From an optimization exercise on the open Yosys and OpenROAD flow, aimed at small area; shortcuts taken in it are not production practice.
Where RTL was checked, it was by simulation tests only, not by an equivalence proof against the original.
Not every run is shown, and edits may drop behaviour that the tests do not exercise.
For runs 2 to 4, only the layout was checked, not whether the RTL still works.
Power and IR-drop figures of this design are not reliable: the tool's default activity estimate is inflated in some of its runs.

**Run 1: metal 2**

Drawn at 2 px/um.
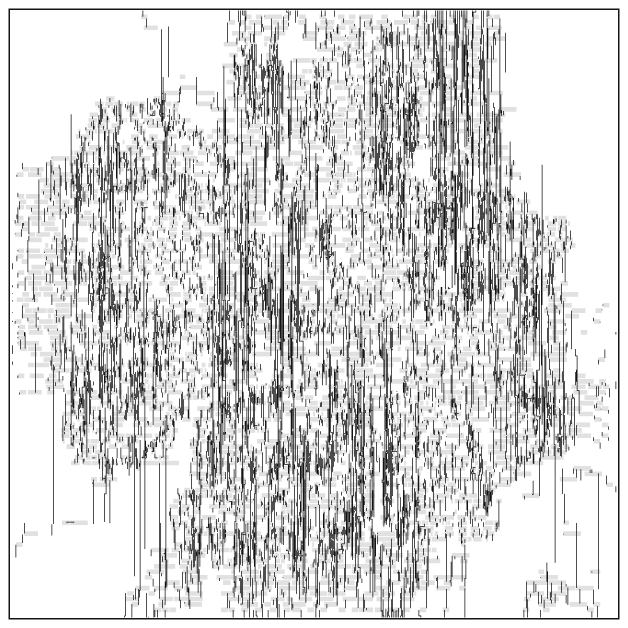
**Run 1: routed metal, one colour a layer**

Drawn at 2 px/um. Only two layers are drawn.
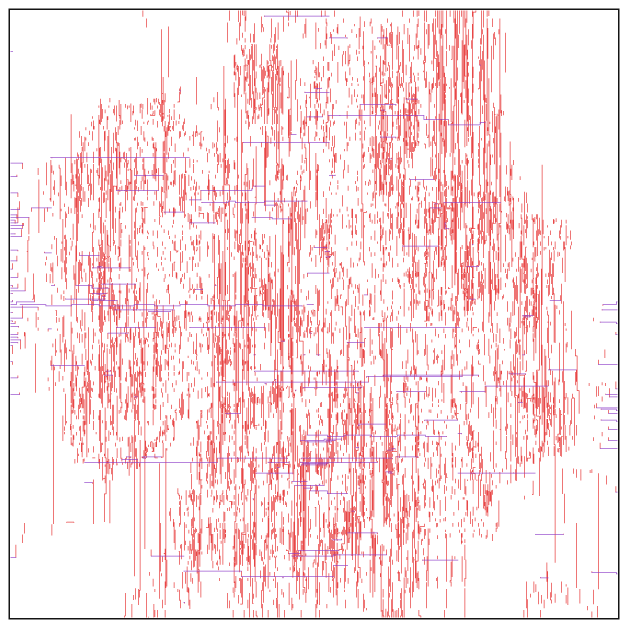
**Run 1: close-up of the layout**

Window x 213 to 243, y 61 to 91 um. Cells in grey, sequential cells in the stronger grey; small squares are vias.
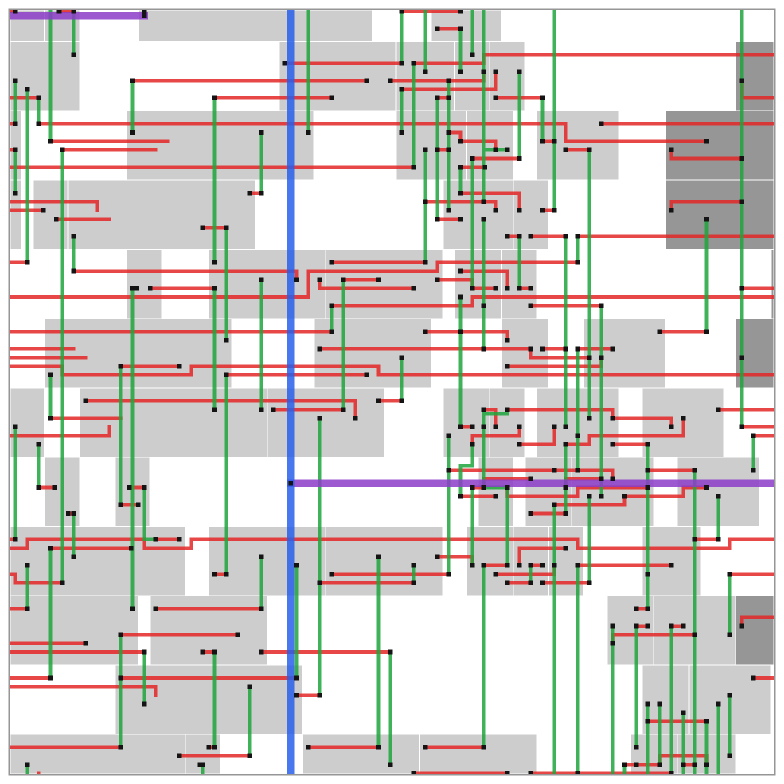
**Run 1: the clock tree on the layout**

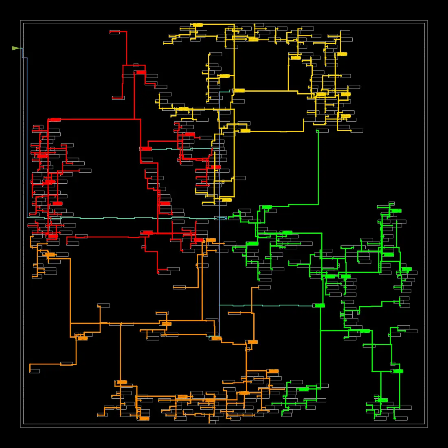
--- design/flow/run.sh ---
#!/bin/bash
# synth_recipe.tcl (not shown) runs the flow's synth.tcl, then flattens the netlist and writes it again
# the make line also repeats each setting of config.mk as NAME=value (left out here)
make -C /OpenROAD-flow-scripts/flow DESIGN_CONFIG=/design/flow/config.mk WORK_HOME=/design/flow/orfs CLKGATE_MAP_FILE= SYNTH_SCRIPT=/design/flow/synth_recipe.tcl finish
--- design/flow/config.mk ---
export PLATFORM = sky130hd
export DESIGN_NAME = ccm
export DESIGN_NICKNAME = ccm
export VERILOG_FILES = /design/flow/design.v
export SDC_FILE = /design/flow/constraint.sdc
export NUM_CORES = 4
export LEC_CHECK = 0
export CAP_MARGIN = 20
export CORE_MARGIN = 2
export CORE_UTILIZATION = 40
export SLEW_MARGIN = 20
--- design/flow/constraint.sdc ---
create_clock -name core_clock -period 7.0 [get_ports {clk}]
set_input_delay 1.4000 -clock core_clock [delete_from_list [all_inputs] [get_ports {clk}]]
set_output_delay 1.4000 -clock core_clock [all_outputs]
set_load 0.01 [all_outputs]
--- design/flow/design.v ---
module dsp_x9(
	output	[17:0]	p,
	input	[8:0]	a,
	input	[8:0]	b,
	input			cea,
	input			ceb,
	input			cepd,
	input			clk,
	input			rstan,
	input			rstbn,
	input			rstpdn
);
reg	signed	[8:0]	ra;
reg	signed	[8:0]	rb;
reg	signed	[17:0]	rp;
always @(posedge clk or negedge rstan)
	if(~rstan)
		ra	<=	9'd0;
	else if(cea)
		ra	<=	a;
always @(posedge clk or negedge rstbn)
	if(~rstbn)
		rb	<=	9'd0;
	else if(ceb)
		rb	<=	b;
always @(posedge clk or negedge rstpdn)
	if(~rstpdn)
		rp	<=	18'd0;
	else if(cepd)
		rp	<=	ra * rb;
assign	p	=	rp;
endmodule
module ccm(
	input			clk,
	input			reset_n,
	input	[8:0]	i_ccm_1m1,	 
	input	[8:0]	i_ccm_1m2,
	input	[8:0]	i_ccm_1m3,
	input	[8:0]	i_ccm_2m1,
	input	[8:0]	i_ccm_2m2,
	input	[8:0]	i_ccm_2m3,
	input	[8:0]	i_ccm_3m1,
	input	[8:0]	i_ccm_3m2,
	input	[8:0]	i_ccm_3m3,
	input	[2:0]	i_video_syn,
	input	[23:0]	i_data,
	output	[2:0]	o_video_sync,
	output	[23:0]	o_data
);
reg			[8:0]	ccm_1m1,ccm_1m2,ccm_1m3,ccm_2m1,ccm_2m2,ccm_2m3,ccm_3m1,ccm_3m2,ccm_3m3;
always @(posedge clk)
	{ccm_1m1,	ccm_1m2,	ccm_1m3,
	ccm_2m1,	ccm_2m2,	ccm_2m3,
	ccm_3m1,	ccm_3m2,	ccm_3m3}	<=	{i_ccm_1m1,		i_ccm_1m2,	i_ccm_1m3,
											i_ccm_2m1,		i_ccm_2m2,	i_ccm_2m3,
											i_ccm_3m1,		i_ccm_3m2,	i_ccm_3m3};
reg		[3:0]		syn_v,syn_h,syn_d;
always @(posedge clk or negedge reset_n)
	if(~reset_n) begin
		syn_v	<=	0;
		syn_h	<=	0;
		syn_d	<=	0;
	end else begin
		syn_v	<=	{syn_v[2:0],	i_video_syn[2]};
		syn_d	<=	{syn_d[2:0],	i_video_syn[1]};
		syn_h	<=	{syn_h[2:0],	i_video_syn[0]};
	end																					
reg		[7:0]	r0,g0,b0;		 
always @(posedge clk)
	{r0,g0,b0}	<=	i_data;		 
wire signed	[17:0]	mul_ccm1_1,mul_ccm1_2,mul_ccm1_3,
				mul_ccm2_1,mul_ccm2_2,mul_ccm2_3,
				mul_ccm3_1,mul_ccm3_2,mul_ccm3_3;
dsp_x9 u_dsp_x9_cmm1_1(
	.p			(mul_ccm1_1		),
	.a			({1'b0,r0}		),
	.b			(ccm_1m1		), 
	.cea		(syn_d[0]		), 
	.ceb		(syn_d[0]		), 
	.cepd		(1'b1			),
	.clk		(clk			), 
	.rstan		(reset_n		), 
	.rstbn		(reset_n		), 
	.rstpdn		(reset_n		) 
);
dsp_x9 u_dsp_x9_cmm1_2(
	.p			(mul_ccm1_2		),
	.a			({1'b0,g0}		),
	.b			(ccm_1m2		), 
	.cea		(syn_d[0]		), 
	.ceb		(syn_d[0]		), 
	.cepd		(1'b1			),
	.clk		(clk			), 
	.rstan		(reset_n		), 
	.rstbn		(reset_n		), 
	.rstpdn		(reset_n		) 
);
dsp_x9 u_dsp_x9_cmm1_3(
	.p			(mul_ccm1_3		),
	.a			({1'b0,b0}		),
	.b			(ccm_1m3		), 
	.cea		(syn_d[0]		), 
	.ceb		(syn_d[0]		), 
	.cepd		(1'b1			),
	.clk		(clk			), 
	.rstan		(reset_n		), 
	.rstbn		(reset_n		), 
	.rstpdn		(reset_n		) 
);
dsp_x9 u_dsp_x9_cmm2_1(
	.p			(mul_ccm2_1		),
	.a			({1'b0,r0}		),
	.b			(ccm_2m1		), 
	.cea		(syn_d[0]		), 
	.ceb		(syn_d[0]		), 
	.cepd		(1'b1			),
	.clk		(clk			), 
	.rstan		(reset_n		), 
	.rstbn		(reset_n		), 
	.rstpdn		(reset_n		) 
);
dsp_x9 u_dsp_x9_cmm2_2(
	.p			(mul_ccm2_2		),
	.a			({1'b0,g0}		),
	.b			(ccm_2m2		), 
	.cea		(syn_d[0]		), 
	.ceb		(syn_d[0]		), 
	.cepd		(1'b1			),
	.clk		(clk			), 
	.rstan		(reset_n		), 
	.rstbn		(reset_n		), 
	.rstpdn		(reset_n		) 
);
dsp_x9 u_dsp_x9_cmm2_3(
	.p			(mul_ccm2_3		),
	.a			({1'b0,b0}		),
	.b			(ccm_2m3		), 
	.cea		(syn_d[0]		), 
	.ceb		(syn_d[0]		), 
	.cepd		(1'b1			),
	.clk		(clk			), 
	.rstan		(reset_n		), 
	.rstbn		(reset_n		), 
	.rstpdn		(reset_n		) 
);
dsp_x9 u_dsp_x9_cmm3_1(
	.p			(mul_ccm3_1		),
	.a			({1'b0,r0}		),
	.b			(ccm_3m1		), 
	.cea		(syn_d[0]		), 
	.ceb		(syn_d[0]		), 
	.cepd		(1'b1			),
	.clk		(clk			), 
	.rstan		(reset_n		), 
	.rstbn		(reset_n		), 
	.rstpdn		(reset_n		) 
);
dsp_x9 u_dsp_x9_cmm3_2(
	.p			(mul_ccm3_2		),
	.a			({1'b0,g0}		),
	.b			(ccm_3m2		), 
	.cea		(syn_d[0]		), 
	.ceb		(syn_d[0]		), 
	.cepd		(1'b1			),
	.clk		(clk			), 
	.rstan		(reset_n		), 
	.rstbn		(reset_n		), 
	.rstpdn		(reset_n		) 
);
dsp_x9 u_dsp_x9_cmm3_3(
	.p			(mul_ccm3_3		),
	.a			({1'b0,b0}		),
	.b			(ccm_3m3		), 
	.cea		(syn_d[0]		), 
	.ceb		(syn_d[0]		), 
	.cepd		(1'b1			),
	.clk		(clk			), 
	.rstan		(reset_n		), 
	.rstbn		(reset_n		), 
	.rstpdn		(reset_n		) 
);
reg			[7:0]	o_r0,	o_g0,	o_b0;
wire signed	[19:0]	o_r0_d,	o_g0_d,	o_b0_d;
assign			o_r0_d	=	mul_ccm1_1 +mul_ccm1_2	+mul_ccm1_3;
assign			o_g0_d	=	mul_ccm2_1 +mul_ccm2_2	+mul_ccm2_3;
assign			o_b0_d	=	mul_ccm3_1 +mul_ccm3_2	+mul_ccm3_3;
always @(posedge clk)
	o_r0		<=	(o_r0_d[19]	==	1'b1		)	?	8'b0:
					(o_r0_d[18:15] != 0			)	?	8'b1111_1111	:o_r0_d[14:7];
always @(posedge clk)
	o_g0		<=	(o_g0_d[19]	==	1'b1		)	?	8'b0:
					(o_g0_d[18:15] != 0			)	?	8'b1111_1111	:o_g0_d[14:7];
always @(posedge clk)
	o_b0		<=	(o_b0_d[19]	==	1'b1		)	?	8'b0:
					(o_b0_d[18:15] != 0			)	?	8'b1111_1111	:o_b0_d[14:7];
assign			o_data			=	{o_r0,	o_g0	,o_b0	};
assign			o_video_sync	=	{syn_v[3],syn_d[3],syn_h[3]};
endmodule
==> results.sh, run 1 <==
export IMPL_synth_register_bits=408
export IMPL_routed_wl_met3_um=2420
export IMPL_cpMaxStageDelayCell="dfrtp_1"
export IMPL_globalplace_congestion=0.847
export IMPL_critPathLaunchType="flip-flop"
export IMPL_tritoncts_clock_tree="built"
export IMPL_routed_wl_met2_um=35000
export IMPL_post_cts_resized_instances=0
export IMPL_crit_family="adder cells"
export IMPL_grt_use_met3_pct=2.13
export IMPL_grt_pass1_vias=24201
export IMPL_seq_area_frac_synth_pct=26.6
export IMPL_timing_critical_path_arrival_ps=5980
export IMPL_placement_cell_area_um2=38600
export IMPL_yosys_area_share_xor_xnor_pct=3.38
export IMPL_fin_worst_hold_slack_ps=344
export IMPL_worst_setup_path_type="reg -> reg"
export IMPL_route_final_wire_length_um=75700
export IMPL_multi_input_combinational_area_share_pct=60.2
export IMPL_grt_met1_usage_pct=24.3
export IMPL_syn_area_um2=36000
export IMPL_grt_overflow_total=0
export IMPL_portBuffers=136
export IMPL_yosys_warning_count=2
export IMPL_multi_input_gates=2379
export IMPL_global_route_usage_met2_pct=28.4
export IMPL_combinational_family_with_the_most_area_after_synthesis="adder cells"
export IMPL_final_signal_buffer_count=163
export IMPL_num_vias=22547
export IMPL_setup_ws_ps=1540
export IMPL_critical_path_max_stage_delay_ps=880
export IMPL_place_hpwl_um=59600
export IMPL_layout_area_overhead_vs_synth_pct=12.2
export IMPL_fillCellCount=8320
export IMPL_drt_pre_antenna_iters=5
export IMPL_cts_post_setup_buffers_inserted=0
export IMPL_seq_cell_share_pct=23.7
export IMPL_coreArea_um2=89600
export IMPL_status="timing/DRC/antenna clean"
export IMPL_post_synth_cell_area_avg_um2=10.8
export IMPL_synth_mux_area_fraction_pct=3.40
export IMPL_clk_insertion_delay_late_ps=610
export IMPL_tightest_slew_ps=1010
export IMPL_most_common_layout_cells="531 x ha_1, 451 x inv_1, 438 x fa_1"
export IMPL_design_die_area_um2=92400
export IMPL_maximum_number_of_pins_on_one_net_before_global_route_repair=120
export IMPL_dominant_cells="multi-input gates"
export IMPL_die_span_in_x_um=304
export IMPL_post_route_util_pct=45.1
export IMPL_clk_transition_reported_paths_ps=60
export IMPL_drtIter0Drc=1006
export IMPL_worstHoldPathType="reg -> reg"
export IMPL_global_route_usage_sum_pct=17.3
export IMPL_maxCapViolations=0
export IMPL_synth_compound_area_share_pct=5.09
export IMPL_synthDistinctLibCells=65
export IMPL_hold_viol_final=0
export IMPL_floorplan_initialDensity_pct=40.2
export IMPL_worst_clock_skew_ps=22.9
export IMPL_critPathRequiredTime_ps=7520
export IMPL_wl_per_cell_um=16.2
export IMPL_critPathCaptureType="flip-flop"
export IMPL_ys_flop_type="dfrtp_1"
export IMPL_postSynth_asyncResetShare_pct=68.4
export IMPL_final_cell_area_um2=40400
export IMPL_yosys_area_share_simple_pct=12.9
export IMPL_drt_vias_per_instance=4.83
export IMPL_cts_buffer_depth=3
export IMPL_buffer_area_share_pct=3.91
export IMPL_synth_edff_count=0
export IMPL_ff_latch_area_um2=9570
export IMPL_period_share_pct=78.0
export IMPL_top_usage_layer="met2"
export IMPL_floorplan_io_pins=137
export IMPL_synth_adder_area_share_pct=42.8
export IMPL_pre_cts_slack_ps=1580
export IMPL_slew_headroom_pct=32.9
export IMPL_antenna_cells_inserted=1
export IMPL_drive_gt1_share_pct=7.12
export IMPL_syn_instance_count=3346
export IMPL_layout_commonest_cell="ha_1"
export IMPL_timing_final_setup_violations=0
export IMPL_num_clock_buffers=70
export IMPL_nWellTaps=1176
export IMPL_design_final_nets=4532
export IMPL_max_freq_mhz=183
export IMPL_grt_first_pass_wirelength_um=129000
export IMPL_synth_nets=4425
export IMPL_final_max_slew_violation_count=0
export IMPL_drc_errors=0
export IMPL_path_buf_inv=4
export IMPL_path_cells="buf_4 > nand2_1 > fa_1 > inv_1 > fa_1 > ha_1 > inv_1 > fa_1 > inv_1 > ha_1 > ha_1 > fa_1 > a21o_1 > a21oi_1 > nor2b_1 > o211ai_1 > nand2_1 > a41oi_1 > nor2b_1 > xnor2_1"
export IMPL_die_height_um=304
export IMPL_holdBufCountCts=0
About 'metal 2':
The layer carries 35.0 mm of wire. 3750 nets have wire on it.

About 'routed metal, one colour a layer':
Red is metal 2, wire length 35.0 mm. Purple is metal 3, wire length 2420 um.

About 'close-up of the layout':
Green is metal 2. Red is metal 1. Blue is metal 4. Purple is metal 3.
53 logic cells have their middle in the window. Most frequent: ha_1 (10), fa_1 (8), nand2_1 (6). Sequential cells in the window: 0.

About 'the clock tree on the layout':
clock net sink count: 408
total clock buffers created by CTS: 50
total number of sequential cells: 408
cell at the root of the clock tree: clkbuf_16
depth of the CTS H-tree: 2

-- run 1: path summary, 6_finish.rpt --
kind	startpoint	endpoint	slack, ps	cells after the start
setup / recovery	u_dsp_x9_cmm1_2.ra[5]$_DFFE_PN0P_	u_dsp_x9_cmm3_2.rp[15]$_DFF_PN0_	1540	20
hold / removal	syn_h[1]$_DFF_PN0_	syn_h[2]$_DFF_PN0_	340	0
setup reg to reg	u_dsp_x9_cmm1_2.ra[5]$_DFFE_PN0P_	u_dsp_x9_cmm3_2.rp[15]$_DFF_PN0_	1540	20
hold reg to reg	syn_h[1]$_DFF_PN0_	syn_h[2]$_DFF_PN0_	340	0
max in group asynchronous	reset_n	u_dsp_x9_cmm1_2.rb[8]$_DFFE_PN0P_	5020	2
min in group asynchronous	reset_n	syn_d[3]$_DFF_PN0_	760	1
-- run 1: cell usage after synthesis (3+ instances only) --
| library cell | n | area [um^2] |
|---|---|---|
| a21o_1 | 28 | 210 |
| o41ai_1 | 4 | 35.0 |
| o31a_1 | 7 | 61.3 |
| nand3b_1 | 3 | 22.5 |
| nand3_1 | 31 | 155 |
| inv_1 | 451 | 1690 |
| ha_1 | 531 | 6640 |
| fa_1 | 438 | 8770 |
| or2_2 | 7 | 43.8 |
| nand2b_1 | 26 | 163 |
| o211ai_1 | 18 | 135 |
| buf_4 | 3 | 22.5 |
| a211o_1 | 3 | 26.3 |
| xnor2_1 | 98 | 858 |
| a41oi_1 | 13 | 114 |
| or3_1 | 8 | 50.1 |
| xor2_1 | 41 | 359 |
| a21oi_1 | 116 | 581 |
| nor3_1 | 23 | 115 |
| nand4_1 | 7 | 43.8 |
| o21bai_1 | 8 | 60.1 |
| o31ai_1 | 5 | 37.5 |
| and2_1 | 344 | 2150 |
| mux2_2 | 107 | 1200 |
| dfrtp_1 | 279 | 6980 |
| o21a_1 | 21 | 158 |
| dfxtp_1 | 129 | 2580 |
| nor2_1 | 39 | 146 |
| a31oi_1 | 3 | 18.8 |
| o21ai_0 | 31 | 155 |
| clkbuf_1 | 95 | 357 |
| a311oi_1 | 4 | 35.0 |
| buf_1 | 10 | 37.5 |
| nand2_1 | 298 | 1120 |
| nor2b_1 | 83 | 519 |
**Run 1: IR drop over the die**

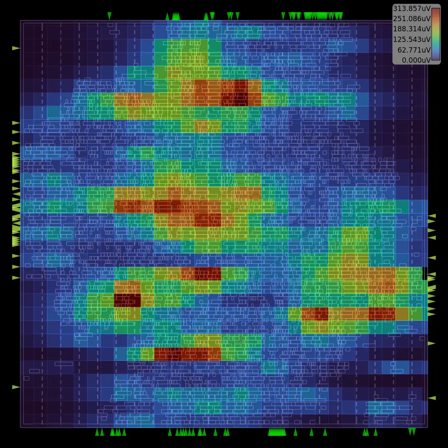

## Run 2: files that changed since run 1, shown whole
==> design/flow/design.v <==
module ccm_fa(input a, input b, input ci, output s, output co);
assign s = a ^ b ^ ci;
assign co = (a & b) | (a & ci) | (b & ci);
endmodule
module ccm_tree(
	input	[7:0]	x0, x1, x2,
	input	[8:0]	m0, m1, m2,
	output	[18:0]	cs
);
	wire p1 = ~(x0[0] & m0[0]);
	wire p2 = ~(x0[0] & m0[1]);
	wire p3 = ~(x0[0] & m0[2]);
	wire p4 = ~(x0[0] & m0[3]);
	wire p5 = ~(x0[0] & m0[4]);
	wire p6 = ~(x0[0] & m0[5]);
	wire p7 = ~(x0[0] & m0[6]);
	wire p8 = ~(x0[0] & m0[7]);
	wire p9 = x0[0] & m0[8];
	wire p10 = ~(x0[1] & m0[0]);
	wire p11 = ~(x0[1] & m0[1]);
	wire p12 = ~(x0[1] & m0[2]);
	wire p13 = ~(x0[1] & m0[3]);
	wire p14 = ~(x0[1] & m0[4]);
	wire p15 = ~(x0[1] & m0[5]);
	wire p16 = ~(x0[1] & m0[6]);
	wire p17 = ~(x0[1] & m0[7]);
	wire p18 = x0[1] & m0[8];
	wire p19 = ~(x0[2] & m0[0]);
	wire p20 = ~(x0[2] & m0[1]);
	wire p21 = ~(x0[2] & m0[2]);
	wire p22 = ~(x0[2] & m0[3]);
	wire p23 = ~(x0[2] & m0[4]);
	wire p24 = ~(x0[2] & m0[5]);
	wire p25 = ~(x0[2] & m0[6]);
	wire p26 = ~(x0[2] & m0[7]);
	wire p27 = x0[2] & m0[8];
	wire p28 = ~(x0[3] & m0[0]);
	wire p29 = ~(x0[3] & m0[1]);
	wire p30 = ~(x0[3] & m0[2]);
	wire p31 = ~(x0[3] & m0[3]);
	wire p32 = ~(x0[3] & m0[4]);
	wire p33 = ~(x0[3] & m0[5]);
	wire p34 = ~(x0[3] & m0[6]);
	wire p35 = ~(x0[3] & m0[7]);
	wire p36 = x0[3] & m0[8];
	wire p37 = ~(x0[4] & m0[0]);
	wire p38 = ~(x0[4] & m0[1]);
	wire p39 = ~(x0[4] & m0[2]);
	wire p40 = ~(x0[4] & m0[3]);
	wire p41 = ~(x0[4] & m0[4]);
	wire p42 = ~(x0[4] & m0[5]);
	wire p43 = ~(x0[4] & m0[6]);
	wire p44 = ~(x0[4] & m0[7]);
	wire p45 = x0[4] & m0[8];
	wire p46 = ~(x0[5] & m0[0]);
	wire p47 = ~(x0[5] & m0[1]);
	wire p48 = ~(x0[5] & m0[2]);
	wire p49 = ~(x0[5] & m0[3]);
	wire p50 = ~(x0[5] & m0[4]);
	wire p51 = ~(x0[5] & m0[5]);
	wire p52 = ~(x0[5] & m0[6]);
	wire p53 = ~(x0[5] & m0[7]);
	wire p54 = x0[5] & m0[8];
	wire p55 = ~(x0[6] & m0[0]);
	wire p56 = ~(x0[6] & m0[1]);
	wire p57 = ~(x0[6] & m0[2]);
	wire p58 = ~(x0[6] & m0[3]);
	wire p59 = ~(x0[6] & m0[4]);
	wire p60 = ~(x0[6] & m0[5]);
	wire p61 = ~(x0[6] & m0[6]);
	wire p62 = ~(x0[6] & m0[7]);
	wire p63 = x0[6] & m0[8];
	wire p64 = ~(x0[7] & m0[0]);
	wire p65 = ~(x0[7] & m0[1]);
	wire p66 = ~(x0[7] & m0[2]);
	wire p67 = ~(x0[7] & m0[3]);
	wire p68 = ~(x0[7] & m0[4]);
	wire p69 = ~(x0[7] & m0[5]);
	wire p70 = ~(x0[7] & m0[6]);
	wire p71 = ~(x0[7] & m0[7]);
	wire p72 = x0[7] & m0[8];
	wire p73 = ~(x1[0] & m1[0]);
	wire p74 = ~(x1[0] & m1[1]);
	wire p75 = ~(x1[0] & m1[2]);
	wire p76 = ~(x1[0] & m1[3]);
	wire p77 = ~(x1[0] & m1[4]);
	wire p78 = ~(x1[0] & m1[5]);
	wire p79 = ~(x1[0] & m1[6]);
	wire p80 = ~(x1[0] & m1[7]);
	wire p81 = x1[0] & m1[8];
	wire p82 = ~(x1[1] & m1[0]);
	wire p83 = ~(x1[1] & m1[1]);
	wire p84 = ~(x1[1] & m1[2]);
	wire p85 = ~(x1[1] & m1[3]);
	wire p86 = ~(x1[1] & m1[4]);
	wire p87 = ~(x1[1] & m1[5]);
	wire p88 = ~(x1[1] & m1[6]);
	wire p89 = ~(x1[1] & m1[7]);
	wire p90 = x1[1] & m1[8];
	wire p91 = ~(x1[2] & m1[0]);
	wire p92 = ~(x1[2] & m1[1]);
	wire p93 = ~(x1[2] & m1[2]);
	wire p94 = ~(x1[2] & m1[3]);
	wire p95 = ~(x1[2] & m1[4]);
	wire p96 = ~(x1[2] & m1[5]);
	wire p97 = ~(x1[2] & m1[6]);
	wire p98 = ~(x1[2] & m1[7]);
	wire p99 = x1[2] & m1[8];
	wire p100 = ~(x1[3] & m1[0]);
	wire p101 = ~(x1[3] & m1[1]);
	wire p102 = ~(x1[3] & m1[2]);
	wire p103 = ~(x1[3] & m1[3]);
	wire p104 = ~(x1[3] & m1[4]);
	wire p105 = ~(x1[3] & m1[5]);
	wire p106 = ~(x1[3] & m1[6]);
	wire p107 = ~(x1[3] & m1[7]);
	wire p108 = x1[3] & m1[8];
	wire p109 = ~(x1[4] & m1[0]);
	wire p110 = ~(x1[4] & m1[1]);
	wire p111 = ~(x1[4] & m1[2]);
	wire p112 = ~(x1[4] & m1[3]);
	wire p113 = ~(x1[4] & m1[4]);
	wire p114 = ~(x1[4] & m1[5]);
	wire p115 = ~(x1[4] & m1[6]);
	wire p116 = ~(x1[4] & m1[7]);
	wire p117 = x1[4] & m1[8];
	wire p118 = ~(x1[5] & m1[0]);
	wire p119 = ~(x1[5] & m1[1]);
	wire p120 = ~(x1[5] & m1[2]);
	wire p121 = ~(x1[5] & m1[3]);
	wire p122 = ~(x1[5] & m1[4]);
	wire p123 = ~(x1[5] & m1[5]);
	wire p124 = ~(x1[5] & m1[6]);
	wire p125 = ~(x1[5] & m1[7]);
	wire p126 = x1[5] & m1[8];
	wire p127 = ~(x1[6] & m1[0]);
	wire p128 = ~(x1[6] & m1[1]);
	wire p129 = ~(x1[6] & m1[2]);
	wire p130 = ~(x1[6] & m1[3]);
	wire p131 = ~(x1[6] & m1[4]);
	wire p132 = ~(x1[6] & m1[5]);
	wire p133 = ~(x1[6] & m1[6]);
	wire p134 = ~(x1[6] & m1[7]);
	wire p135 = x1[6] & m1[8];
	wire p136 = ~(x1[7] & m1[0]);
	wire p137 = ~(x1[7] & m1[1]);
	wire p138 = ~(x1[7] & m1[2]);
	wire p139 = ~(x1[7] & m1[3]);
	wire p140 = ~(x1[7] & m1[4]);
	wire p141 = ~(x1[7] & m1[5]);
	wire p142 = ~(x1[7] & m1[6]);
	wire p143 = ~(x1[7] & m1[7]);
	wire p144 = x1[7] & m1[8];
	wire p145 = ~(x2[0] & m2[0]);
	wire p146 = ~(x2[0] & m2[1]);
	wire p147 = ~(x2[0] & m2[2]);
	wire p148 = ~(x2[0] & m2[3]);
	wire p149 = ~(x2[0] & m2[4]);
	wire p150 = ~(x2[0] & m2[5]);
	wire p151 = ~(x2[0] & m2[6]);
	wire p152 = ~(x2[0] & m2[7]);
	wire p153 = x2[0] & m2[8];
	wire p154 = ~(x2[1] & m2[0]);
	wire p155 = ~(x2[1] & m2[1]);
	wire p156 = ~(x2[1] & m2[2]);
	wire p157 = ~(x2[1] & m2[3]);
	wire p158 = ~(x2[1] & m2[4]);
	wire p159 = ~(x2[1] & m2[5]);
	wire p160 = ~(x2[1] & m2[6]);
	wire p161 = ~(x2[1] & m2[7]);
	wire p162 = x2[1] & m2[8];
	wire p163 = ~(x2[2] & m2[0]);
	wire p164 = ~(x2[2] & m2[1]);
	wire p165 = ~(x2[2] & m2[2]);
	wire p166 = ~(x2[2] & m2[3]);
	wire p167 = ~(x2[2] & m2[4]);
	wire p168 = ~(x2[2] & m2[5]);
	wire p169 = ~(x2[2] & m2[6]);
	wire p170 = ~(x2[2] & m2[7]);
	wire p171 = x2[2] & m2[8];
	wire p172 = ~(x2[3] & m2[0]);
	wire p173 = ~(x2[3] & m2[1]);
	wire p174 = ~(x2[3] & m2[2]);
	wire p175 = ~(x2[3] & m2[3]);
	wire p176 = ~(x2[3] & m2[4]);
	wire p177 = ~(x2[3] & m2[5]);
	wire p178 = ~(x2[3] & m2[6]);
	wire p179 = ~(x2[3] & m2[7]);
	wire p180 = x2[3] & m2[8];
	wire p181 = ~(x2[4] & m2[0]);
	wire p182 = ~(x2[4] & m2[1]);
	wire p183 = ~(x2[4] & m2[2]);
	wire p184 = ~(x2[4] & m2[3]);
	wire p185 = ~(x2[4] & m2[4]);
	wire p186 = ~(x2[4] & m2[5]);
	wire p187 = ~(x2[4] & m2[6]);
	wire p188 = ~(x2[4] & m2[7]);
	wire p189 = x2[4] & m2[8];
	wire p190 = ~(x2[5] & m2[0]);
	wire p191 = ~(x2[5] & m2[1]);
	wire p192 = ~(x2[5] & m2[2]);
	wire p193 = ~(x2[5] & m2[3]);
	wire p194 = ~(x2[5] & m2[4]);
	wire p195 = ~(x2[5] & m2[5]);
	wire p196 = ~(x2[5] & m2[6]);
	wire p197 = ~(x2[5] & m2[7]);
	wire p198 = x2[5] & m2[8];
	wire p199 = ~(x2[6] & m2[0]);
	wire p200 = ~(x2[6] & m2[1]);
	wire p201 = ~(x2[6] & m2[2]);
	wire p202 = ~(x2[6] & m2[3]);
	wire p203 = ~(x2[6] & m2[4]);
	wire p204 = ~(x2[6] & m2[5]);
	wire p205 = ~(x2[6] & m2[6]);
	wire p206 = ~(x2[6] & m2[7]);
	wire p207 = x2[6] & m2[8];
	wire p208 = ~(x2[7] & m2[0]);
	wire p209 = ~(x2[7] & m2[1]);
	wire p210 = ~(x2[7] & m2[2]);
	wire p211 = ~(x2[7] & m2[3]);
	wire p212 = ~(x2[7] & m2[4]);
	wire p213 = ~(x2[7] & m2[5]);
	wire p214 = ~(x2[7] & m2[6]);
	wire p215 = ~(x2[7] & m2[7]);
	wire p216 = x2[7] & m2[8];
	wire c218 = (p1 & p73) | (p1 & p145) | (p73 & p145);
	wire s219, c220;
	ccm_fa u_s219 (.a(p2), .b(p10), .ci(p74), .s(s219), .co(c220));
	wire s221, c222;
	ccm_fa u_s221 (.a(p82), .b(p146), .ci(p154), .s(s221), .co(c222));
	wire c224 = (c218 & s219) | (c218 & s221) | (s219 & s221);
	wire s225, c226;
	ccm_fa u_s225 (.a(p3), .b(p11), .ci(p19), .s(s225), .co(c226));
	wire s227, c228;
	ccm_fa u_s227 (.a(p75), .b(p83), .ci(p91), .s(s227), .co(c228));
	wire s229, c230;
	ccm_fa u_s229 (.a(p147), .b(p155), .ci(p163), .s(s229), .co(c230));
	wire s231, c232;
	ccm_fa u_s231 (.a(c220), .b(c222), .ci(s225), .s(s231), .co(c232));
	wire s233, c234;
	ccm_fa u_s233 (.a(s227), .b(s229), .ci(c224), .s(s233), .co(c234));
	wire c235 = s231 | s233;
	wire s236, c237;
	ccm_fa u_s236 (.a(p4), .b(p12), .ci(p20), .s(s236), .co(c237));
	wire s238, c239;
	ccm_fa u_s238 (.a(p28), .b(p76), .ci(p84), .s(s238), .co(c239));
	wire s240, c241;
	ccm_fa u_s240 (.a(p92), .b(p100), .ci(p148), .s(s240), .co(c241));
	wire s242, c243;
	ccm_fa u_s242 (.a(p156), .b(p164), .ci(p172), .s(s242), .co(c243));
	wire s244, c245;
	ccm_fa u_s244 (.a(c226), .b(c228), .ci(c230), .s(s244), .co(c245));
	wire s246, c247;
	ccm_fa u_s246 (.a(s236), .b(s238), .ci(s240), .s(s246), .co(c247));
	wire s248, c249;
	ccm_fa u_s248 (.a(s242), .b(c232), .ci(s244), .s(s248), .co(c249));
	wire s250, c251;
	ccm_fa u_s250 (.a(s246), .b(c234), .ci(s248), .s(s250), .co(c251));
	wire c252 = c235 | s250;
	wire s253, c254;
	ccm_fa u_s253 (.a(p5), .b(p13), .ci(p21), .s(s253), .co(c254));
	wire s255, c256;
	ccm_fa u_s255 (.a(p29), .b(p37), .ci(p77), .s(s255), .co(c256));
	wire s257, c258;
	ccm_fa u_s257 (.a(p85), .b(p93), .ci(p101), .s(s257), .co(c258));
	wire s259, c260;
	ccm_fa u_s259 (.a(p109), .b(p149), .ci(p157), .s(s259), .co(c260));
	wire s261, c262;
	ccm_fa u_s261 (.a(p165), .b(p173), .ci(p181), .s(s261), .co(c262));
	wire s263, c264;
	ccm_fa u_s263 (.a(c237), .b(c239), .ci(c241), .s(s263), .co(c264));
	wire s265, c266;
	ccm_fa u_s265 (.a(c243), .b(s253), .ci(s255), .s(s265), .co(c266));
	wire s267, c268;
	ccm_fa u_s267 (.a(s257), .b(s259), .ci(s261), .s(s267), .co(c268));
	wire s269, c270;
	ccm_fa u_s269 (.a(c245), .b(c247), .ci(s263), .s(s269), .co(c270));
	wire s271, c272;
	ccm_fa u_s271 (.a(s265), .b(s267), .ci(c249), .s(s271), .co(c272));
	wire s273, c274;
	ccm_fa u_s273 (.a(s269), .b(c251), .ci(s271), .s(s273), .co(c274));
	wire c275 = c252 | s273;
	wire s276, c277;
	ccm_fa u_s276 (.a(p6), .b(p14), .ci(p22), .s(s276), .co(c277));
	wire s278, c279;
	ccm_fa u_s278 (.a(p30), .b(p38), .ci(p46), .s(s278), .co(c279));
	wire s280, c281;
	ccm_fa u_s280 (.a(p78), .b(p86), .ci(p94), .s(s280), .co(c281));
	wire s282, c283;
	ccm_fa u_s282 (.a(p102), .b(p110), .ci(p118), .s(s282), .co(c283));
	wire s284, c285;
	ccm_fa u_s284 (.a(p150), .b(p158), .ci(p166), .s(s284), .co(c285));
	wire s286, c287;
	ccm_fa u_s286 (.a(p174), .b(p182), .ci(p190), .s(s286), .co(c287));
	wire s288, c289;
	ccm_fa u_s288 (.a(c254), .b(c256), .ci(c258), .s(s288), .co(c289));
	wire s290, c291;
	ccm_fa u_s290 (.a(c260), .b(c262), .ci(s276), .s(s290), .co(c291));
	wire s292, c293;
	ccm_fa u_s292 (.a(s278), .b(s280), .ci(s282), .s(s292), .co(c293));
	wire s294, c295;
	ccm_fa u_s294 (.a(s284), .b(s286), .ci(c264), .s(s294), .co(c295));
	wire s296, c297;
	ccm_fa u_s296 (.a(c266), .b(c268), .ci(s288), .s(s296), .co(c297));
	wire s298, c299;
	ccm_fa u_s298 (.a(s290), .b(s292), .ci(c270), .s(s298), .co(c299));
	wire s300, c301;
	ccm_fa u_s300 (.a(s294), .b(s296), .ci(c272), .s(s300), .co(c301));
	wire s302, c303;
	ccm_fa u_s302 (.a(s298), .b(s300), .ci(c274), .s(s302), .co(c303));
	wire c304 = c275 | s302;
	wire s305, c306;
	ccm_fa u_s305 (.a(p7), .b(p15), .ci(p23), .s(s305), .co(c306));
	wire s307, c308;
	ccm_fa u_s307 (.a(p31), .b(p39), .ci(p47), .s(s307), .co(c308));
	wire s309, c310;
	ccm_fa u_s309 (.a(p55), .b(p79), .ci(p87), .s(s309), .co(c310));
	wire s311, c312;
	ccm_fa u_s311 (.a(p95), .b(p103), .ci(p111), .s(s311), .co(c312));
	wire s313, c314;
	ccm_fa u_s313 (.a(p119), .b(p127), .ci(p151), .s(s313), .co(c314));
	wire s315, c316;
	ccm_fa u_s315 (.a(p159), .b(p167), .ci(p175), .s(s315), .co(c316));
	wire s317, c318;
	ccm_fa u_s317 (.a(p183), .b(p191), .ci(p199), .s(s317), .co(c318));
	wire s319, c320;
	ccm_fa u_s319 (.a(c277), .b(c279), .ci(c281), .s(s319), .co(c320));
	wire s321, c322;
	ccm_fa u_s321 (.a(c283), .b(c285), .ci(c287), .s(s321), .co(c322));
	wire s323, c324;
	ccm_fa u_s323 (.a(s305), .b(s307), .ci(s309), .s(s323), .co(c324));
	wire s325, c326;
	ccm_fa u_s325 (.a(s311), .b(s313), .ci(s315), .s(s325), .co(c326));
	wire s327, c328;
	ccm_fa u_s327 (.a(s317), .b(c289), .ci(c291), .s(s327), .co(c328));
	wire s329, c330;
	ccm_fa u_s329 (.a(c293), .b(s319), .ci(s321), .s(s329), .co(c330));
	wire s331, c332;
	ccm_fa u_s331 (.a(s323), .b(s325), .ci(c295), .s(s331), .co(c332));
	wire s333, c334;
	ccm_fa u_s333 (.a(c297), .b(s327), .ci(s329), .s(s333), .co(c334));
	wire s335, c336;
	ccm_fa u_s335 (.a(c299), .b(s331), .ci(s333), .s(s335), .co(c336));
	wire s337, c338;
	ccm_fa u_s337 (.a(c301), .b(s335), .ci(c303), .s(s337), .co(c338));
	wire c339 = c304 | s337;
	wire s340, c341;
	ccm_fa u_s340 (.a(p8), .b(p16), .ci(p24), .s(s340), .co(c341));
	wire s342, c343;
	ccm_fa u_s342 (.a(p32), .b(p40), .ci(p48), .s(s342), .co(c343));
	wire s344, c345;
	ccm_fa u_s344 (.a(p56), .b(p64), .ci(p80), .s(s344), .co(c345));
	wire s346, c347;
	ccm_fa u_s346 (.a(p88), .b(p96), .ci(p104), .s(s346), .co(c347));
	wire s348, c349;
	ccm_fa u_s348 (.a(p112), .b(p120), .ci(p128), .s(s348), .co(c349));
	wire s350, c351;
	ccm_fa u_s350 (.a(p136), .b(p152), .ci(p160), .s(s350), .co(c351));
	wire s352, c353;
	ccm_fa u_s352 (.a(p168), .b(p176), .ci(p184), .s(s352), .co(c353));
	wire s354, c355;
	ccm_fa u_s354 (.a(p192), .b(p200), .ci(p208), .s(s354), .co(c355));
	wire s356, c357;
	ccm_fa u_s356 (.a(c306), .b(c308), .ci(c310), .s(s356), .co(c357));
	wire s358, c359;
	ccm_fa u_s358 (.a(c312), .b(c314), .ci(c316), .s(s358), .co(c359));
	wire s360, c361;
	ccm_fa u_s360 (.a(c318), .b(s340), .ci(s342), .s(s360), .co(c361));
	wire s362, c363;
	ccm_fa u_s362 (.a(s344), .b(s346), .ci(s348), .s(s362), .co(c363));
	wire s364, c365;
	ccm_fa u_s364 (.a(s350), .b(s352), .ci(s354), .s(s364), .co(c365));
	wire s366, c367;
	ccm_fa u_s366 (.a(c320), .b(c322), .ci(c324), .s(s366), .co(c367));
	wire s368, c369;
	ccm_fa u_s368 (.a(c326), .b(s356), .ci(s358), .s(s368), .co(c369));
	wire s370, c371;
	ccm_fa u_s370 (.a(s360), .b(s362), .ci(s364), .s(s370), .co(c371));
	wire s372, c373;
	ccm_fa u_s372 (.a(c328), .b(c330), .ci(s366), .s(s372), .co(c373));
	wire s374, c375;
	ccm_fa u_s374 (.a(s368), .b(s370), .ci(c332), .s(s374), .co(c375));
	wire s376, c377;
	ccm_fa u_s376 (.a(c334), .b(s372), .ci(s374), .s(s376), .co(c377));
	wire s378, c379;
	ccm_fa u_s378 (.a(c336), .b(s376), .ci(c338), .s(s378), .co(c379));
	wire s380 = p17 ^ p25;
	wire c381 = p17 & p25;
	wire s382, c383;
	ccm_fa u_s382 (.a(p33), .b(p41), .ci(p49), .s(s382), .co(c383));
	wire s384, c385;
	ccm_fa u_s384 (.a(p57), .b(p65), .ci(p89), .s(s384), .co(c385));
	wire s386, c387;
	ccm_fa u_s386 (.a(p97), .b(p105), .ci(p113), .s(s386), .co(c387));
	wire s388, c389;
	ccm_fa u_s388 (.a(p121), .b(p129), .ci(p137), .s(s388), .co(c389));
	wire s390, c391;
	ccm_fa u_s390 (.a(p161), .b(p169), .ci(p177), .s(s390), .co(c391));
	wire s392, c393;
	ccm_fa u_s392 (.a(p185), .b(p193), .ci(p201), .s(s392), .co(c393));
	wire s394, c395;
	ccm_fa u_s394 (.a(p209), .b(p9), .ci(p81), .s(s394), .co(c395));
	wire s396, c397;
	ccm_fa u_s396 (.a(p153), .b(c341), .ci(c343), .s(s396), .co(c397));
	wire s398, c399;
	ccm_fa u_s398 (.a(c345), .b(c347), .ci(c349), .s(s398), .co(c399));
	wire s400, c401;
	ccm_fa u_s400 (.a(c351), .b(c353), .ci(c355), .s(s400), .co(c401));
	wire s402, c403;
	ccm_fa u_s402 (.a(s380), .b(s382), .ci(s384), .s(s402), .co(c403));
	wire s404, c405;
	ccm_fa u_s404 (.a(s386), .b(s388), .ci(s390), .s(s404), .co(c405));
	wire s406, c407;
	ccm_fa u_s406 (.a(s392), .b(s394), .ci(c357), .s(s406), .co(c407));
	wire s408, c409;
	ccm_fa u_s408 (.a(c359), .b(c361), .ci(c363), .s(s408), .co(c409));
	wire s410, c411;
	ccm_fa u_s410 (.a(c365), .b(s396), .ci(s398), .s(s410), .co(c411));
	wire s412, c413;
	ccm_fa u_s412 (.a(s400), .b(s402), .ci(s404), .s(s412), .co(c413));
	wire s414, c415;
	ccm_fa u_s414 (.a(c367), .b(c369), .ci(s406), .s(s414), .co(c415));
	wire s416, c417;
	ccm_fa u_s416 (.a(c371), .b(s408), .ci(s410), .s(s416), .co(c417));
	wire s418, c419;
	ccm_fa u_s418 (.a(s412), .b(c373), .ci(s414), .s(s418), .co(c419));
	wire s420, c421;
	ccm_fa u_s420 (.a(s416), .b(c375), .ci(s418), .s(s420), .co(c421));
	wire s422, c423;
	ccm_fa u_s422 (.a(c377), .b(s420), .ci(c379), .s(s422), .co(c423));
	wire s424 = p26 ^ p34;
	wire c425 = p26 & p34;
	wire s426, c427;
	ccm_fa u_s426 (.a(p42), .b(p50), .ci(p58), .s(s426), .co(c427));
	wire s428, c429;
	ccm_fa u_s428 (.a(p66), .b(p98), .ci(p106), .s(s428), .co(c429));
	wire s430, c431;
	ccm_fa u_s430 (.a(p114), .b(p122), .ci(p130), .s(s430), .co(c431));
	wire s432, c433;
	ccm_fa u_s432 (.a(p138), .b(p170), .ci(p178), .s(s432), .co(c433));
	wire s434, c435;
	ccm_fa u_s434 (.a(p186), .b(p194), .ci(p202), .s(s434), .co(c435));
	wire s436, c437;
	ccm_fa u_s436 (.a(p210), .b(p18), .ci(p90), .s(s436), .co(c437));
	wire s438, c439;
	ccm_fa u_s438 (.a(p162), .b(c381), .ci(c383), .s(s438), .co(c439));
	wire s440, c441;
	ccm_fa u_s440 (.a(c385), .b(c387), .ci(c389), .s(s440), .co(c441));
	wire s442, c443;
	ccm_fa u_s442 (.a(c391), .b(c393), .ci(c395), .s(s442), .co(c443));
	wire s444, c445;
	ccm_fa u_s444 (.a(s424), .b(s426), .ci(s428), .s(s444), .co(c445));
	wire s446, c447;
	ccm_fa u_s446 (.a(s430), .b(s432), .ci(s434), .s(s446), .co(c447));
	wire s448, c449;
	ccm_fa u_s448 (.a(s436), .b(c397), .ci(c399), .s(s448), .co(c449));
	wire s450, c451;
	ccm_fa u_s450 (.a(c401), .b(c403), .ci(c405), .s(s450), .co(c451));
	wire s452, c453;
	ccm_fa u_s452 (.a(s438), .b(s440), .ci(s442), .s(s452), .co(c453));
	wire s454, c455;
	ccm_fa u_s454 (.a(s444), .b(s446), .ci(c407), .s(s454), .co(c455));
	wire s456, c457;
	ccm_fa u_s456 (.a(c409), .b(c411), .ci(s448), .s(s456), .co(c457));
	wire s458, c459;
	ccm_fa u_s458 (.a(c413), .b(s450), .ci(s452), .s(s458), .co(c459));
	wire s460, c461;
	ccm_fa u_s460 (.a(c415), .b(s454), .ci(c417), .s(s460), .co(c461));
	wire s462, c463;
	ccm_fa u_s462 (.a(s456), .b(s458), .ci(c419), .s(s462), .co(c463));
	wire s464, c465;
	ccm_fa u_s464 (.a(s460), .b(c421), .ci(s462), .s(s464), .co(c465));
	wire s466, c467;
	ccm_fa u_s466 (.a(p35), .b(p43), .ci(p51), .s(s466), .co(c467));
	wire s468, c469;
	ccm_fa u_s468 (.a(p59), .b(p67), .ci(p107), .s(s468), .co(c469));
	wire s470, c471;
	ccm_fa u_s470 (.a(p115), .b(p123), .ci(p131), .s(s470), .co(c471));
	wire s472, c473;
	ccm_fa u_s472 (.a(p139), .b(p179), .ci(p187), .s(s472), .co(c473));
	wire s474, c475;
	ccm_fa u_s474 (.a(p195), .b(p203), .ci(p211), .s(s474), .co(c475));
	wire s476, c477;
	ccm_fa u_s476 (.a(p27), .b(p99), .ci(p171), .s(s476), .co(c477));
	wire s478, c479;
	ccm_fa u_s478 (.a(c425), .b(c427), .ci(c429), .s(s478), .co(c479));
	wire s480, c481;
	ccm_fa u_s480 (.a(c431), .b(c433), .ci(c435), .s(s480), .co(c481));
	wire s482, c483;
	ccm_fa u_s482 (.a(c437), .b(s466), .ci(s468), .s(s482), .co(c483));
	wire s484, c485;
	ccm_fa u_s484 (.a(s470), .b(s472), .ci(s474), .s(s484), .co(c485));
	wire s486, c487;
	ccm_fa u_s486 (.a(s476), .b(c439), .ci(c441), .s(s486), .co(c487));
	wire s488, c489;
	ccm_fa u_s488 (.a(c443), .b(c445), .ci(c447), .s(s488), .co(c489));
	wire s490, c491;
	ccm_fa u_s490 (.a(s478), .b(s480), .ci(s482), .s(s490), .co(c491));
	wire s492, c493;
	ccm_fa u_s492 (.a(s484), .b(c449), .ci(c451), .s(s492), .co(c493));
	wire s494, c495;
	ccm_fa u_s494 (.a(s486), .b(c453), .ci(s488), .s(s494), .co(c495));
	wire s496, c497;
	ccm_fa u_s496 (.a(s490), .b(c455), .ci(c457), .s(s496), .co(c497));
	wire s498, c499;
	ccm_fa u_s498 (.a(s492), .b(c459), .ci(s494), .s(s498), .co(c499));
	wire s500, c501;
	ccm_fa u_s500 (.a(s496), .b(c461), .ci(s498), .s(s500), .co(c501));
	wire s502, c503;
	ccm_fa u_s502 (.a(c463), .b(s500), .ci(c465), .s(s502), .co(c503));
	wire s504, c505;
	ccm_fa u_s504 (.a(p44), .b(p52), .ci(p60), .s(s504), .co(c505));
	wire s506, c507;
	ccm_fa u_s506 (.a(p68), .b(p116), .ci(p124), .s(s506), .co(c507));
	wire s508, c509;
	ccm_fa u_s508 (.a(p132), .b(p140), .ci(p188), .s(s508), .co(c509));
	wire s510, c511;
	ccm_fa u_s510 (.a(p196), .b(p204), .ci(p212), .s(s510), .co(c511));
	wire s512, c513;
	ccm_fa u_s512 (.a(p36), .b(p108), .ci(p180), .s(s512), .co(c513));
	wire s514, c515;
	ccm_fa u_s514 (.a(c467), .b(c469), .ci(c471), .s(s514), .co(c515));
	wire s516, c517;
	ccm_fa u_s516 (.a(c473), .b(c475), .ci(c477), .s(s516), .co(c517));
	wire s518, c519;
	ccm_fa u_s518 (.a(s504), .b(s506), .ci(s508), .s(s518), .co(c519));
	wire s520, c521;
	ccm_fa u_s520 (.a(s510), .b(s512), .ci(c479), .s(s520), .co(c521));
	wire s522, c523;
	ccm_fa u_s522 (.a(c481), .b(c483), .ci(c485), .s(s522), .co(c523));
	wire s524, c525;
	ccm_fa u_s524 (.a(s514), .b(s516), .ci(s518), .s(s524), .co(c525));
	wire s526, c527;
	ccm_fa u_s526 (.a(c487), .b(c489), .ci(s520), .s(s526), .co(c527));
	wire s528, c529;
	ccm_fa u_s528 (.a(c491), .b(s522), .ci(s524), .s(s528), .co(c529));
	wire s530, c531;
	ccm_fa u_s530 (.a(c493), .b(c495), .ci(s526), .s(s530), .co(c531));
	wire s532, c533;
	ccm_fa u_s532 (.a(s528), .b(c497), .ci(c499), .s(s532), .co(c533));
	wire s534, c535;
	ccm_fa u_s534 (.a(s530), .b(s532), .ci(c501), .s(s534), .co(c535));
	wire s536, c537;
	ccm_fa u_s536 (.a(p53), .b(p61), .ci(p69), .s(s536), .co(c537));
	wire s538, c539;
	ccm_fa u_s538 (.a(p125), .b(p133), .ci(p141), .s(s538), .co(c539));
	wire s540, c541;
	ccm_fa u_s540 (.a(p197), .b(p205), .ci(p213), .s(s540), .co(c541));
	wire s542, c543;
	ccm_fa u_s542 (.a(p45), .b(p117), .ci(p189), .s(s542), .co(c543));
	wire s544, c545;
	ccm_fa u_s544 (.a(c505), .b(c507), .ci(c509), .s(s544), .co(c545));
	wire s546, c547;
	ccm_fa u_s546 (.a(c511), .b(c513), .ci(s536), .s(s546), .co(c547));
	wire s548, c549;
	ccm_fa u_s548 (.a(s538), .b(s540), .ci(s542), .s(s548), .co(c549));
	wire s550, c551;
	ccm_fa u_s550 (.a(c515), .b(c517), .ci(c519), .s(s550), .co(c551));
	wire s552, c553;
	ccm_fa u_s552 (.a(s544), .b(s546), .ci(s548), .s(s552), .co(c553));
	wire s554, c555;
	ccm_fa u_s554 (.a(c521), .b(c523), .ci(c525), .s(s554), .co(c555));
	wire s556, c557;
	ccm_fa u_s556 (.a(s550), .b(s552), .ci(c527), .s(s556), .co(c557));
	wire s558, c559;
	ccm_fa u_s558 (.a(c529), .b(s554), .ci(s556), .s(s558), .co(c559));
	wire s560, c561;
	ccm_fa u_s560 (.a(c531), .b(s558), .ci(c533), .s(s560), .co(c561));
	wire s562, c563;
	ccm_fa u_s562 (.a(p62), .b(p70), .ci(p134), .s(s562), .co(c563));
	wire s564, c565;
	ccm_fa u_s564 (.a(p142), .b(p206), .ci(p214), .s(s564), .co(c565));
	wire s566, c567;
	ccm_fa u_s566 (.a(p54), .b(p126), .ci(p198), .s(s566), .co(c567));
	wire s568, c569;
	ccm_fa u_s568 (.a(c537), .b(c539), .ci(c541), .s(s568), .co(c569));
	wire s570, c571;
	ccm_fa u_s570 (.a(c543), .b(s562), .ci(s564), .s(s570), .co(c571));
	wire s572, c573;
	ccm_fa u_s572 (.a(s566), .b(c545), .ci(c547), .s(s572), .co(c573));
	wire s574, c575;
	ccm_fa u_s574 (.a(s568), .b(c549), .ci(s570), .s(s574), .co(c575));
	wire s576, c577;
	ccm_fa u_s576 (.a(c551), .b(s572), .ci(c553), .s(s576), .co(c577));
	wire s578, c579;
	ccm_fa u_s578 (.a(s574), .b(c555), .ci(s576), .s(s578), .co(c579));
	wire s580, c581;
	ccm_fa u_s580 (.a(c557), .b(s578), .ci(c559), .s(s580), .co(c581));
	wire s582, c583;
	ccm_fa u_s582 (.a(p71), .b(p143), .ci(p215), .s(s582), .co(c583));
	wire s584, c585;
	ccm_fa u_s584 (.a(p63), .b(p135), .ci(p207), .s(s584), .co(c585));
	wire s586, c587;
	ccm_fa u_s586 (.a(c563), .b(c565), .ci(c567), .s(s586), .co(c587));
	wire s588, c589;
	ccm_fa u_s588 (.a(s582), .b(s584), .ci(c569), .s(s588), .co(c589));
	wire s590, c591;
	ccm_fa u_s590 (.a(c571), .b(s586), .ci(c573), .s(s590), .co(c591));
	wire s592, c593;
	ccm_fa u_s592 (.a(s588), .b(c575), .ci(s590), .s(s592), .co(c593));
	wire s594, c595;
	ccm_fa u_s594 (.a(c577), .b(s592), .ci(c579), .s(s594), .co(c595));
	wire s596, c597;
	ccm_fa u_s596 (.a(p72), .b(p144), .ci(p216), .s(s596), .co(c597));
	wire s598, c599;
	ccm_fa u_s598 (.a(c583), .b(c585), .ci(s596), .s(s598), .co(c599));
	wire s600, c601;
	ccm_fa u_s600 (.a(c587), .b(s598), .ci(c589), .s(s600), .co(c601));
	wire s602, c603;
	ccm_fa u_s602 (.a(c591), .b(s600), .ci(c593), .s(s602), .co(c603));
	wire s604 = c597 ^ c599;
	wire c605 = c597 & c599;
	wire s606, c607;
	ccm_fa u_s606 (.a(s604), .b(c601), .ci(c603), .s(s606), .co(c607));
	assign cs = {c607, c605, s606, c595, s602, c581, s594, c561, s580, c535, s560, c503, s534, s502, c423, s464, s422, s378, c339};
endmodule
module ccm_fin(
	input	[18:0]	cs,
	output	[7:0]	y
);
	wire [11:0] ta = ~{1'b0, cs[17], cs[16], cs[14], cs[12], cs[10], cs[8], cs[6], cs[5], cs[3], cs[2], cs[0]};
	wire [11:0] tb = ~{1'b1, cs[18], 1'b1, cs[15], cs[13], cs[11], cs[9], cs[7], 1'b1, cs[4], 1'b1, cs[1]};
	wire tc = ~1'b1;
	wire [11:0] p = ta ^ tb;
	wire [11:0] g = ta & tb;
	wire G608 = g[0] | (p[0] & tc);
	wire G609 = g[1] | (p[1] & G608);
	wire P610 = p[1] & p[0];
	wire G611 = g[2] | (p[2] & g[1]);
	wire P612 = p[2] & p[1];
	wire G613 = g[3] | (p[3] & g[2]);
	wire P614 = p[3] & p[2];
	wire G615 = g[4] | (p[4] & g[3]);
	wire P616 = p[4] & p[3];
	wire G617 = g[5] | (p[5] & g[4]);
	wire P618 = p[5] & p[4];
	wire G619 = g[6] | (p[6] & g[5]);
	wire P620 = p[6] & p[5];
	wire G621 = g[7] | (p[7] & g[6]);
	wire P622 = p[7] & p[6];
	wire G623 = g[8] | (p[8] & g[7]);
	wire P624 = p[8] & p[7];
	wire G625 = g[9] | (p[9] & g[8]);
	wire P626 = p[9] & p[8];
	wire G627 = g[10] | (p[10] & g[9]);
	wire P628 = p[10] & p[9];
	wire G629 = g[11] | (p[11] & g[10]);
	wire P630 = p[11] & p[10];
	wire G631 = G611 | (P612 & G608);
	wire P632 = P612 & p[0];
	wire G633 = G613 | (P614 & G609);
	wire P634 = P614 & P610;
	wire G635 = G615 | (P616 & G611);
	wire P636 = P616 & P612;
	wire G637 = G617 | (P618 & G613);
	wire P638 = P618 & P614;
	wire G639 = G619 | (P620 & G615);
	wire P640 = P620 & P616;
	wire G641 = G621 | (P622 & G617);
	wire P642 = P622 & P618;
	wire G643 = G623 | (P624 & G619);
	wire P644 = P624 & P620;
	wire G645 = G625 | (P626 & G621);
	wire P646 = P626 & P622;
	wire G647 = G627 | (P628 & G623);
	wire P648 = P628 & P624;
	wire G649 = G629 | (P630 & G625);
	wire P650 = P630 & P626;
	wire G651 = G635 | (P636 & G608);
	wire P652 = P636 & p[0];
	wire G653 = G637 | (P638 & G609);
	wire P654 = P638 & P610;
	wire G655 = G639 | (P640 & G631);
	wire P656 = P640 & P632;
	wire G657 = G641 | (P642 & G633);
	wire P658 = P642 & P634;
	wire G659 = G643 | (P644 & G635);
	wire P660 = P644 & P636;
	wire G661 = G645 | (P646 & G637);
	wire P662 = P646 & P638;
	wire G663 = G647 | (P648 & G639);
	wire P664 = P648 & P640;
	wire G665 = G649 | (P650 & G641);
	wire P666 = P650 & P642;
	wire G667 = G659 | (P660 & G608);
	wire P668 = P660 & p[0];
	wire G669 = G661 | (P662 & G609);
	wire P670 = P662 & P610;
	wire G671 = G663 | (P664 & G631);
	wire P672 = P664 & P632;
	wire G673 = G665 | (P666 & G633);
	wire P674 = P666 & P634;
	wire [11:0] cy = {G671, G669, G667, G657, G655, G653, G651, G633, G631, G609, G608, tc};
	wire [11:0] sum = p ^ cy;
	wire neg = sum[11];
	wire ovf = |sum[10:8];
	assign y = neg ? 8'd0 : ovf ? 8'd255 : sum[7:0];
endmodule
module ccm_row(
	input	[7:0]	x0, x1, x2,
	input	[8:0]	m0, m1, m2,
	output	[7:0]	y
);
wire	[18:0]	cs;
ccm_tree u_tree(.x0(x0), .x1(x1), .x2(x2), .m0(m0), .m1(m1), .m2(m2), .cs(cs));
ccm_fin u_fin(.cs(cs), .y(y));
endmodule
module ccm(
	input			clk,
	input			reset_n,
	input	[8:0]	i_ccm_1m1,	 
	input	[8:0]	i_ccm_1m2,
	input	[8:0]	i_ccm_1m3,
	input	[8:0]	i_ccm_2m1,
	input	[8:0]	i_ccm_2m2,
	input	[8:0]	i_ccm_2m3,
	input	[8:0]	i_ccm_3m1,
	input	[8:0]	i_ccm_3m2,
	input	[8:0]	i_ccm_3m3,
	input	[2:0]	i_video_syn,
	input	[23:0]	i_data,
	output	[2:0]	o_video_sync,
	output	[23:0]	o_data
);
reg		[3:0]		syn_v,syn_h,syn_d;
always @(posedge clk or negedge reset_n)
	if(~reset_n) begin
		syn_v	<=	0;
		syn_h	<=	0;
		syn_d	<=	0;
	end else begin
		syn_v	<=	{syn_v[2:0],	i_video_syn[2]};
		syn_d	<=	{syn_d[2:0],	i_video_syn[1]};
		syn_h	<=	{syn_h[2:0],	i_video_syn[0]};
	end
wire	[7:0]	r_new, g_new, b_new;
ccm_row u_row_r(
	.x0	(i_data[23:16]), .x1 (i_data[15:8]), .x2 (i_data[7:0]),
	.m0	(i_ccm_1m1), .m1 (i_ccm_1m2), .m2 (i_ccm_1m3),
	.y	(r_new)
);
ccm_row u_row_g(
	.x0	(i_data[23:16]), .x1 (i_data[15:8]), .x2 (i_data[7:0]),
	.m0	(i_ccm_2m1), .m1 (i_ccm_2m2), .m2 (i_ccm_2m3),
	.y	(g_new)
);
ccm_row u_row_b(
	.x0	(i_data[23:16]), .x1 (i_data[15:8]), .x2 (i_data[7:0]),
	.m0	(i_ccm_3m1), .m1 (i_ccm_3m2), .m2 (i_ccm_3m3),
	.y	(b_new)
);
reg		[23:0]	d1, d2, d3, d4;
always @(posedge clk) begin
	d1	<=	{r_new, g_new, b_new};
	d2	<=	d1;
	d3	<=	d2;
	d4	<=	d3;
end
assign			o_data			=	d4;
assign			o_video_sync	=	{syn_v[3],syn_d[3],syn_h[3]};
endmodule
==> design/flow/config.mk <==
export PLATFORM = sky130hd
export DESIGN_NAME = ccm
export DESIGN_NICKNAME = ccm
export VERILOG_FILES = /design/flow/design.v
export SDC_FILE = /design/flow/constraint.sdc
export NUM_CORES = 4
export LEC_CHECK = 0
export CAP_MARGIN = 20
export CORE_MARGIN = 2
export CORE_UTILIZATION = 40
export SLEW_MARGIN = 20
export SYNTH_HIERARCHICAL = 1
export SYNTH_MINIMUM_KEEP_SIZE = 0
**Run 2: IR drop over the die**

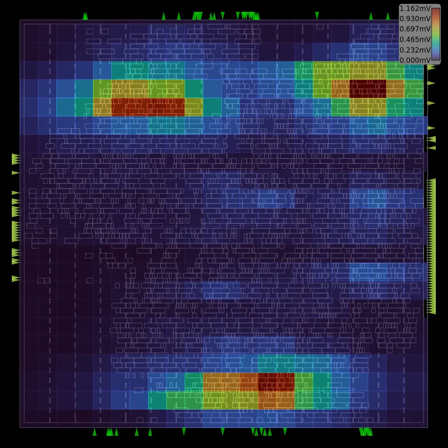

**Run 2: routed metal, one colour a layer**

Drawn at 3 px/um. Only two layers are drawn.
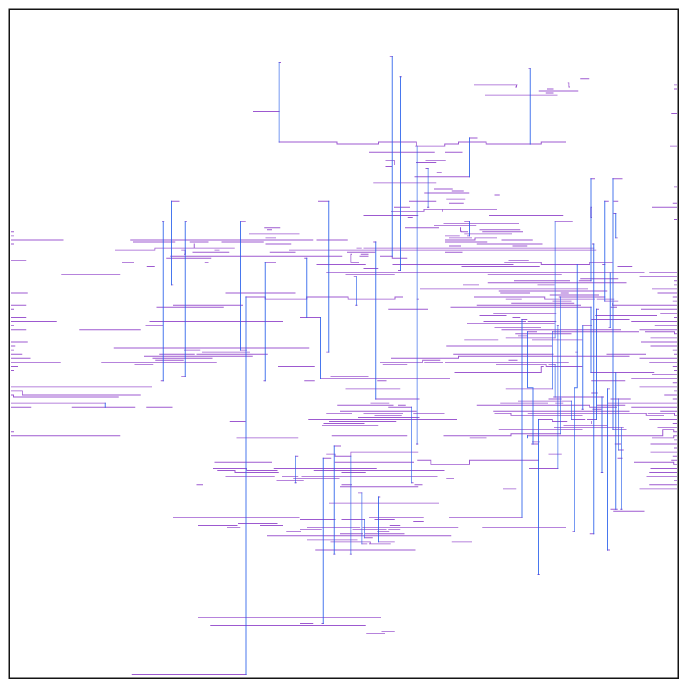
Blue is metal 4, wire length 1950 um. Purple is metal 3, wire length 5450 um.

**Run 2: metal 2**

Drawn at 2 px/um.
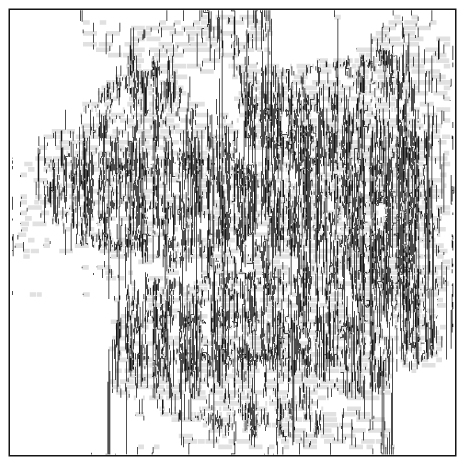
2505 nets have wire on it. The longest straight run is 103 um. The layer carries 27.3 mm of wire.

==> results.sh, run 2 <==
export IMPL_holdBufCountCts=0
export IMPL_synth_top_cell_area_share_pct=59.1
export IMPL_layout_commonest_cell="nand2_1"
export IMPL_globalplace_congestion=0.948
export IMPL_post_synth_cell_area_avg_um2=10.7
export IMPL_synth_most_common_cell="nand2_1"
export IMPL_grt_pass1_vias=15883
export IMPL_path_buf_inv=4
export IMPL_final_max_slew_violation_count=0
export IMPL_coreArea_um2=47400
export IMPL_postSynth_asyncResetShare_pct=11.1
export IMPL_htree_num_levels=3
export IMPL_cell_type_contributing_the_most_total_cell_area_after_synthesis="fa_1"
export IMPL_synth_area_leaders="fa_1 59%, nand2_1 11%, dfxtp_1 10%"
export IMPL_period_share_pct=99.0
export IMPL_design_die_area_um2=49500
export IMPL_timing_critical_path_arrival_ps=7200
export IMPL_syn_area_um2=19100
export IMPL_maximum_number_of_pins_on_one_net_before_global_route_repair=23
export IMPL_place_hpwl_um=46900
export IMPL_grt_first_pass_wirelength_um=89500
export IMPL_drt_vias_per_instance=5.31
export IMPL_placement_cell_area_um2=22300
export IMPL_drive_gt1_share_pct=23.3
export IMPL_yosys_warning_count=7
export IMPL_cts_buffer_depth=2
export IMPL_die_height_um=223
export IMPL_floorplan_initialDensity_pct=40.3
export IMPL_die_span_in_x_um=223
export IMPL_design_final_nets=2729
export IMPL_critical_path_max_stage_delay_ps=550
export IMPL_holdCritStartpoint="d2[10]$_DFF_P_"
export IMPL_timing_final_setup_violations=0
export IMPL_worstHoldPathType="reg -> reg"
export IMPL_ys_flop_type="dfxtp_1"
export IMPL_status="timing/DRC/antenna clean"
export IMPL_clk_transition_reported_paths_ps=100
export IMPL_layout_area_overhead_vs_synth_pct=23.7
export IMPL_critPathCaptureType="flip-flop"
export IMPL_seq_area_frac_synth_pct=11.6
export IMPL_maxCapViolations=0
export IMPL_drt_pre_antenna_iters=6
export IMPL_ff2ff_setup_slack_ps=6510
export IMPL_num_vias=14008
export IMPL_drtIter0Drc=1219
export IMPL_synth_register_bits=108
export IMPL_critPathLaunchType="primary input"
export IMPL_syn_instance_count=1788
export IMPL_global_route_usage_sum_pct=24.2
export IMPL_synth_nets=2498
export IMPL_cts_sink_count=108
export IMPL_cts_buffers=9
export IMPL_clk_insertion_delay_late_ps=410
export IMPL_route_final_wire_length_um=57600
export IMPL_synth_edff_count=0
export IMPL_synthDistinctLibCells=34
export IMPL_critPathRequiredTime_ps=7280
export IMPL_cpMaxStageDelayCell="fa_1"
export IMPL_drc_errors=0
export IMPL_fillCellCount=4250
export IMPL_worst_clock_skew_ps=22.2
export IMPL_most_common_layout_cells="578 x nand2_1, 461 x fa_1, 227 x buf_4"
export IMPL_tritoncts_clock_tree="built"
export IMPL_grt_overflow_total=0
run 2: routing by layer:
layer  global-route usage [%]  vias up  routed length, um
li1                         -     5805                  -
met1                     32.1     7370              22900
met2                     39.0      712              27300
met3                     5.53      115               5450
met4                     8.53        6               1950
met5                        0        -                 41
run 2: layout make-up:
| class | instances | share of cell area (%) |
|---|---|---|
| clock inverter | 7 | 0.387 |
| multi-input combinational | 1413 | 67.6 |
| tap | 615 | 3.26 |
| clock buffer | 9 | 0.953 |
| inverter | 63 | 1.00 |
| timing repair buffer | 424 | 17.4 |
| sequential | 108 | 9.41 |
run 2: final timing paths:
check | endpoint | cells after the start
max reg2reg | syn_d[1]$_DFF_PN0_ | 0
min in group asynchronous | syn_h[3]$_DFF_PN0_ | 1
min reg2reg | d3[10]$_DFF_P_ | 0
max in group asynchronous | syn_v[0]$_DFF_PN0_ | 1
min | d3[10]$_DFF_P_ | 0
max | d1[16]$_DFF_P_ | 19
run 2: cells by family after synthesis:
family / count (synthesis) / share of synthesized area, %
AND/OR/NAND/NOR: 708 / 15.5
adder cells (fa/ha/maj): 606 / 61.8
buffers and inverters: 267 / 6.90
flip-flops: 108 / 11.6
AO/OA/AOI/OAI: 84 / 3.48
XOR/XNOR: 15 / 0.688
run 2: Yosys stat by module, one instance, submodules excluded, a selection:
module | cell area [um^2] | flops+latches
ccm | 2240 | 108
ccm_fin | 544 | 0
ccm_fa | 20.0 | 0
ccm_tree | 1310 | 0
run 2: timing repair:
action | CTS | global route
setup endpoints to repair | 24 | 24
pin swaps | 39 | 45
resized for setup | 124 | 122
gates cloned | 7 | 3
setup buffers | 24 | 9
run 2: per-stage QoR:
step           hold slack, ps  util [%]
2_1_floorplan             310         -
6_report                  308      49.8
3_5_place_dp              312      47.0
4_1_cts                   308      49.0
5_1_grt                   323      49.8
3_3_place_gp              311      47.0
**Run 2: sequential cells grouped by signal name**

Drawn at 2 px/um. Other sequential cells in the stronger grey, the rest of the logic in the fainter grey.
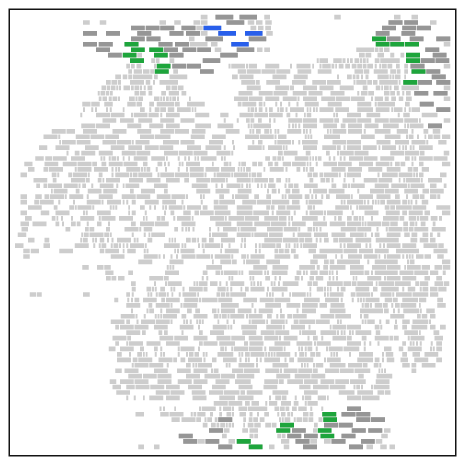

--- run 3 (diff from run 2) ---
--- a/design/flow/design.v
+++ b/design/flow/design.v
@@ -628,67 +628,41 @@
 	wire P610 = p[1] & p[0];
-	wire G611 = g[2] | (p[2] & g[1]);
-	wire P612 = p[2] & p[1];
-	wire G613 = g[3] | (p[3] & g[2]);
-	wire P614 = p[3] & p[2];
-	wire G615 = g[4] | (p[4] & g[3]);
-	wire P616 = p[4] & p[3];
-	wire G617 = g[5] | (p[5] & g[4]);
-	wire P618 = p[5] & p[4];
-	wire G619 = g[6] | (p[6] & g[5]);
-	wire P620 = p[6] & p[5];
-	wire G621 = g[7] | (p[7] & g[6]);
-	wire P622 = p[7] & p[6];
-	wire G623 = g[8] | (p[8] & g[7]);
-	wire P624 = p[8] & p[7];
-	wire G625 = g[9] | (p[9] & g[8]);
-	wire P626 = p[9] & p[8];
-	wire G627 = g[10] | (p[10] & g[9]);
-	wire P628 = p[10] & p[9];
-	wire G629 = g[11] | (p[11] & g[10]);
-	wire P630 = p[11] & p[10];
-	wire G631 = G611 | (P612 & G608);
-	wire P632 = P612 & p[0];
-	wire G633 = G613 | (P614 & G609);
-	wire P634 = P614 & P610;
-	wire G635 = G615 | (P616 & G611);
-	wire P636 = P616 & P612;
-	wire G637 = G617 | (P618 & G613);
-	wire P638 = P618 & P614;
-	wire G639 = G619 | (P620 & G615);
-	wire P640 = P620 & P616;
-	wire G641 = G621 | (P622 & G617);
-	wire P642 = P622 & P618;
-	wire G643 = G623 | (P624 & G619);
-	wire P644 = P624 & P620;
-	wire G645 = G625 | (P626 & G621);
-	wire P646 = P626 & P622;
-	wire G647 = G627 | (P628 & G623);
-	wire P648 = P628 & P624;
-	wire G649 = G629 | (P630 & G625);
-	wire P650 = P630 & P626;
-	wire G651 = G635 | (P636 & G608);
-	wire P652 = P636 & p[0];
-	wire G653 = G637 | (P638 & G609);
-	wire P654 = P638 & P610;
-	wire G655 = G639 | (P640 & G631);
-	wire P656 = P640 & P632;
-	wire G657 = G641 | (P642 & G633);
-	wire P658 = P642 & P634;
-	wire G659 = G643 | (P644 & G635);
-	wire P660 = P644 & P636;
-	wire G661 = G645 | (P646 & G637);
-	wire P662 = P646 & P638;
-	wire G663 = G647 | (P648 & G639);
-	wire P664 = P648 & P640;
-	wire G665 = G649 | (P650 & G641);
-	wire P666 = P650 & P642;
-	wire G667 = G659 | (P660 & G608);
-	wire P668 = P660 & p[0];
-	wire G669 = G661 | (P662 & G609);
-	wire P670 = P662 & P610;
-	wire G671 = G663 | (P664 & G631);
-	wire P672 = P664 & P632;
-	wire G673 = G665 | (P666 & G633);
-	wire P674 = P666 & P634;
-	wire [11:0] cy = {G671, G669, G667, G657, G655, G653, G651, G633, G631, G609, G608, tc};
+	wire G611 = g[3] | (p[3] & g[2]);
+	wire P612 = p[3] & p[2];
+	wire G613 = g[5] | (p[5] & g[4]);
+	wire P614 = p[5] & p[4];
+	wire G615 = g[7] | (p[7] & g[6]);
+	wire P616 = p[7] & p[6];
+	wire G617 = g[9] | (p[9] & g[8]);
+	wire P618 = p[9] & p[8];
+	wire G619 = g[11] | (p[11] & g[10]);
+	wire P620 = p[11] & p[10];
+	wire G621 = g[2] | (p[2] & G609);
+	wire P622 = p[2] & P610;
+	wire G623 = G611 | (P612 & G609);
+	wire P624 = P612 & P610;
+	wire G625 = g[6] | (p[6] & G613);
+	wire P626 = p[6] & P614;
+	wire G627 = G615 | (P616 & G613);
+	wire P628 = P616 & P614;
+	wire G629 = g[10] | (p[10] & G617);
+	wire P630 = p[10] & P618;
+	wire G631 = G619 | (P620 & G617);
+	wire P632 = P620 & P618;
+	wire G633 = g[4] | (p[4] & G623);
+	wire P634 = p[4] & P624;
+	wire G635 = G613 | (P614 & G623);
+	wire P636 = P614 & P624;
+	wire G637 = G625 | (P626 & G623);
+	wire P638 = P626 & P624;
+	wire G639 = G627 | (P628 & G623);
+	wire P640 = P628 & P624;
+	wire G641 = g[8] | (p[8] & G639);
+	wire P642 = p[8] & P640;
+	wire G643 = G617 | (P618 & G639);
+	wire P644 = P618 & P640;
+	wire G645 = G629 | (P630 & G639);
+	wire P646 = P630 & P640;
+	wire G647 = G631 | (P632 & G639);
+	wire P648 = P632 & P640;
+	wire [11:0] cy = {G645, G643, G641, G639, G637, G635, G633, G623, G621, G609, G608, tc};
 	wire [11:0] sum = p ^ cy;
@@ -698,11 +672,2 @@
 endmodule
-module ccm_row(
-	input	[7:0]	x0, x1, x2,
-	input	[8:0]	m0, m1, m2,
-	output	[7:0]	y
-);
-wire	[18:0]	cs;
-ccm_tree u_tree(.x0(x0), .x1(x1), .x2(x2), .m0(m0), .m1(m1), .m2(m2), .cs(cs));
-ccm_fin u_fin(.cs(cs), .y(y));
-endmodule
 module ccm(
@@ -735,22 +700,31 @@
 	end
-wire	[7:0]	r_new, g_new, b_new;
-ccm_row u_row_r(
+wire	[18:0]	cs_r, cs_g, cs_b;
+ccm_tree u_tree_r(
 	.x0	(i_data[23:16]), .x1 (i_data[15:8]), .x2 (i_data[7:0]),
 	.m0	(i_ccm_1m1), .m1 (i_ccm_1m2), .m2 (i_ccm_1m3),
-	.y	(r_new)
+	.cs	(cs_r)
 );
-ccm_row u_row_g(
+ccm_tree u_tree_g(
 	.x0	(i_data[23:16]), .x1 (i_data[15:8]), .x2 (i_data[7:0]),
 	.m0	(i_ccm_2m1), .m1 (i_ccm_2m2), .m2 (i_ccm_2m3),
-	.y	(g_new)
+	.cs	(cs_g)
 );
-ccm_row u_row_b(
+ccm_tree u_tree_b(
 	.x0	(i_data[23:16]), .x1 (i_data[15:8]), .x2 (i_data[7:0]),
 	.m0	(i_ccm_3m1), .m1 (i_ccm_3m2), .m2 (i_ccm_3m3),
-	.y	(b_new)
+	.cs	(cs_b)
 );
-reg		[23:0]	d1, d2, d3, d4;
+reg		[18:0]	c1_r, c1_g, c1_b;
+always @(posedge clk) begin
+	c1_r	<=	cs_r;
+	c1_g	<=	cs_g;
+	c1_b	<=	cs_b;
+end
+wire	[7:0]	r_new, g_new, b_new;
+ccm_fin u_fin_r(.cs(c1_r), .y(r_new));
+ccm_fin u_fin_g(.cs(c1_g), .y(g_new));
+ccm_fin u_fin_b(.cs(c1_b), .y(b_new));
+reg		[23:0]	d2, d3, d4;
 always @(posedge clk) begin
-	d1	<=	{r_new, g_new, b_new};
-	d2	<=	d1;
+	d2	<=	{r_new, g_new, b_new};
 	d3	<=	d2;
**Run 3: sequential cells grouped by signal name**

Drawn at 2 px/um. Other sequential cells in the stronger grey, the rest of the logic in the fainter grey.
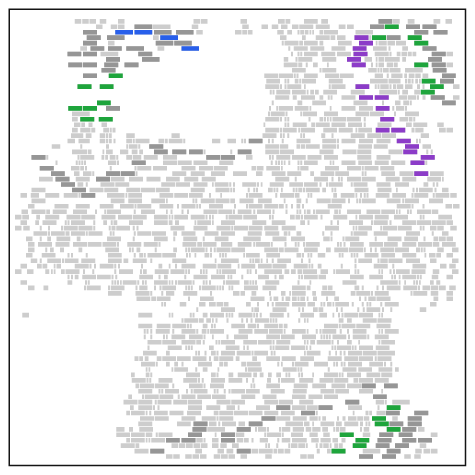
Green is `d2`, placed flops 24, where widely spread. Purple is `c1_g`, placed flops 19, where top right. Blue is `syn_v`, placed flops 4.
Another 94 sequential cells are not coloured.

**Run 3: metal 2**

Drawn at 2 px/um.
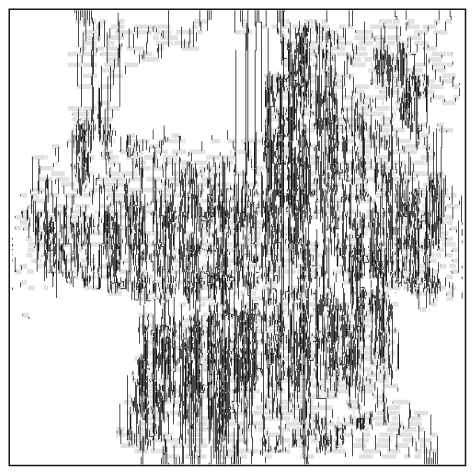
The wires run mostly vertical. The layer holds 48% of the routed length.

==> results.sh, run 3 <==
export IMPL_post_synth_cell_area_avg_um2=11.0
export IMPL_yosys_top_cells_count="579 x nand2_1, 573 x fa_1, 129 x dfxtp_1"
export IMPL_slew_headroom_pct=43.0
export IMPL_cts_sink_count=141
export IMPL_cts_buffers=17
export IMPL_grt_use_met3_pct=5.68
export IMPL_worst_clock_skew_ps=19.1
export IMPL_floorplan_io_pins=137
export IMPL_hold_viol_final=0
export IMPL_global_route_usage_sum_pct=23.5
export IMPL_top_usage_layer="met2"
export IMPL_period_share_pct=87.2
export IMPL_postSynth_asyncResetShare_pct=8.51
export IMPL_die_span_in_x_um=227
export IMPL_fin_worst_hold_slack_ps=324
export IMPL_path_buf_inv=1
export IMPL_number_of_cells_on_the_worst_hold_path=0
export IMPL_num_vias=13351
export IMPL_post_route_util_pct=45.6
export IMPL_ys_flop_type="dfxtp_1"
export IMPL_highest_signal_layer="met5"
export IMPL_cts_post_setup_buffers_inserted=0
export IMPL_status="timing/DRC/antenna clean"
export IMPL_die_height_um=227
export IMPL_tightest_slew_ps=852
export IMPL_path_cells="clkdlybuf4s50_1 > nand2_1 > fa_1 > fa_1 > fa_1 > fa_1 > fa_1 > fa_1 > fa_1 > fa_1 > fa_1"
export IMPL_drive_gt1_share_pct=9.14
export IMPL_synth_most_common_cell="nand2_1"
export IMPL_clk_transition_reported_paths_ps=70
export IMPL_floorplan_initialDensity_pct=40.7
export IMPL_critPathLaunchType="primary input"
export IMPL_synth_area_leaders="fa_1 57%, dfxtp_1 13%, nand2_1 11%"
export IMPL_critPathRequiredTime_ps=7370
export IMPL_synthDistinctLibCells=38
export IMPL_ff2ff_path_depth=12
export IMPL_drt_pre_antenna_iters=5
export IMPL_layout_commonest_cell="nand2_1"
export IMPL_global_route_usage_met2_pct=37.7
export IMPL_final_max_slew_violation_count=0
export IMPL_grt_pass1_vias=15307
export IMPL_maxCapViolations=0
export IMPL_portBuffers=136
export IMPL_grt_met1_usage_pct=30.3
export IMPL_syn_instance_count=1812
export IMPL_post_cts_resized_instances=0
export IMPL_min_delay_worst_endpoint="d3[15]$_DFF_P_"
export IMPL_routed_wl_met3_um=5060
export IMPL_critical_path_reg2reg_startpoint="c1_r[0]$_DFF_P_"
export IMPL_place_hpwl_um=45700
**Run 3: routed metal, one colour a layer**

Drawn at 3 px/um. Only two layers are drawn.
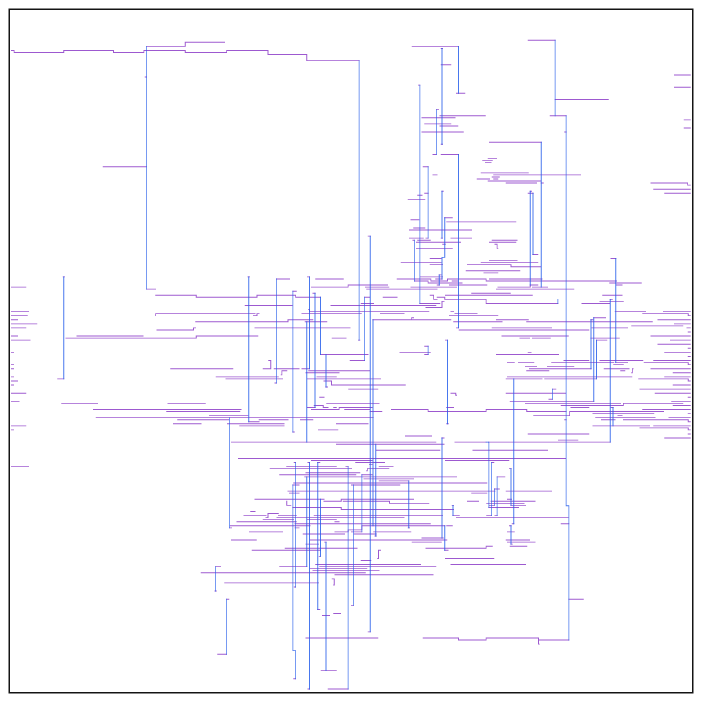
Purple is metal 3, wire length 5060 um. Blue is metal 4, wire length 2190 um.

run 3: changes by cell type in the layout (fill, tap and decap cells not counted), sizes merged, moves of 7 or more:
cell	previous run	this run
o22ai	27	3
o21a	12	0
nor3	6	15
nor2	21	30
clkdlybuf4s50	67	136
a221oi	0	15
buf	279	84
dlymetal6s2s	27	0
a31oi	0	9
dlygate4sd2	33	0
fa	564	573
dfxtp	96	129
bufbuf	7	0
run 3: worst max path at each step:
stage | slack (ps) | cells after the start | end | startpoint
global placement | 510 | 11 | c1_b[2]$_DFF_P_ | i_data[1]
global route | 700 | 11 | c1_g[2]$_DFF_P_ | i_data[1]
detailed placement | 430 | 11 | c1_b[2]$_DFF_P_ | i_data[17]
finish | 900 | 11 | c1_g[2]$_DFF_P_ | i_data[1]
floorplan | 1260 | 12 | c1_b[2]$_DFF_P_ | i_ccm_3m1[2]
CTS | 960 | 11 | c1_b[2]$_DFF_P_ | i_data[17]
run 3: final cells by class:
cell class / instances / area (um^2) / area share (%)
antenna: 5 / 12.5 / 0.0560
clock buffer: 17 / 425 / 1.90
clock inverter: 15 / 181 / 0.812
inverter: 57 / 214 / 0.957
multi-input combinational: 1410 / 15800 / 70.6
sequential: 141 / 2880 / 12.9
tap: 664 / 831 / 3.72
timing repair buffer: 220 / 2030 / 9.08
run 3: per-stage QoR:
step	worst slack, ps
after detailed placement	426
after floorplan	1260
final	896
after global placement	510
after CTS	964
after global routing	701
run 3: cell families (layout without fill, tap and decap cells):
group / Yosys count / count (layout) / share of synthesized area (%)
xor gates and xnor gates: 15 / 15 / 0.658
other: 0 / 5 / 0
and+or+nand+nor: 732 / 732 / 15.7
DFF: 141 / 141 / 14.4
buffers and inverters: 261 / 309 / 6.49
adders and majority gates: 615 / 615 / 60.1
AOI/OAI and AO/OA: 45 / 45 / 2.43
muxes: 3 / 3 / 0.150
**Run 3: the clock tree on the layout**

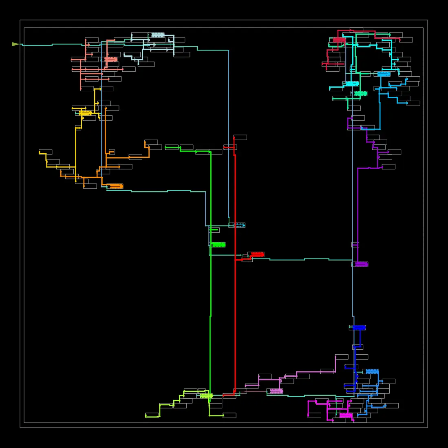

--- run 4 (diff from run 3) ---
--- a/design/flow/design.v
+++ b/design/flow/design.v
@@ -623,47 +623,27 @@
 	wire tc = ~1'b1;
-	wire [11:0] p = ta ^ tb;
-	wire [11:0] g = ta & tb;
-	wire G608 = g[0] | (p[0] & tc);
-	wire G609 = g[1] | (p[1] & G608);
-	wire P610 = p[1] & p[0];
-	wire G611 = g[3] | (p[3] & g[2]);
-	wire P612 = p[3] & p[2];
-	wire G613 = g[5] | (p[5] & g[4]);
-	wire P614 = p[5] & p[4];
-	wire G615 = g[7] | (p[7] & g[6]);
-	wire P616 = p[7] & p[6];
-	wire G617 = g[9] | (p[9] & g[8]);
-	wire P618 = p[9] & p[8];
-	wire G619 = g[11] | (p[11] & g[10]);
-	wire P620 = p[11] & p[10];
-	wire G621 = g[2] | (p[2] & G609);
-	wire P622 = p[2] & P610;
-	wire G623 = G611 | (P612 & G609);
-	wire P624 = P612 & P610;
-	wire G625 = g[6] | (p[6] & G613);
-	wire P626 = p[6] & P614;
-	wire G627 = G615 | (P616 & G613);
-	wire P628 = P616 & P614;
-	wire G629 = g[10] | (p[10] & G617);
-	wire P630 = p[10] & P618;
-	wire G631 = G619 | (P620 & G617);
-	wire P632 = P620 & P618;
-	wire G633 = g[4] | (p[4] & G623);
-	wire P634 = p[4] & P624;
-	wire G635 = G613 | (P614 & G623);
-	wire P636 = P614 & P624;
-	wire G637 = G625 | (P626 & G623);
-	wire P638 = P626 & P624;
-	wire G639 = G627 | (P628 & G623);
-	wire P640 = P628 & P624;
-	wire G641 = g[8] | (p[8] & G639);
-	wire P642 = p[8] & P640;
-	wire G643 = G617 | (P618 & G639);
-	wire P644 = P618 & P640;
-	wire G645 = G629 | (P630 & G639);
-	wire P646 = P630 & P640;
-	wire G647 = G631 | (P632 & G639);
-	wire P648 = P632 & P640;
-	wire [11:0] cy = {G645, G643, G641, G639, G637, G635, G633, G623, G621, G609, G608, tc};
-	wire [11:0] sum = p ^ cy;
+	wire [11:0] ns;
+	assign ns[0] = cs[0] ^ cs[1] ^ 1'b1;
+	wire k608 = (cs[0] & cs[1]) | (cs[0] & 1'b1) | (cs[1] & 1'b1);
+	assign ns[1] = cs[2] ^ 1'b1 ^ k608;
+	wire k609 = (cs[2] & 1'b1) | (cs[2] & k608) | (1'b1 & k608);
+	wire k610;
+	ccm_fa u_k610 (.a(cs[3]), .b(cs[4]), .ci(k609), .s(ns[2]), .co(k610));
+	assign ns[3] = cs[5] ^ 1'b1 ^ k610;
+	wire k611 = (cs[5] & 1'b1) | (cs[5] & k610) | (1'b1 & k610);
+	wire k612;
+	ccm_fa u_k612 (.a(cs[6]), .b(cs[7]), .ci(k611), .s(ns[4]), .co(k612));
+	wire k613;
+	ccm_fa u_k613 (.a(cs[8]), .b(cs[9]), .ci(k612), .s(ns[5]), .co(k613));
+	wire k614;
+	ccm_fa u_k614 (.a(cs[10]), .b(cs[11]), .ci(k613), .s(ns[6]), .co(k614));
+	wire k615;
+	ccm_fa u_k615 (.a(cs[12]), .b(cs[13]), .ci(k614), .s(ns[7]), .co(k615));
+	wire k616;
+	ccm_fa u_k616 (.a(cs[14]), .b(cs[15]), .ci(k615), .s(ns[8]), .co(k616));
+	assign ns[9] = cs[16] ^ 1'b1 ^ k616;
+	wire k617 = (cs[16] & 1'b1) | (cs[16] & k616) | (1'b1 & k616);
+	wire k618;
+	ccm_fa u_k618 (.a(cs[17]), .b(cs[18]), .ci(k617), .s(ns[10]), .co(k618));
+	assign ns[11] = 1'b0 ^ 1'b1 ^ k618;
+	wire [11:0] sum = ~ns;
 	wire neg = sum[11];
**Run 4: the clock tree on the layout**

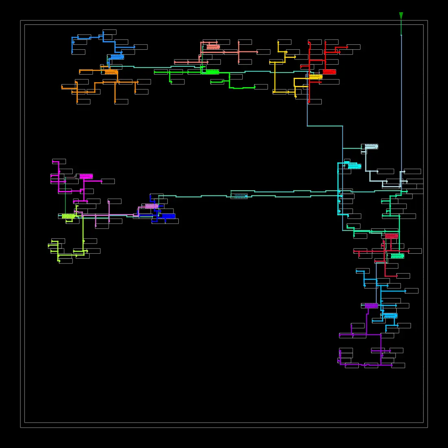
total clock buffers created by CTS: 17
clock net sink count: 141

**Run 4: sequential cells grouped by signal name**

Drawn at 2 px/um. Other sequential cells in the stronger grey, the rest of the logic in the fainter grey.
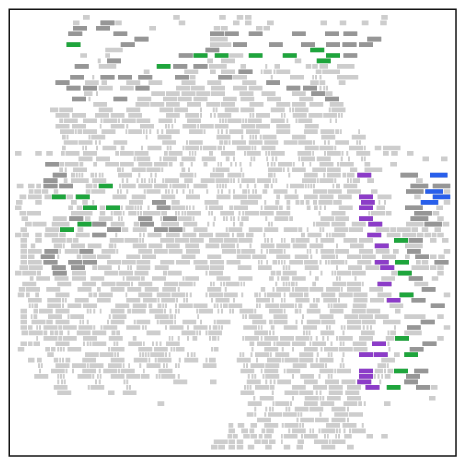
Blue is `syn_v`, placed flops 4, where right middle. Purple is `c1_g`, placed flops 19. Green is `d2`, placed flops 24, where widely spread.
Another 94 sequential cells are not coloured.

==> results.sh, run 4 <==
export IMPL_yosys_top_cells_count="585 x fa_1, 570 x nand2_1, 129 x clkbuf_1, 129 x dfxtp_1"
export IMPL_setup_ws_ps=1030
export IMPL_wl_per_cell_um=23.4
export IMPL_critical_path_reg2reg_startpoint="c1_b[0]$_DFF_P_"
export IMPL_holdBufCountCts=0
export IMPL_antenna_cells_inserted=0
export IMPL_critical_path_max_stage_delay_ps=850
export IMPL_clock_root_buffer="clkbuf_16"
export IMPL_fin_worst_hold_slack_ps=326
export IMPL_timing_final_setup_violations=0
export IMPL_multiInputGateArea_um2=15000
export IMPL_status="timing/DRC/antenna clean"
export IMPL_cts_post_setup_buffers_inserted=0
export IMPL_max_freq_mhz=168
export IMPL_portBuffers=136
export IMPL_timing_critical_path_arrival_ps=6290
export IMPL_ff_latch_area_um2=2880
export IMPL_design_die_area_um2=49600
export IMPL_worst_setup_path_type="in -> reg"
export IMPL_path_cells="clkdlybuf4s50_1 > buf_4 > nand2_1 > fa_1 > fa_1 > fa_1 > fa_1 > fa_1 > fa_1 > fa_1 > fa_1"
export IMPL_final_max_slew_violation_count=0
export IMPL_floorplan_io_pins=137
export IMPL_layout_commonest_cell="fa_1"
export IMPL_layout_area_overhead_vs_synth_pct=11.7
export IMPL_grt_pass1_vias=14510
export IMPL_num_vias=12445
export IMPL_drc_errors=0
export IMPL_place_hpwl_um=42000
export IMPL_critPathLaunchType="primary input"
export IMPL_synthDistinctLibCells=17
export IMPL_grt_first_pass_wirelength_um=84400
export IMPL_min_delay_worst_endpoint="d3[13]$_DFF_P_"
export IMPL_globalplace_congestion=0.898
export IMPL_post_cts_resized_instances=0
export IMPL_drive_gt1_share_pct=7.42
export IMPL_post_route_util_pct=45.0
export IMPL_global_route_usage_met2_pct=37.1
export IMPL_ys_flop_type="dfxtp_1"
export IMPL_grt_use_met3_pct=7.54
export IMPL_post_synth_cell_area_avg_um2=11.3
export IMPL_worst_clock_skew_ps=8.52
export IMPL_period_share_pct=85.3
export IMPL_seq_area_frac_synth_pct=15.1
export IMPL_critPathCaptureType="flip-flop"
export IMPL_path_buf_inv=2
export IMPL_ff2ff_setup_slack_ps=2260
export IMPL_syn_area_um2=19100
export IMPL_cell_type_contributing_the_most_total_cell_area_after_synthesis="fa_1"
export IMPL_path_depth=11
export IMPL_hold_viol_final=0
export IMPL_coreArea_um2=47400
export IMPL_global_route_usage_sum_pct=23.2
export IMPL_synth_top_cell_area_share_pct=61.2
export IMPL_drtIter0Drc=857
export IMPL_number_of_cells_on_the_worst_hold_path=0
export IMPL_clk_insertion_delay_late_ps=450
export IMPL_synth_nets=2402
export IMPL_synth_register_bits=141
export IMPL_syn_instance_count=1686
export IMPL_maximum_number_of_pins_on_one_net_before_global_route_repair=28
export IMPL_ff2ff_path_depth=19
export IMPL_crit_family="adder cells"
export IMPL_fillCellCount=4405
export IMPL_drt_pre_antenna_iters=5
export IMPL_clk_transition_reported_paths_ps=60
export IMPL_critical_path_reg2reg_endpoint="d2[2]$_DFF_P_"
export IMPL_route_final_wire_length_um=54200
export IMPL_drt_vias_per_instance=5.38
export IMPL_pre_cts_slack_ps=616
export IMPL_tightest_slew_ps=917
export IMPL_floorplan_initialDensity_pct=40.3
export IMPL_maxCapViolations=0
export IMPL_cpMaxStageDelayCell="clkdlybuf4s50_1"
export IMPL_top_usage_layer="met2"
export IMPL_grt_overflow_total=0
export IMPL_slew_headroom_pct=38.7
export IMPL_most_common_layout_cells="585 x fa_1, 570 x nand2_1, 136 x clkdlybuf4s50_1"
export IMPL_synth_most_common_cell="fa_1"
export IMPL_design_final_nets=2402
export IMPL_synth_edff_count=0
export IMPL_die_span_in_x_um=223
export IMPL_holdCritStartpoint="d2[13]$_DFF_P_"
export IMPL_htree_num_levels=4
export IMPL_worstHoldPathType="reg -> reg"
export IMPL_die_height_um=223
export IMPL_critPathRequiredTime_ps=7320
export IMPL_yosys_warning_count=7
export IMPL_tritoncts_clock_tree="built"
**Run 4: metal 2**

Drawn at 2 px/um.
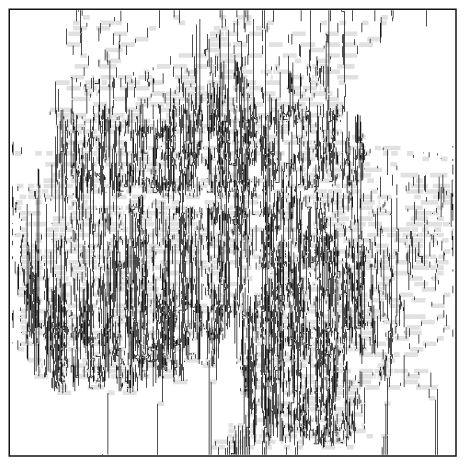
The layer carries 25.6 mm of wire. The longest straight run is 97.6 um.

-- run 4: cell types whose count changed after synthesis, sizes merged, moves of 6 or more --
cell / delta
nand2: -9
a31oi: -9
xnor2: -9
nand3: -6
nor2: -27
fa: +12
a21oi: +15
a221oi: -15
nor3: -15
xor2: -6
inv: -18
and2: -6
ha: -15
-- run 4: kinds of logic (layout without fill, tap and decap cells) --
family,after synthesis,in the layout,synth area share (%)
compound gates,24,24,1.10
fa+ha+maj,612,612,63.0
buf+inv,249,262,6.65
flops,141,141,15.1
simple gates,660,660,14.2
-- run 4: final cells by class --
cell class | instances | share of cell area, %
timing repair buffer | 191 | 9.12
multi-input combinational | 1296 | 70.1
tap | 615 | 3.60
inverter | 39 | 0.685
clock buffer | 18 | 2.11
clock inverter | 14 | 0.937
sequential | 141 | 13.5
-- run 4: layer usage --
layer | wire length (um) | up-vias | part of all wire, %
li1 | - | 4895 | -
met1 | 20700 | 6626 | 38
met2 | 25600 | 789 | 47
met3 | 5630 | 133 | 10
met4 | 2200 | 2 | 4.1
met5 | 12 | - | 0.022
-- run 4: worst reg2reg max path, delay by kind of cell, from the launching register on --
family,cells,cell delay [ps]
AOI/OAI and AO/OA,1,120
and+or+nand+nor,1,530
buffers and inverters,6,320
DFF,1,300
adders and majority gates,11,3350
-- run 4: metrics by stage --
| step | instance area [um^2] |
|---|---|
| CTS | 21400 |
| global placement | 20700 |
| floorplan | 19100 |
| global route | 21400 |
| finish | 21400 |
| detailed placement | 20700 |
-- run 4: how the worst max path moves through the flow --
stage                      start         endpoint  slack, ps
floorplan           i_ccm_3m1[2]  c1_b[2]$_DFF_P_       1260
global placement      i_data[22]  c1_b[2]$_DFF_P_        650
detailed placement  i_ccm_1m2[0]  c1_r[2]$_DFF_P_        620
CTS                 i_ccm_1m2[0]  c1_r[2]$_DFF_P_       1110
global route          i_data[17]  c1_b[2]$_DFF_P_        950
finish                i_data[18]  c1_r[2]$_DFF_P_       1030
**Run 4: routed metal, one colour a layer**

Drawn at 3 px/um. Only two layers are drawn.
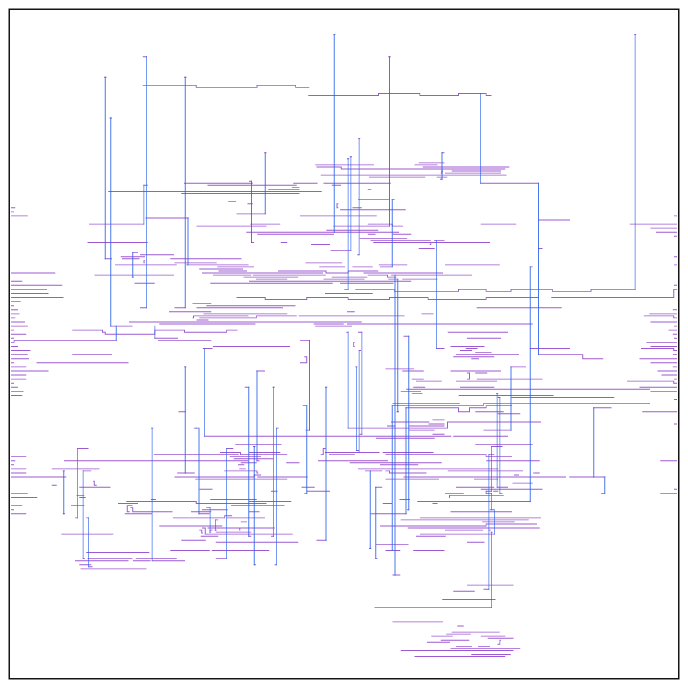

==> run 5: too many edits to list; what changed since run 4 <==
design/flow/design.v: 715 -> 654 lines; modules unchanged: 1
  ccm_tree: edited, 612 -> 503 lines
  ccm_fin: edited, 36 -> 36 lines
  ccm_x3: new, 35 lines
  ccm_sel: new, 3 lines
  ccm_sel2: new, 3 lines
  ccm: edited, 63 -> 70 lines
==> module ccm_fin as of run 5 <==
module ccm_fin(
	input	[20:0]	cs,
	output	[7:0]	y
);
	wire [11:0] ta = ~{1'b0, cs[19], cs[17], cs[15], cs[13], cs[11], cs[9], cs[7], cs[6], cs[4], cs[2], cs[0]};
	wire [11:0] tb = ~{1'b1, cs[20], cs[18], cs[16], cs[14], cs[12], cs[10], cs[8], 1'b1, cs[5], cs[3], cs[1]};
	wire tc = ~1'b1;
	wire [11:0] ns;
	assign ns[0] = cs[0] ^ cs[1] ^ 1'b1;
	wire k425 = (cs[0] & cs[1]) | (cs[0] & 1'b1) | (cs[1] & 1'b1);
	wire k426;
	ccm_fa u_k426 (.a(cs[2]), .b(cs[3]), .ci(k425), .s(ns[1]), .co(k426));
	wire k427;
	ccm_fa u_k427 (.a(cs[4]), .b(cs[5]), .ci(k426), .s(ns[2]), .co(k427));
	assign ns[3] = cs[6] ^ 1'b1 ^ k427;
	wire k428 = (cs[6] & 1'b1) | (cs[6] & k427) | (1'b1 & k427);
	wire k429;
	ccm_fa u_k429 (.a(cs[7]), .b(cs[8]), .ci(k428), .s(ns[4]), .co(k429));
	wire k430;
	ccm_fa u_k430 (.a(cs[9]), .b(cs[10]), .ci(k429), .s(ns[5]), .co(k430));
	wire k431;
	ccm_fa u_k431 (.a(cs[11]), .b(cs[12]), .ci(k430), .s(ns[6]), .co(k431));
	wire k432;
	ccm_fa u_k432 (.a(cs[13]), .b(cs[14]), .ci(k431), .s(ns[7]), .co(k432));
	wire k433;
	ccm_fa u_k433 (.a(cs[15]), .b(cs[16]), .ci(k432), .s(ns[8]), .co(k433));
	wire k434;
	ccm_fa u_k434 (.a(cs[17]), .b(cs[18]), .ci(k433), .s(ns[9]), .co(k434));
	wire k435;
	ccm_fa u_k435 (.a(cs[19]), .b(cs[20]), .ci(k434), .s(ns[10]), .co(k435));
	assign ns[11] = 1'b0 ^ 1'b1 ^ k435;
	wire [11:0] sum = ~ns;
	wire neg = sum[11];
	wire ovf = |sum[10:8];
	assign y = neg ? 8'd0 : ovf ? 8'd255 : sum[7:0];
endmodule
==> module ccm_sel as of run 5 <==
module ccm_sel(input s1, input s2, input s3, input a, input b, input c, output y);
assign y = ~((s1 & a) | (s2 & b) | (s3 & c));
endmodule
==> module ccm_sel2 as of run 5 <==
module ccm_sel2(input s2, input s3, input b, input c, output y);
assign y = ~((s2 & b) | (s3 & c));
endmodule
==> module ccm as of run 5 <==
module ccm(
	input			clk,
	input			reset_n,
	input	[8:0]	i_ccm_1m1,	 
	input	[8:0]	i_ccm_1m2,
	input	[8:0]	i_ccm_1m3,
	input	[8:0]	i_ccm_2m1,
	input	[8:0]	i_ccm_2m2,
	input	[8:0]	i_ccm_2m3,
	input	[8:0]	i_ccm_3m1,
	input	[8:0]	i_ccm_3m2,
	input	[8:0]	i_ccm_3m3,
	input	[2:0]	i_video_syn,
	input	[23:0]	i_data,
	output	[2:0]	o_video_sync,
	output	[23:0]	o_data
);
reg		[3:0]		syn_v,syn_h,syn_d;
always @(posedge clk or negedge reset_n)
	if(~reset_n) begin
		syn_v	<=	0;
		syn_h	<=	0;
		syn_d	<=	0;
	end else begin
		syn_v	<=	{syn_v[2:0],	i_video_syn[2]};
		syn_d	<=	{syn_d[2:0],	i_video_syn[1]};
		syn_h	<=	{syn_h[2:0],	i_video_syn[0]};
	end
wire	[9:0]	t_r, t_g, t_b;
ccm_x3 u_x3_r(.x(i_data[23:16]), .t(t_r));
ccm_x3 u_x3_g(.x(i_data[15:8]), .t(t_g));
ccm_x3 u_x3_b(.x(i_data[7:0]), .t(t_b));
wire	[20:0]	cs_r, cs_g, cs_b;
ccm_tree u_tree_r(
	.x0	(i_data[23:16]), .x1 (i_data[15:8]), .x2 (i_data[7:0]),
	.t0	(t_r), .t1 (t_g), .t2 (t_b),
	.m0	(i_ccm_1m1), .m1 (i_ccm_1m2), .m2 (i_ccm_1m3),
	.cs	(cs_r)
);
ccm_tree u_tree_g(
	.x0	(i_data[23:16]), .x1 (i_data[15:8]), .x2 (i_data[7:0]),
	.t0	(t_r), .t1 (t_g), .t2 (t_b),
	.m0	(i_ccm_2m1), .m1 (i_ccm_2m2), .m2 (i_ccm_2m3),
	.cs	(cs_g)
);
ccm_tree u_tree_b(
	.x0	(i_data[23:16]), .x1 (i_data[15:8]), .x2 (i_data[7:0]),
	.t0	(t_r), .t1 (t_g), .t2 (t_b),
	.m0	(i_ccm_3m1), .m1 (i_ccm_3m2), .m2 (i_ccm_3m3),
	.cs	(cs_b)
);
reg		[20:0]	c1_r, c1_g, c1_b;
always @(posedge clk) begin
	c1_r	<=	cs_r;
	c1_g	<=	cs_g;
	c1_b	<=	cs_b;
end
wire	[7:0]	r_new, g_new, b_new;
ccm_fin u_fin_r(.cs(c1_r), .y(r_new));
ccm_fin u_fin_g(.cs(c1_g), .y(g_new));
ccm_fin u_fin_b(.cs(c1_b), .y(b_new));
reg		[23:0]	d2, d3, d4;
always @(posedge clk) begin
	d2	<=	{r_new, g_new, b_new};
	d3	<=	d2;
	d4	<=	d3;
end
assign			o_data			=	d4;
assign			o_video_sync	=	{syn_v[3],syn_d[3],syn_h[3]};
endmodule
==> module ccm_x3 as of run 5 <==
module ccm_x3(
	input	[7:0]	x,
	output	[9:0]	t
);
wire [7:1] g = x[7:1] & x[6:0];
wire [7:1] p = x[7:1] ^ x[6:0];
wire G1 = g[2] | (p[2] & g[1]);
wire P1 = p[2] & p[1];
wire G2 = g[4] | (p[4] & g[3]);
wire P2 = p[4] & p[3];
wire G3 = g[6] | (p[6] & g[5]);
wire P3 = p[6] & p[5];
wire G4 = g[3] | (p[3] & G1);
wire P4 = p[3] & P1;
wire G5 = G2 | (P2 & G1);
wire P5 = P2 & P1;
wire G6 = g[7] | (p[7] & G3);
wire P6 = p[7] & P3;
wire G7 = g[5] | (p[5] & G5);
wire P7 = p[5] & P5;
wire G8 = G3 | (P3 & G5);
wire P8 = P3 & P5;
wire G9 = G6 | (P6 & G5);
wire P9 = P6 & P5;
assign t[0] = x[0];
assign t[1] = p[1];
assign t[2] = p[2] ^ g[1];
assign t[3] = p[3] ^ G1;
assign t[4] = p[4] ^ G4;
assign t[5] = p[5] ^ G5;
assign t[6] = p[6] ^ G7;
assign t[7] = p[7] ^ G8;
assign t[8] = x[7] ^ G9;
assign t[9] = x[7] & G9;
endmodule
**Run 5: routed metal, one colour a layer**

Drawn at 3 px/um. Only two layers are drawn.
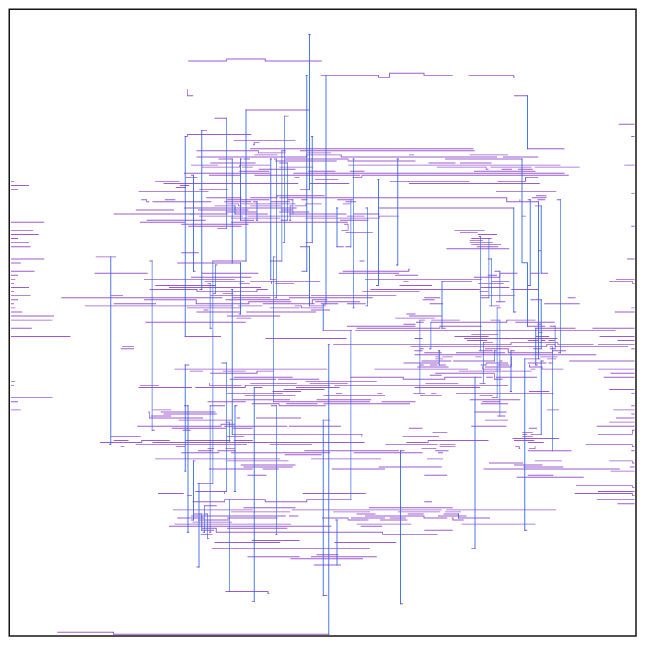
Blue is metal 4, wire length 2660 um. Purple is metal 3, wire length 7420 um.

**Run 5: close-up of the layout**

Window x 141 to 171, y 37 to 67 um. Cells in grey, sequential cells in the stronger grey; small squares are vias.
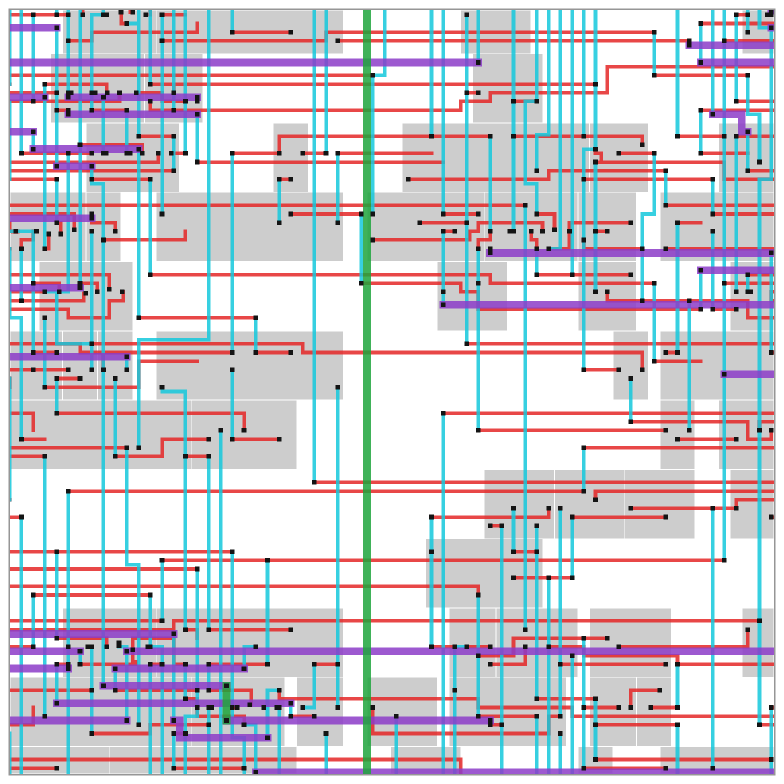
Cyan is metal 2. Purple is metal 3. Red is metal 1. Green is metal 4.
Sequential cells in the window: 0. 47 logic cells have their middle in the window. Most frequent: fa_1 (9), a222oi_1 (8), buf_4 (7).

==> results.sh, run 5 <==
export IMPL_status="timing/DRC/antenna clean"
export IMPL_maximum_number_of_pins_on_one_net_before_global_route_repair=29
export IMPL_clk_insertion_delay_late_ps=480
export IMPL_holdBufCountCts=0
export IMPL_layout_area_overhead_vs_synth_pct=16.3
export IMPL_post_synth_cell_area_avg_um2=12.9
export IMPL_placement_cell_area_um2=18800
export IMPL_wl_per_cell_um=29.6
export IMPL_drc_errors=0
export IMPL_path_cells="clkdlybuf4s50_1 > ha_1 > fa_1 > a21oi_2 > inv_1 > a21oi_1 > fa_1 > inv_1 > buf_4 > a222oi_1 > fa_1 > fa_1 > fa_1 > fa_1 > fa_1 > fa_1"
export IMPL_tightest_slew_ps=1190
export IMPL_grt_pass1_vias=14458
export IMPL_timing_critical_path_from="i_data[17]"
export IMPL_place_hpwl_um=45600
export IMPL_placementRows=74
export IMPL_grt_met1_usage_pct=36.2
export IMPL_most_prevalent_standard_cell_on_the_critical_path="fa_1"
export IMPL_global_route_usage_sum_pct=27.9
export IMPL_numPlacedInstances=1966
export IMPL_design_die_area_um2=43400
export IMPL_route_final_wire_length_um=59200
export IMPL_critPathLaunchType="primary input"
export IMPL_most_common_layout_cells="381 x fa_1, 252 x a222oi_1, 136 x clkdlybuf4s50_1"
export IMPL_layout_cells_non_filler=1999
export IMPL_cts_post_setup_buffers_inserted=0
export IMPL_final_max_slew_violation_count=0
export IMPL_globalplace_congestion=0.985
export IMPL_timing_critical_path_arrival_ps=6860
export IMPL_cpMaxStageDelayCell="fa_1"
export IMPL_final_period_minus_worst_setup_slack_ps=6520
export IMPL_cts_buffer_depth=2
export IMPL_cts_buffers=17
export IMPL_die_span_in_x_um=208
export IMPL_tritoncts_clock_tree="built"
export IMPL_timing_final_setup_violations=0
export IMPL_top_usage_layer="met2"
export IMPL_coreArea_um2=41000
export IMPL_worst_setup_path_type="in -> reg"
export IMPL_syn_instance_count=1293
export IMPL_drt_pre_antenna_iters=14
export IMPL_holdCritStartpoint="d2[17]$_DFF_P_"
export IMPL_worst_clock_skew_ps=22.0
export IMPL_design_final_nets=1980
export IMPL_slew_headroom_pct=20.3
export IMPL_drtIter0Drc=3311
export IMPL_hold_viol_final=0
export IMPL_layout_commonest_cell="fa_1"
export IMPL_critical_path_reg2reg_startpoint="c1_g[0]$_DFF_P_"
export IMPL_floorplan_initialDensity_pct=40.8
export IMPL_synth_nets=1820
export IMPL_max_freq_mhz=153
export IMPL_rsz0062_at_grt="no"
export IMPL_portBuffers=136
export IMPL_maxCapViolations=0
export IMPL_critPathRequiredTime_ps=7340
export IMPL_number_of_antenna_violations_at_the_first_check_in_global_routing=1
export IMPL_floorplan_io_pins=137
export IMPL_yosys_warning_count=7
export IMPL_critPathCaptureType="flip-flop"
export IMPL_reg_largest_list="d2: 24 flops, d3: 24 flops, d4: 24 flops"
export IMPL_critical_path_max_stage_delay_ps=570
export IMPL_die_height_um=208
export IMPL_global_route_usage_met2_pct=43.1
export IMPL_timing_critical_path_fanout_max=6
export IMPL_post_cts_resized_instances=0
export IMPL_drive_gt1_share_pct=12.6
export IMPL_worstHoldPathType="reg -> reg"
export IMPL_final_cell_area_um2=19400
export IMPL_clk_transition_reported_paths_ps=70
export IMPL_clock_root_buffer="clkbuf_16"
export IMPL_drt_vias_per_instance=6.74
export IMPL_grt_overflow_total=0
export IMPL_num_vias=13465
export IMPL_grt_first_pass_wirelength_um=89400
export IMPL_grt_use_met3_pct=7.97
export IMPL_period_share_pct=93.1
export IMPL_syn_area_um2=16700
**Run 5: the clock tree on the layout**

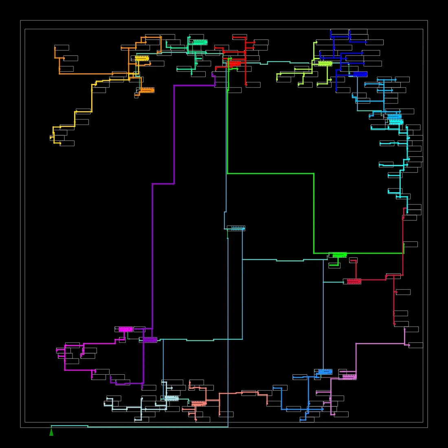
depth of the CTS H-tree: 4
clock net sink count: 147

==> run 5: cell types whose count changed in the layout (fill, tap and decap cells not counted), sizes merged, moves of 9 or more <==
cell | previous run | this run
a22oi | 0 | 36
fa | 585 | 381
a21oi | 24 | 33
ha | 21 | 36
and2 | 72 | 108
inv | 45 | 56
buf | 55 | 77
nor2b | 0 | 72
a222oi | 0 | 252
nand2 | 579 | 75
==> run 5: worst paths after layout <==
| path | cells after the start | end | slack (ps) |
|---|---|---|---|
| worst max-delay path | 16 | c1_g[1]$_DFF_P_ | 480 |
| worst min-delay path | 0 | d3[17]$_DFF_P_ | 320 |
| worst max register to register | 17 | d2[8]$_DFF_P_ | 1790 |
| worst min register to register | 0 | d3[17]$_DFF_P_ | 320 |
| max in group asynchronous | 1 | syn_d[0]$_DFF_PN0_ | 5400 |
| min in group asynchronous | 1 | syn_h[3]$_DFF_PN0_ | 1270 |
==> run 5: cell type report <==
class,count,area (um^2)
fillers,3737,21600
multi-input cells,1026,13000
flip-flops and latches,147,3000
repair buffers,213,1960
well taps,532,666
clock buffers,18,450
clock inverters,14,181
inverters,48,180
diodes,1,2.50
==> run 5: through the flow <==
step           worst slack, ps  hold WS (ps)  util [%]
2_1_floorplan              921           310         -
3_3_place_gp              87.5           310      45.8
3_5_place_dp              66.9           312      45.8
4_1_cts                    562           324      47.4
5_1_grt                    278           330      47.4
6_report                   482           324      47.4
==> run 5: metal layers <==
layer | vias to the layer above | wire (um)
li1 | 5286 | -
met1 | 6859 | 22200
met2 | 1136 | 26800
met3 | 182 | 7420
met4 | 2 | 2660
met5 | - | 13
==> run 5: worst max-delay path, delay by kind of cell <==
| family | cells | cell delay, ps |
|---|---|---|
| AO/OA/AOI/OAI | 3 | 530 |
| buffers and inverters | 4 | 1020 |
| adder cells (fa/ha/maj) | 9 | 3910 |
**Run 5: IR drop over the die**

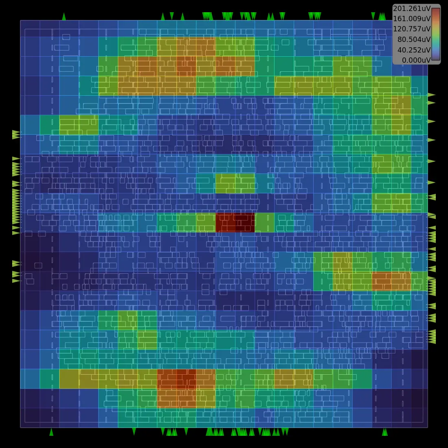

--- run 6 (diff from run 5) ---
--- a/design/flow/config.mk
+++ b/design/flow/config.mk
@@ -9,3 +9,3 @@
 export CORE_MARGIN = 2
-export CORE_UTILIZATION = 40
+export CORE_UTILIZATION = 30
 export SLEW_MARGIN = 20
**Run 6: IR drop over the die**

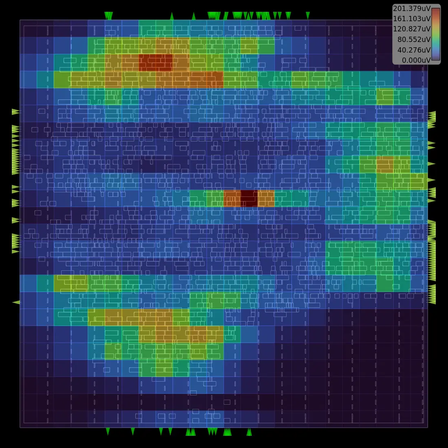

**Run 6: placement by cell class**

Drawn at 2 px/um.
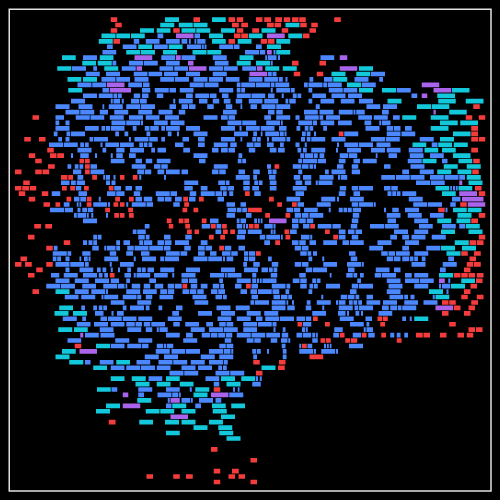
Red is other buffers and delay cells, cells 217. Purple is clock drivers and dummy loads, cells 32. Cyan is flops, cells 147. Blue is combinational and other logic, cells 1074.

**Run 6: sequential cells grouped by signal name**

Drawn at 2 px/um. Other sequential cells in the stronger grey, the rest of the logic in the fainter grey.
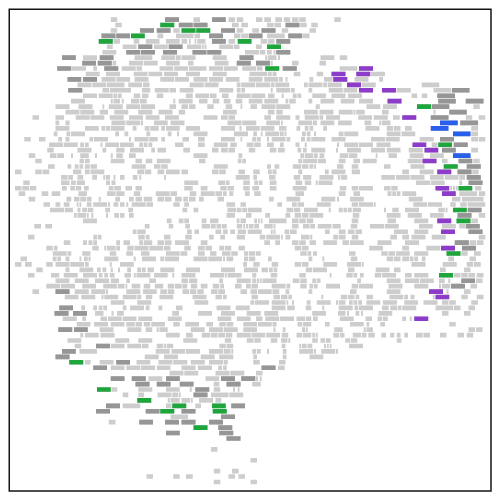
Purple is `c1_g`, placed flops 21. Green is `d2`, placed flops 24, where widely spread. Blue is `syn_v`, placed flops 4, where top right.

==> results.sh, run 6 <==
export IMPL_status="timing/DRC/antenna clean"
export IMPL_critical_path_reg2reg_endpoint="d2[12]$_DFF_P_"
export IMPL_post_cts_resized_instances=0
export IMPL_final_antenna_net_count=0
export IMPL_cts_sink_count=147
export IMPL_maxCapViolations=0
export IMPL_max_freq_mhz=147
export IMPL_drive_gt1_share_pct=12.7
export IMPL_maximum_number_of_pins_on_one_net_before_global_route_repair=29
export IMPL_drc_errors=0
export IMPL_critPathCaptureType="flip-flop"
export IMPL_period_share_pct=97.2
export IMPL_place_hpwl_um=47800
export IMPL_reg_largest_list="d2: 24 flops, d3: 24 flops, d4: 24 flops"
export IMPL_route_final_wire_length_um=60900
export IMPL_setup_ws_ps=196
export IMPL_worstSetupEndpoint="c1_g[6]$_DFF_P_"
export IMPL_floorplan_io_pins=137
export IMPL_synth_nets=1820
export IMPL_coreArea_um2=55100
export IMPL_number_of_antenna_violations_at_the_first_check_in_global_routing=0
export IMPL_placement_cell_area_um2=19100
export IMPL_tightest_slew_ps=1180
export IMPL_drt_pre_antenna_iters=13
export IMPL_grt_first_pass_wirelength_um=89700
export IMPL_design_final_nets=1984
export IMPL_globalplace_congestion=0.958
export IMPL_clk_transition_reported_paths_ps=60
export IMPL_number_of_cells_on_the_worst_hold_path=0
export IMPL_timing_critical_path_fanout_max=8
export IMPL_most_prevalent_standard_cell_on_the_critical_path="fa_1"
export IMPL_layout_area_overhead_vs_synth_pct=17.8
export IMPL_grt_overflow_total=0
export IMPL_clk_insertion_delay_late_ps=470
export IMPL_wl_per_cell_um=27.4
export IMPL_die_span_in_x_um=240
export IMPL_hold_viol_final=0
export IMPL_floorplan_initialDensity_pct=30.3
export IMPL_cts_buffers=17
export IMPL_critical_path_reg2reg_startpoint="c1_g[0]$_DFF_P_"
export IMPL_path_cells="clkdlybuf4s50_1 > buf_4 > fa_1 > a21oi_2 > buf_4 > o21ai_2 > xor2_1 > a222oi_1 > fa_1 > fa_1 > fa_1 > fa_1 > fa_1 > fa_1"
export IMPL_num_vias=13466
export IMPL_global_route_usage_sum_pct=21.4
export IMPL_multiInputGateArea_um2=13000
export IMPL_tritoncts_clock_tree="built"
export IMPL_critPathLaunchType="primary input"
export IMPL_yosys_warning_count=7
export IMPL_fillCellCount=5456
export IMPL_portBuffers=136
export IMPL_timing_critical_path_from="i_data[9]"
export IMPL_timing_final_setup_violations=0
export IMPL_post_synth_cell_area_avg_um2=12.9
export IMPL_worstHoldPathType="reg -> reg"
export IMPL_holdCritStartpoint="d3[22]$_DFF_P_"
export IMPL_cts_post_setup_buffers_inserted=0
export IMPL_final_cell_area_um2=19700
export IMPL_timing_critical_path_arrival_ps=7150
export IMPL_design_die_area_um2=57600
export IMPL_slew_headroom_pct=21.0
export IMPL_worst_clock_skew_ps=6.07
export IMPL_die_height_um=240
export IMPL_most_common_layout_cells="381 x fa_1, 252 x a222oi_1, 136 x clkdlybuf4s50_1"
export IMPL_cpMaxStageDelayCell="xor2_1"
export IMPL_worst_setup_path_type="in -> reg"
export IMPL_layout_commonest_cell="fa_1"
export IMPL_grt_pass1_vias=14425
export IMPL_numPlacedInstances=2186
export IMPL_syn_instance_count=1293
export IMPL_cts_buffer_depth=2
export IMPL_final_max_slew_violation_count=0
export IMPL_drt_vias_per_instance=6.07
export IMPL_syn_area_um2=16700
export IMPL_ff_latch_area_um2=3000
export IMPL_critPathRequiredTime_ps=7340
export IMPL_ff2ff_path_depth=17
export IMPL_final_period_minus_worst_setup_slack_ps=6800
export IMPL_clock_root_buffer="clkbuf_16"
export IMPL_drtIter0Drc=3709
export IMPL_ff2ff_setup_slack_ps=1840
export IMPL_rsz0062_at_grt="no"
export IMPL_antenna_cells_inserted=0
export IMPL_htree_num_levels=4
export IMPL_holdBufCountCts=0
export IMPL_placementRows=86
export IMPL_critical_path_max_stage_delay_ps=910
export IMPL_layout_cells_non_filler=2218
export IMPL_pre_cts_slack_ps=-95.6
## run 6: per-stage QoR
step                hold slack [ps]  util (%)  TNS [ps]
floorplan                       310         -         0
global placement                311      34.7         0
detailed placement              313      34.7      -215
CTS                             326      35.8         0
global route                    328      35.8         0
finish                          323      35.8         0
## run 6: per-layer routing
| metal | track usage (%) | wire length [um] | vias to the layer above |
|---|---|---|---|
| met2 | 31.8 | 26500 | 1119 |
| met1 | 28.4 | 23800 | 6905 |
| met4 | 9.05 | 2500 | 0 |
| met3 | 7.08 | 8090 | 148 |
| met5 | 0 | 0 | - |
| li1 | - | - | 5294 |
## run 6: worst max-delay path, delay by kind of cell
family,cells,cell delay [ps]
adder cells (fa/ha/maj),7,3310
XOR/XNOR,1,910
buffers and inverters,3,920
AO/OA/AOI/OAI,3,590
## run 6: worst min-delay path by stage
| stage | endpoint | slack [ps] |
|---|---|---|
| 5_1_grt | d3[18]$_DFF_P_ | 330 |
| 4_1_cts | d4[22]$_DFF_P_ | 330 |
| 6_report | d4[22]$_DFF_P_ | 320 |
| 2_1_floorplan | d3[0]$_DFF_P_ | 310 |
| 3_3_place_gp | d3[21]$_DFF_P_ | 310 |
| 3_5_place_dp | d3[17]$_DFF_P_ | 310 |
## run 6: final cells by class
class | count | area share [%]
inverter | 48 | 0.915
tap | 748 | 4.75
clock buffer | 19 | 2.25
clock inverter | 13 | 0.756
multi-input combinational | 1026 | 66.0
sequential | 147 | 15.2
timing repair buffer | 217 | 10.1

==> layout pictures side by side <==
Close-up of the layout.
(a)
Window x 152 to 182, y 41 to 71 um. Cells in grey, sequential cells in the stronger grey; small squares are vias.
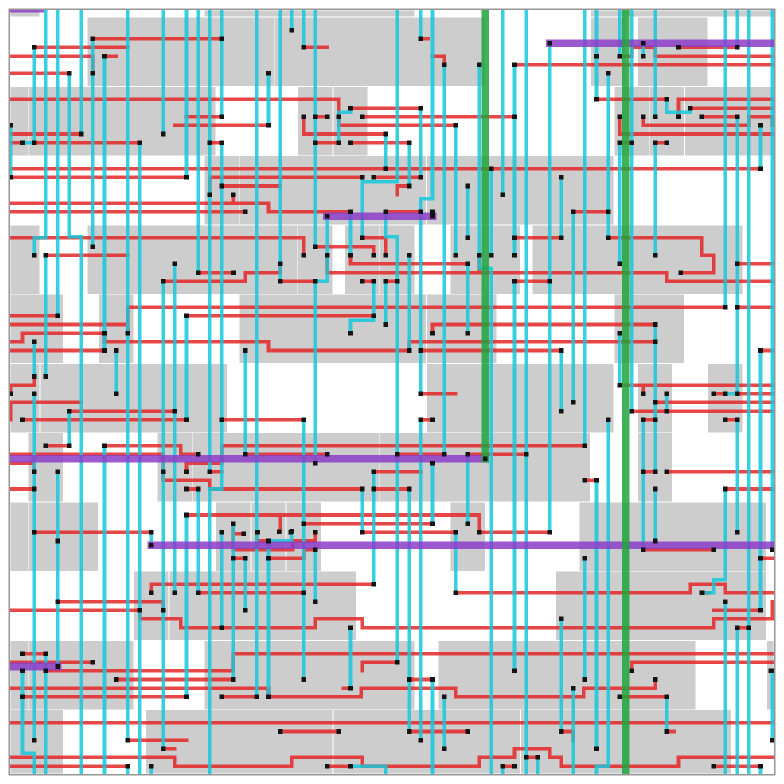
(b)
Window x 152 to 182, y 41 to 71 um. Cells in grey, sequential cells in the stronger grey; small squares are vias.
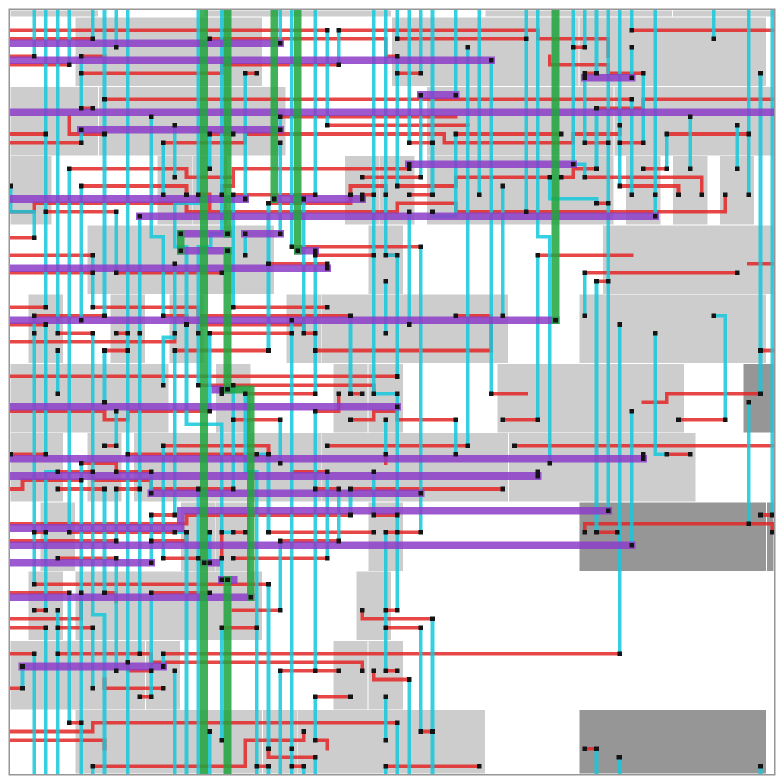
(c)
Window x 156 to 186, y 42 to 72 um. Cells in grey, sequential cells in the stronger grey; small squares are vias.
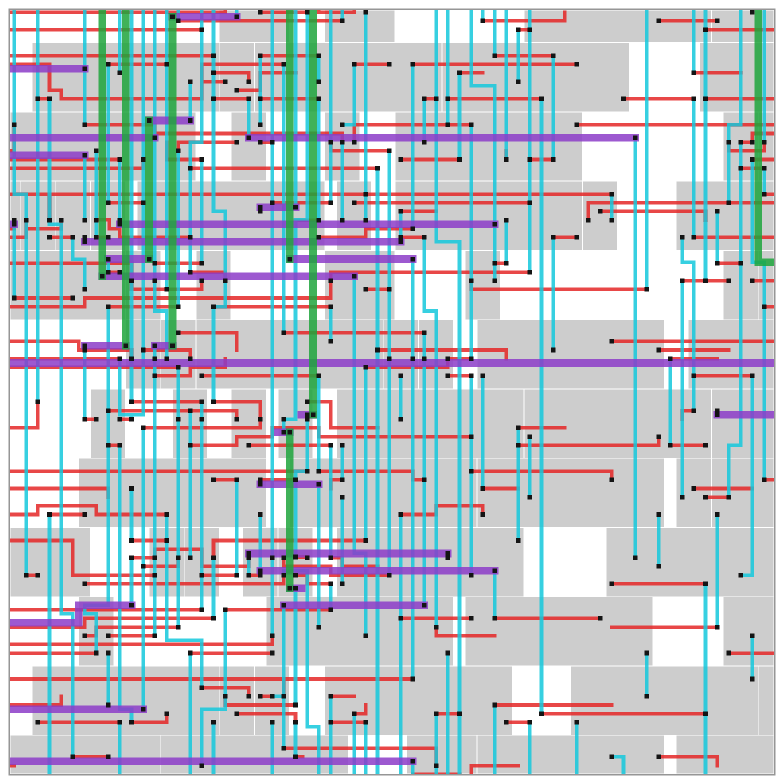
| picture | from |
|---|---|
| (a) | run 2 |
| (c) | run 3 |
| (b) | run 4 |

Key to (b):
Red is metal 1. Purple is metal 3. Cyan is metal 2. Green is metal 4.
Netlist names of flops here include `c1_g` (2). Most frequent: nand2_1 (26), fa_1 (20), dfxtp_1 (2). 48 logic cells have their middle in the window. Sequential cells in the window: 2.

-- separate check: timing with driven ports --
Ports are ideal in the flow. The routed layouts listed here were re-timed in OpenROAD. Step 1 assumes that a clkbuf_16 drives the clock port and a buf_2 every other input. Step 2 also shifts input and output timing later by t, the mid clock arrival at the registers, as if the neighbouring blocks saw the same clock. Slacks: ideal / step 1 / step 2; pairs: ideal / step 1.
| run | t, ns | setup slack, ns | hold WS [ns] | worst setup path at the end | worst data-port slew with drivers (ns) |
|---|---|---|---|---|---|
| run 1 | 0.660 | 1.540 / 1.540 / 1.540 | 0.344 / 0.344 / 0.344 | register to register | 0.05 |
| run 2 | 0.461 | 0.072 / 0.101 / -0.359 | 0.308 / 0.308 / 0.308 | input to register | 0.09 |
| run 3 | 0.538 | 0.896 / 0.925 / 0.387 | 0.324 / 0.324 / 0.324 | input to register | 0.10 |
| run 4 | 0.502 | 1.032 / 1.058 / 0.556 | 0.326 / 0.326 / 0.326 | input to register | 0.07 |
| run 5 | 0.519 | 0.482 / 0.503 / -0.016 | 0.324 / 0.324 / 0.324 | input to register | 0.05 |
| run 6 | 0.520 | 0.196 / 0.226 / -0.294 | 0.323 / 0.323 / 0.323 | input to register | 0.07 |
With both steps, setup timing fails in run 2, run 5 and run 6, where it was met with ideal ports. For run 3, which loses most, drivers alone change the setup slack by +0.029 ns; drivers and shift together by -0.509 ns.
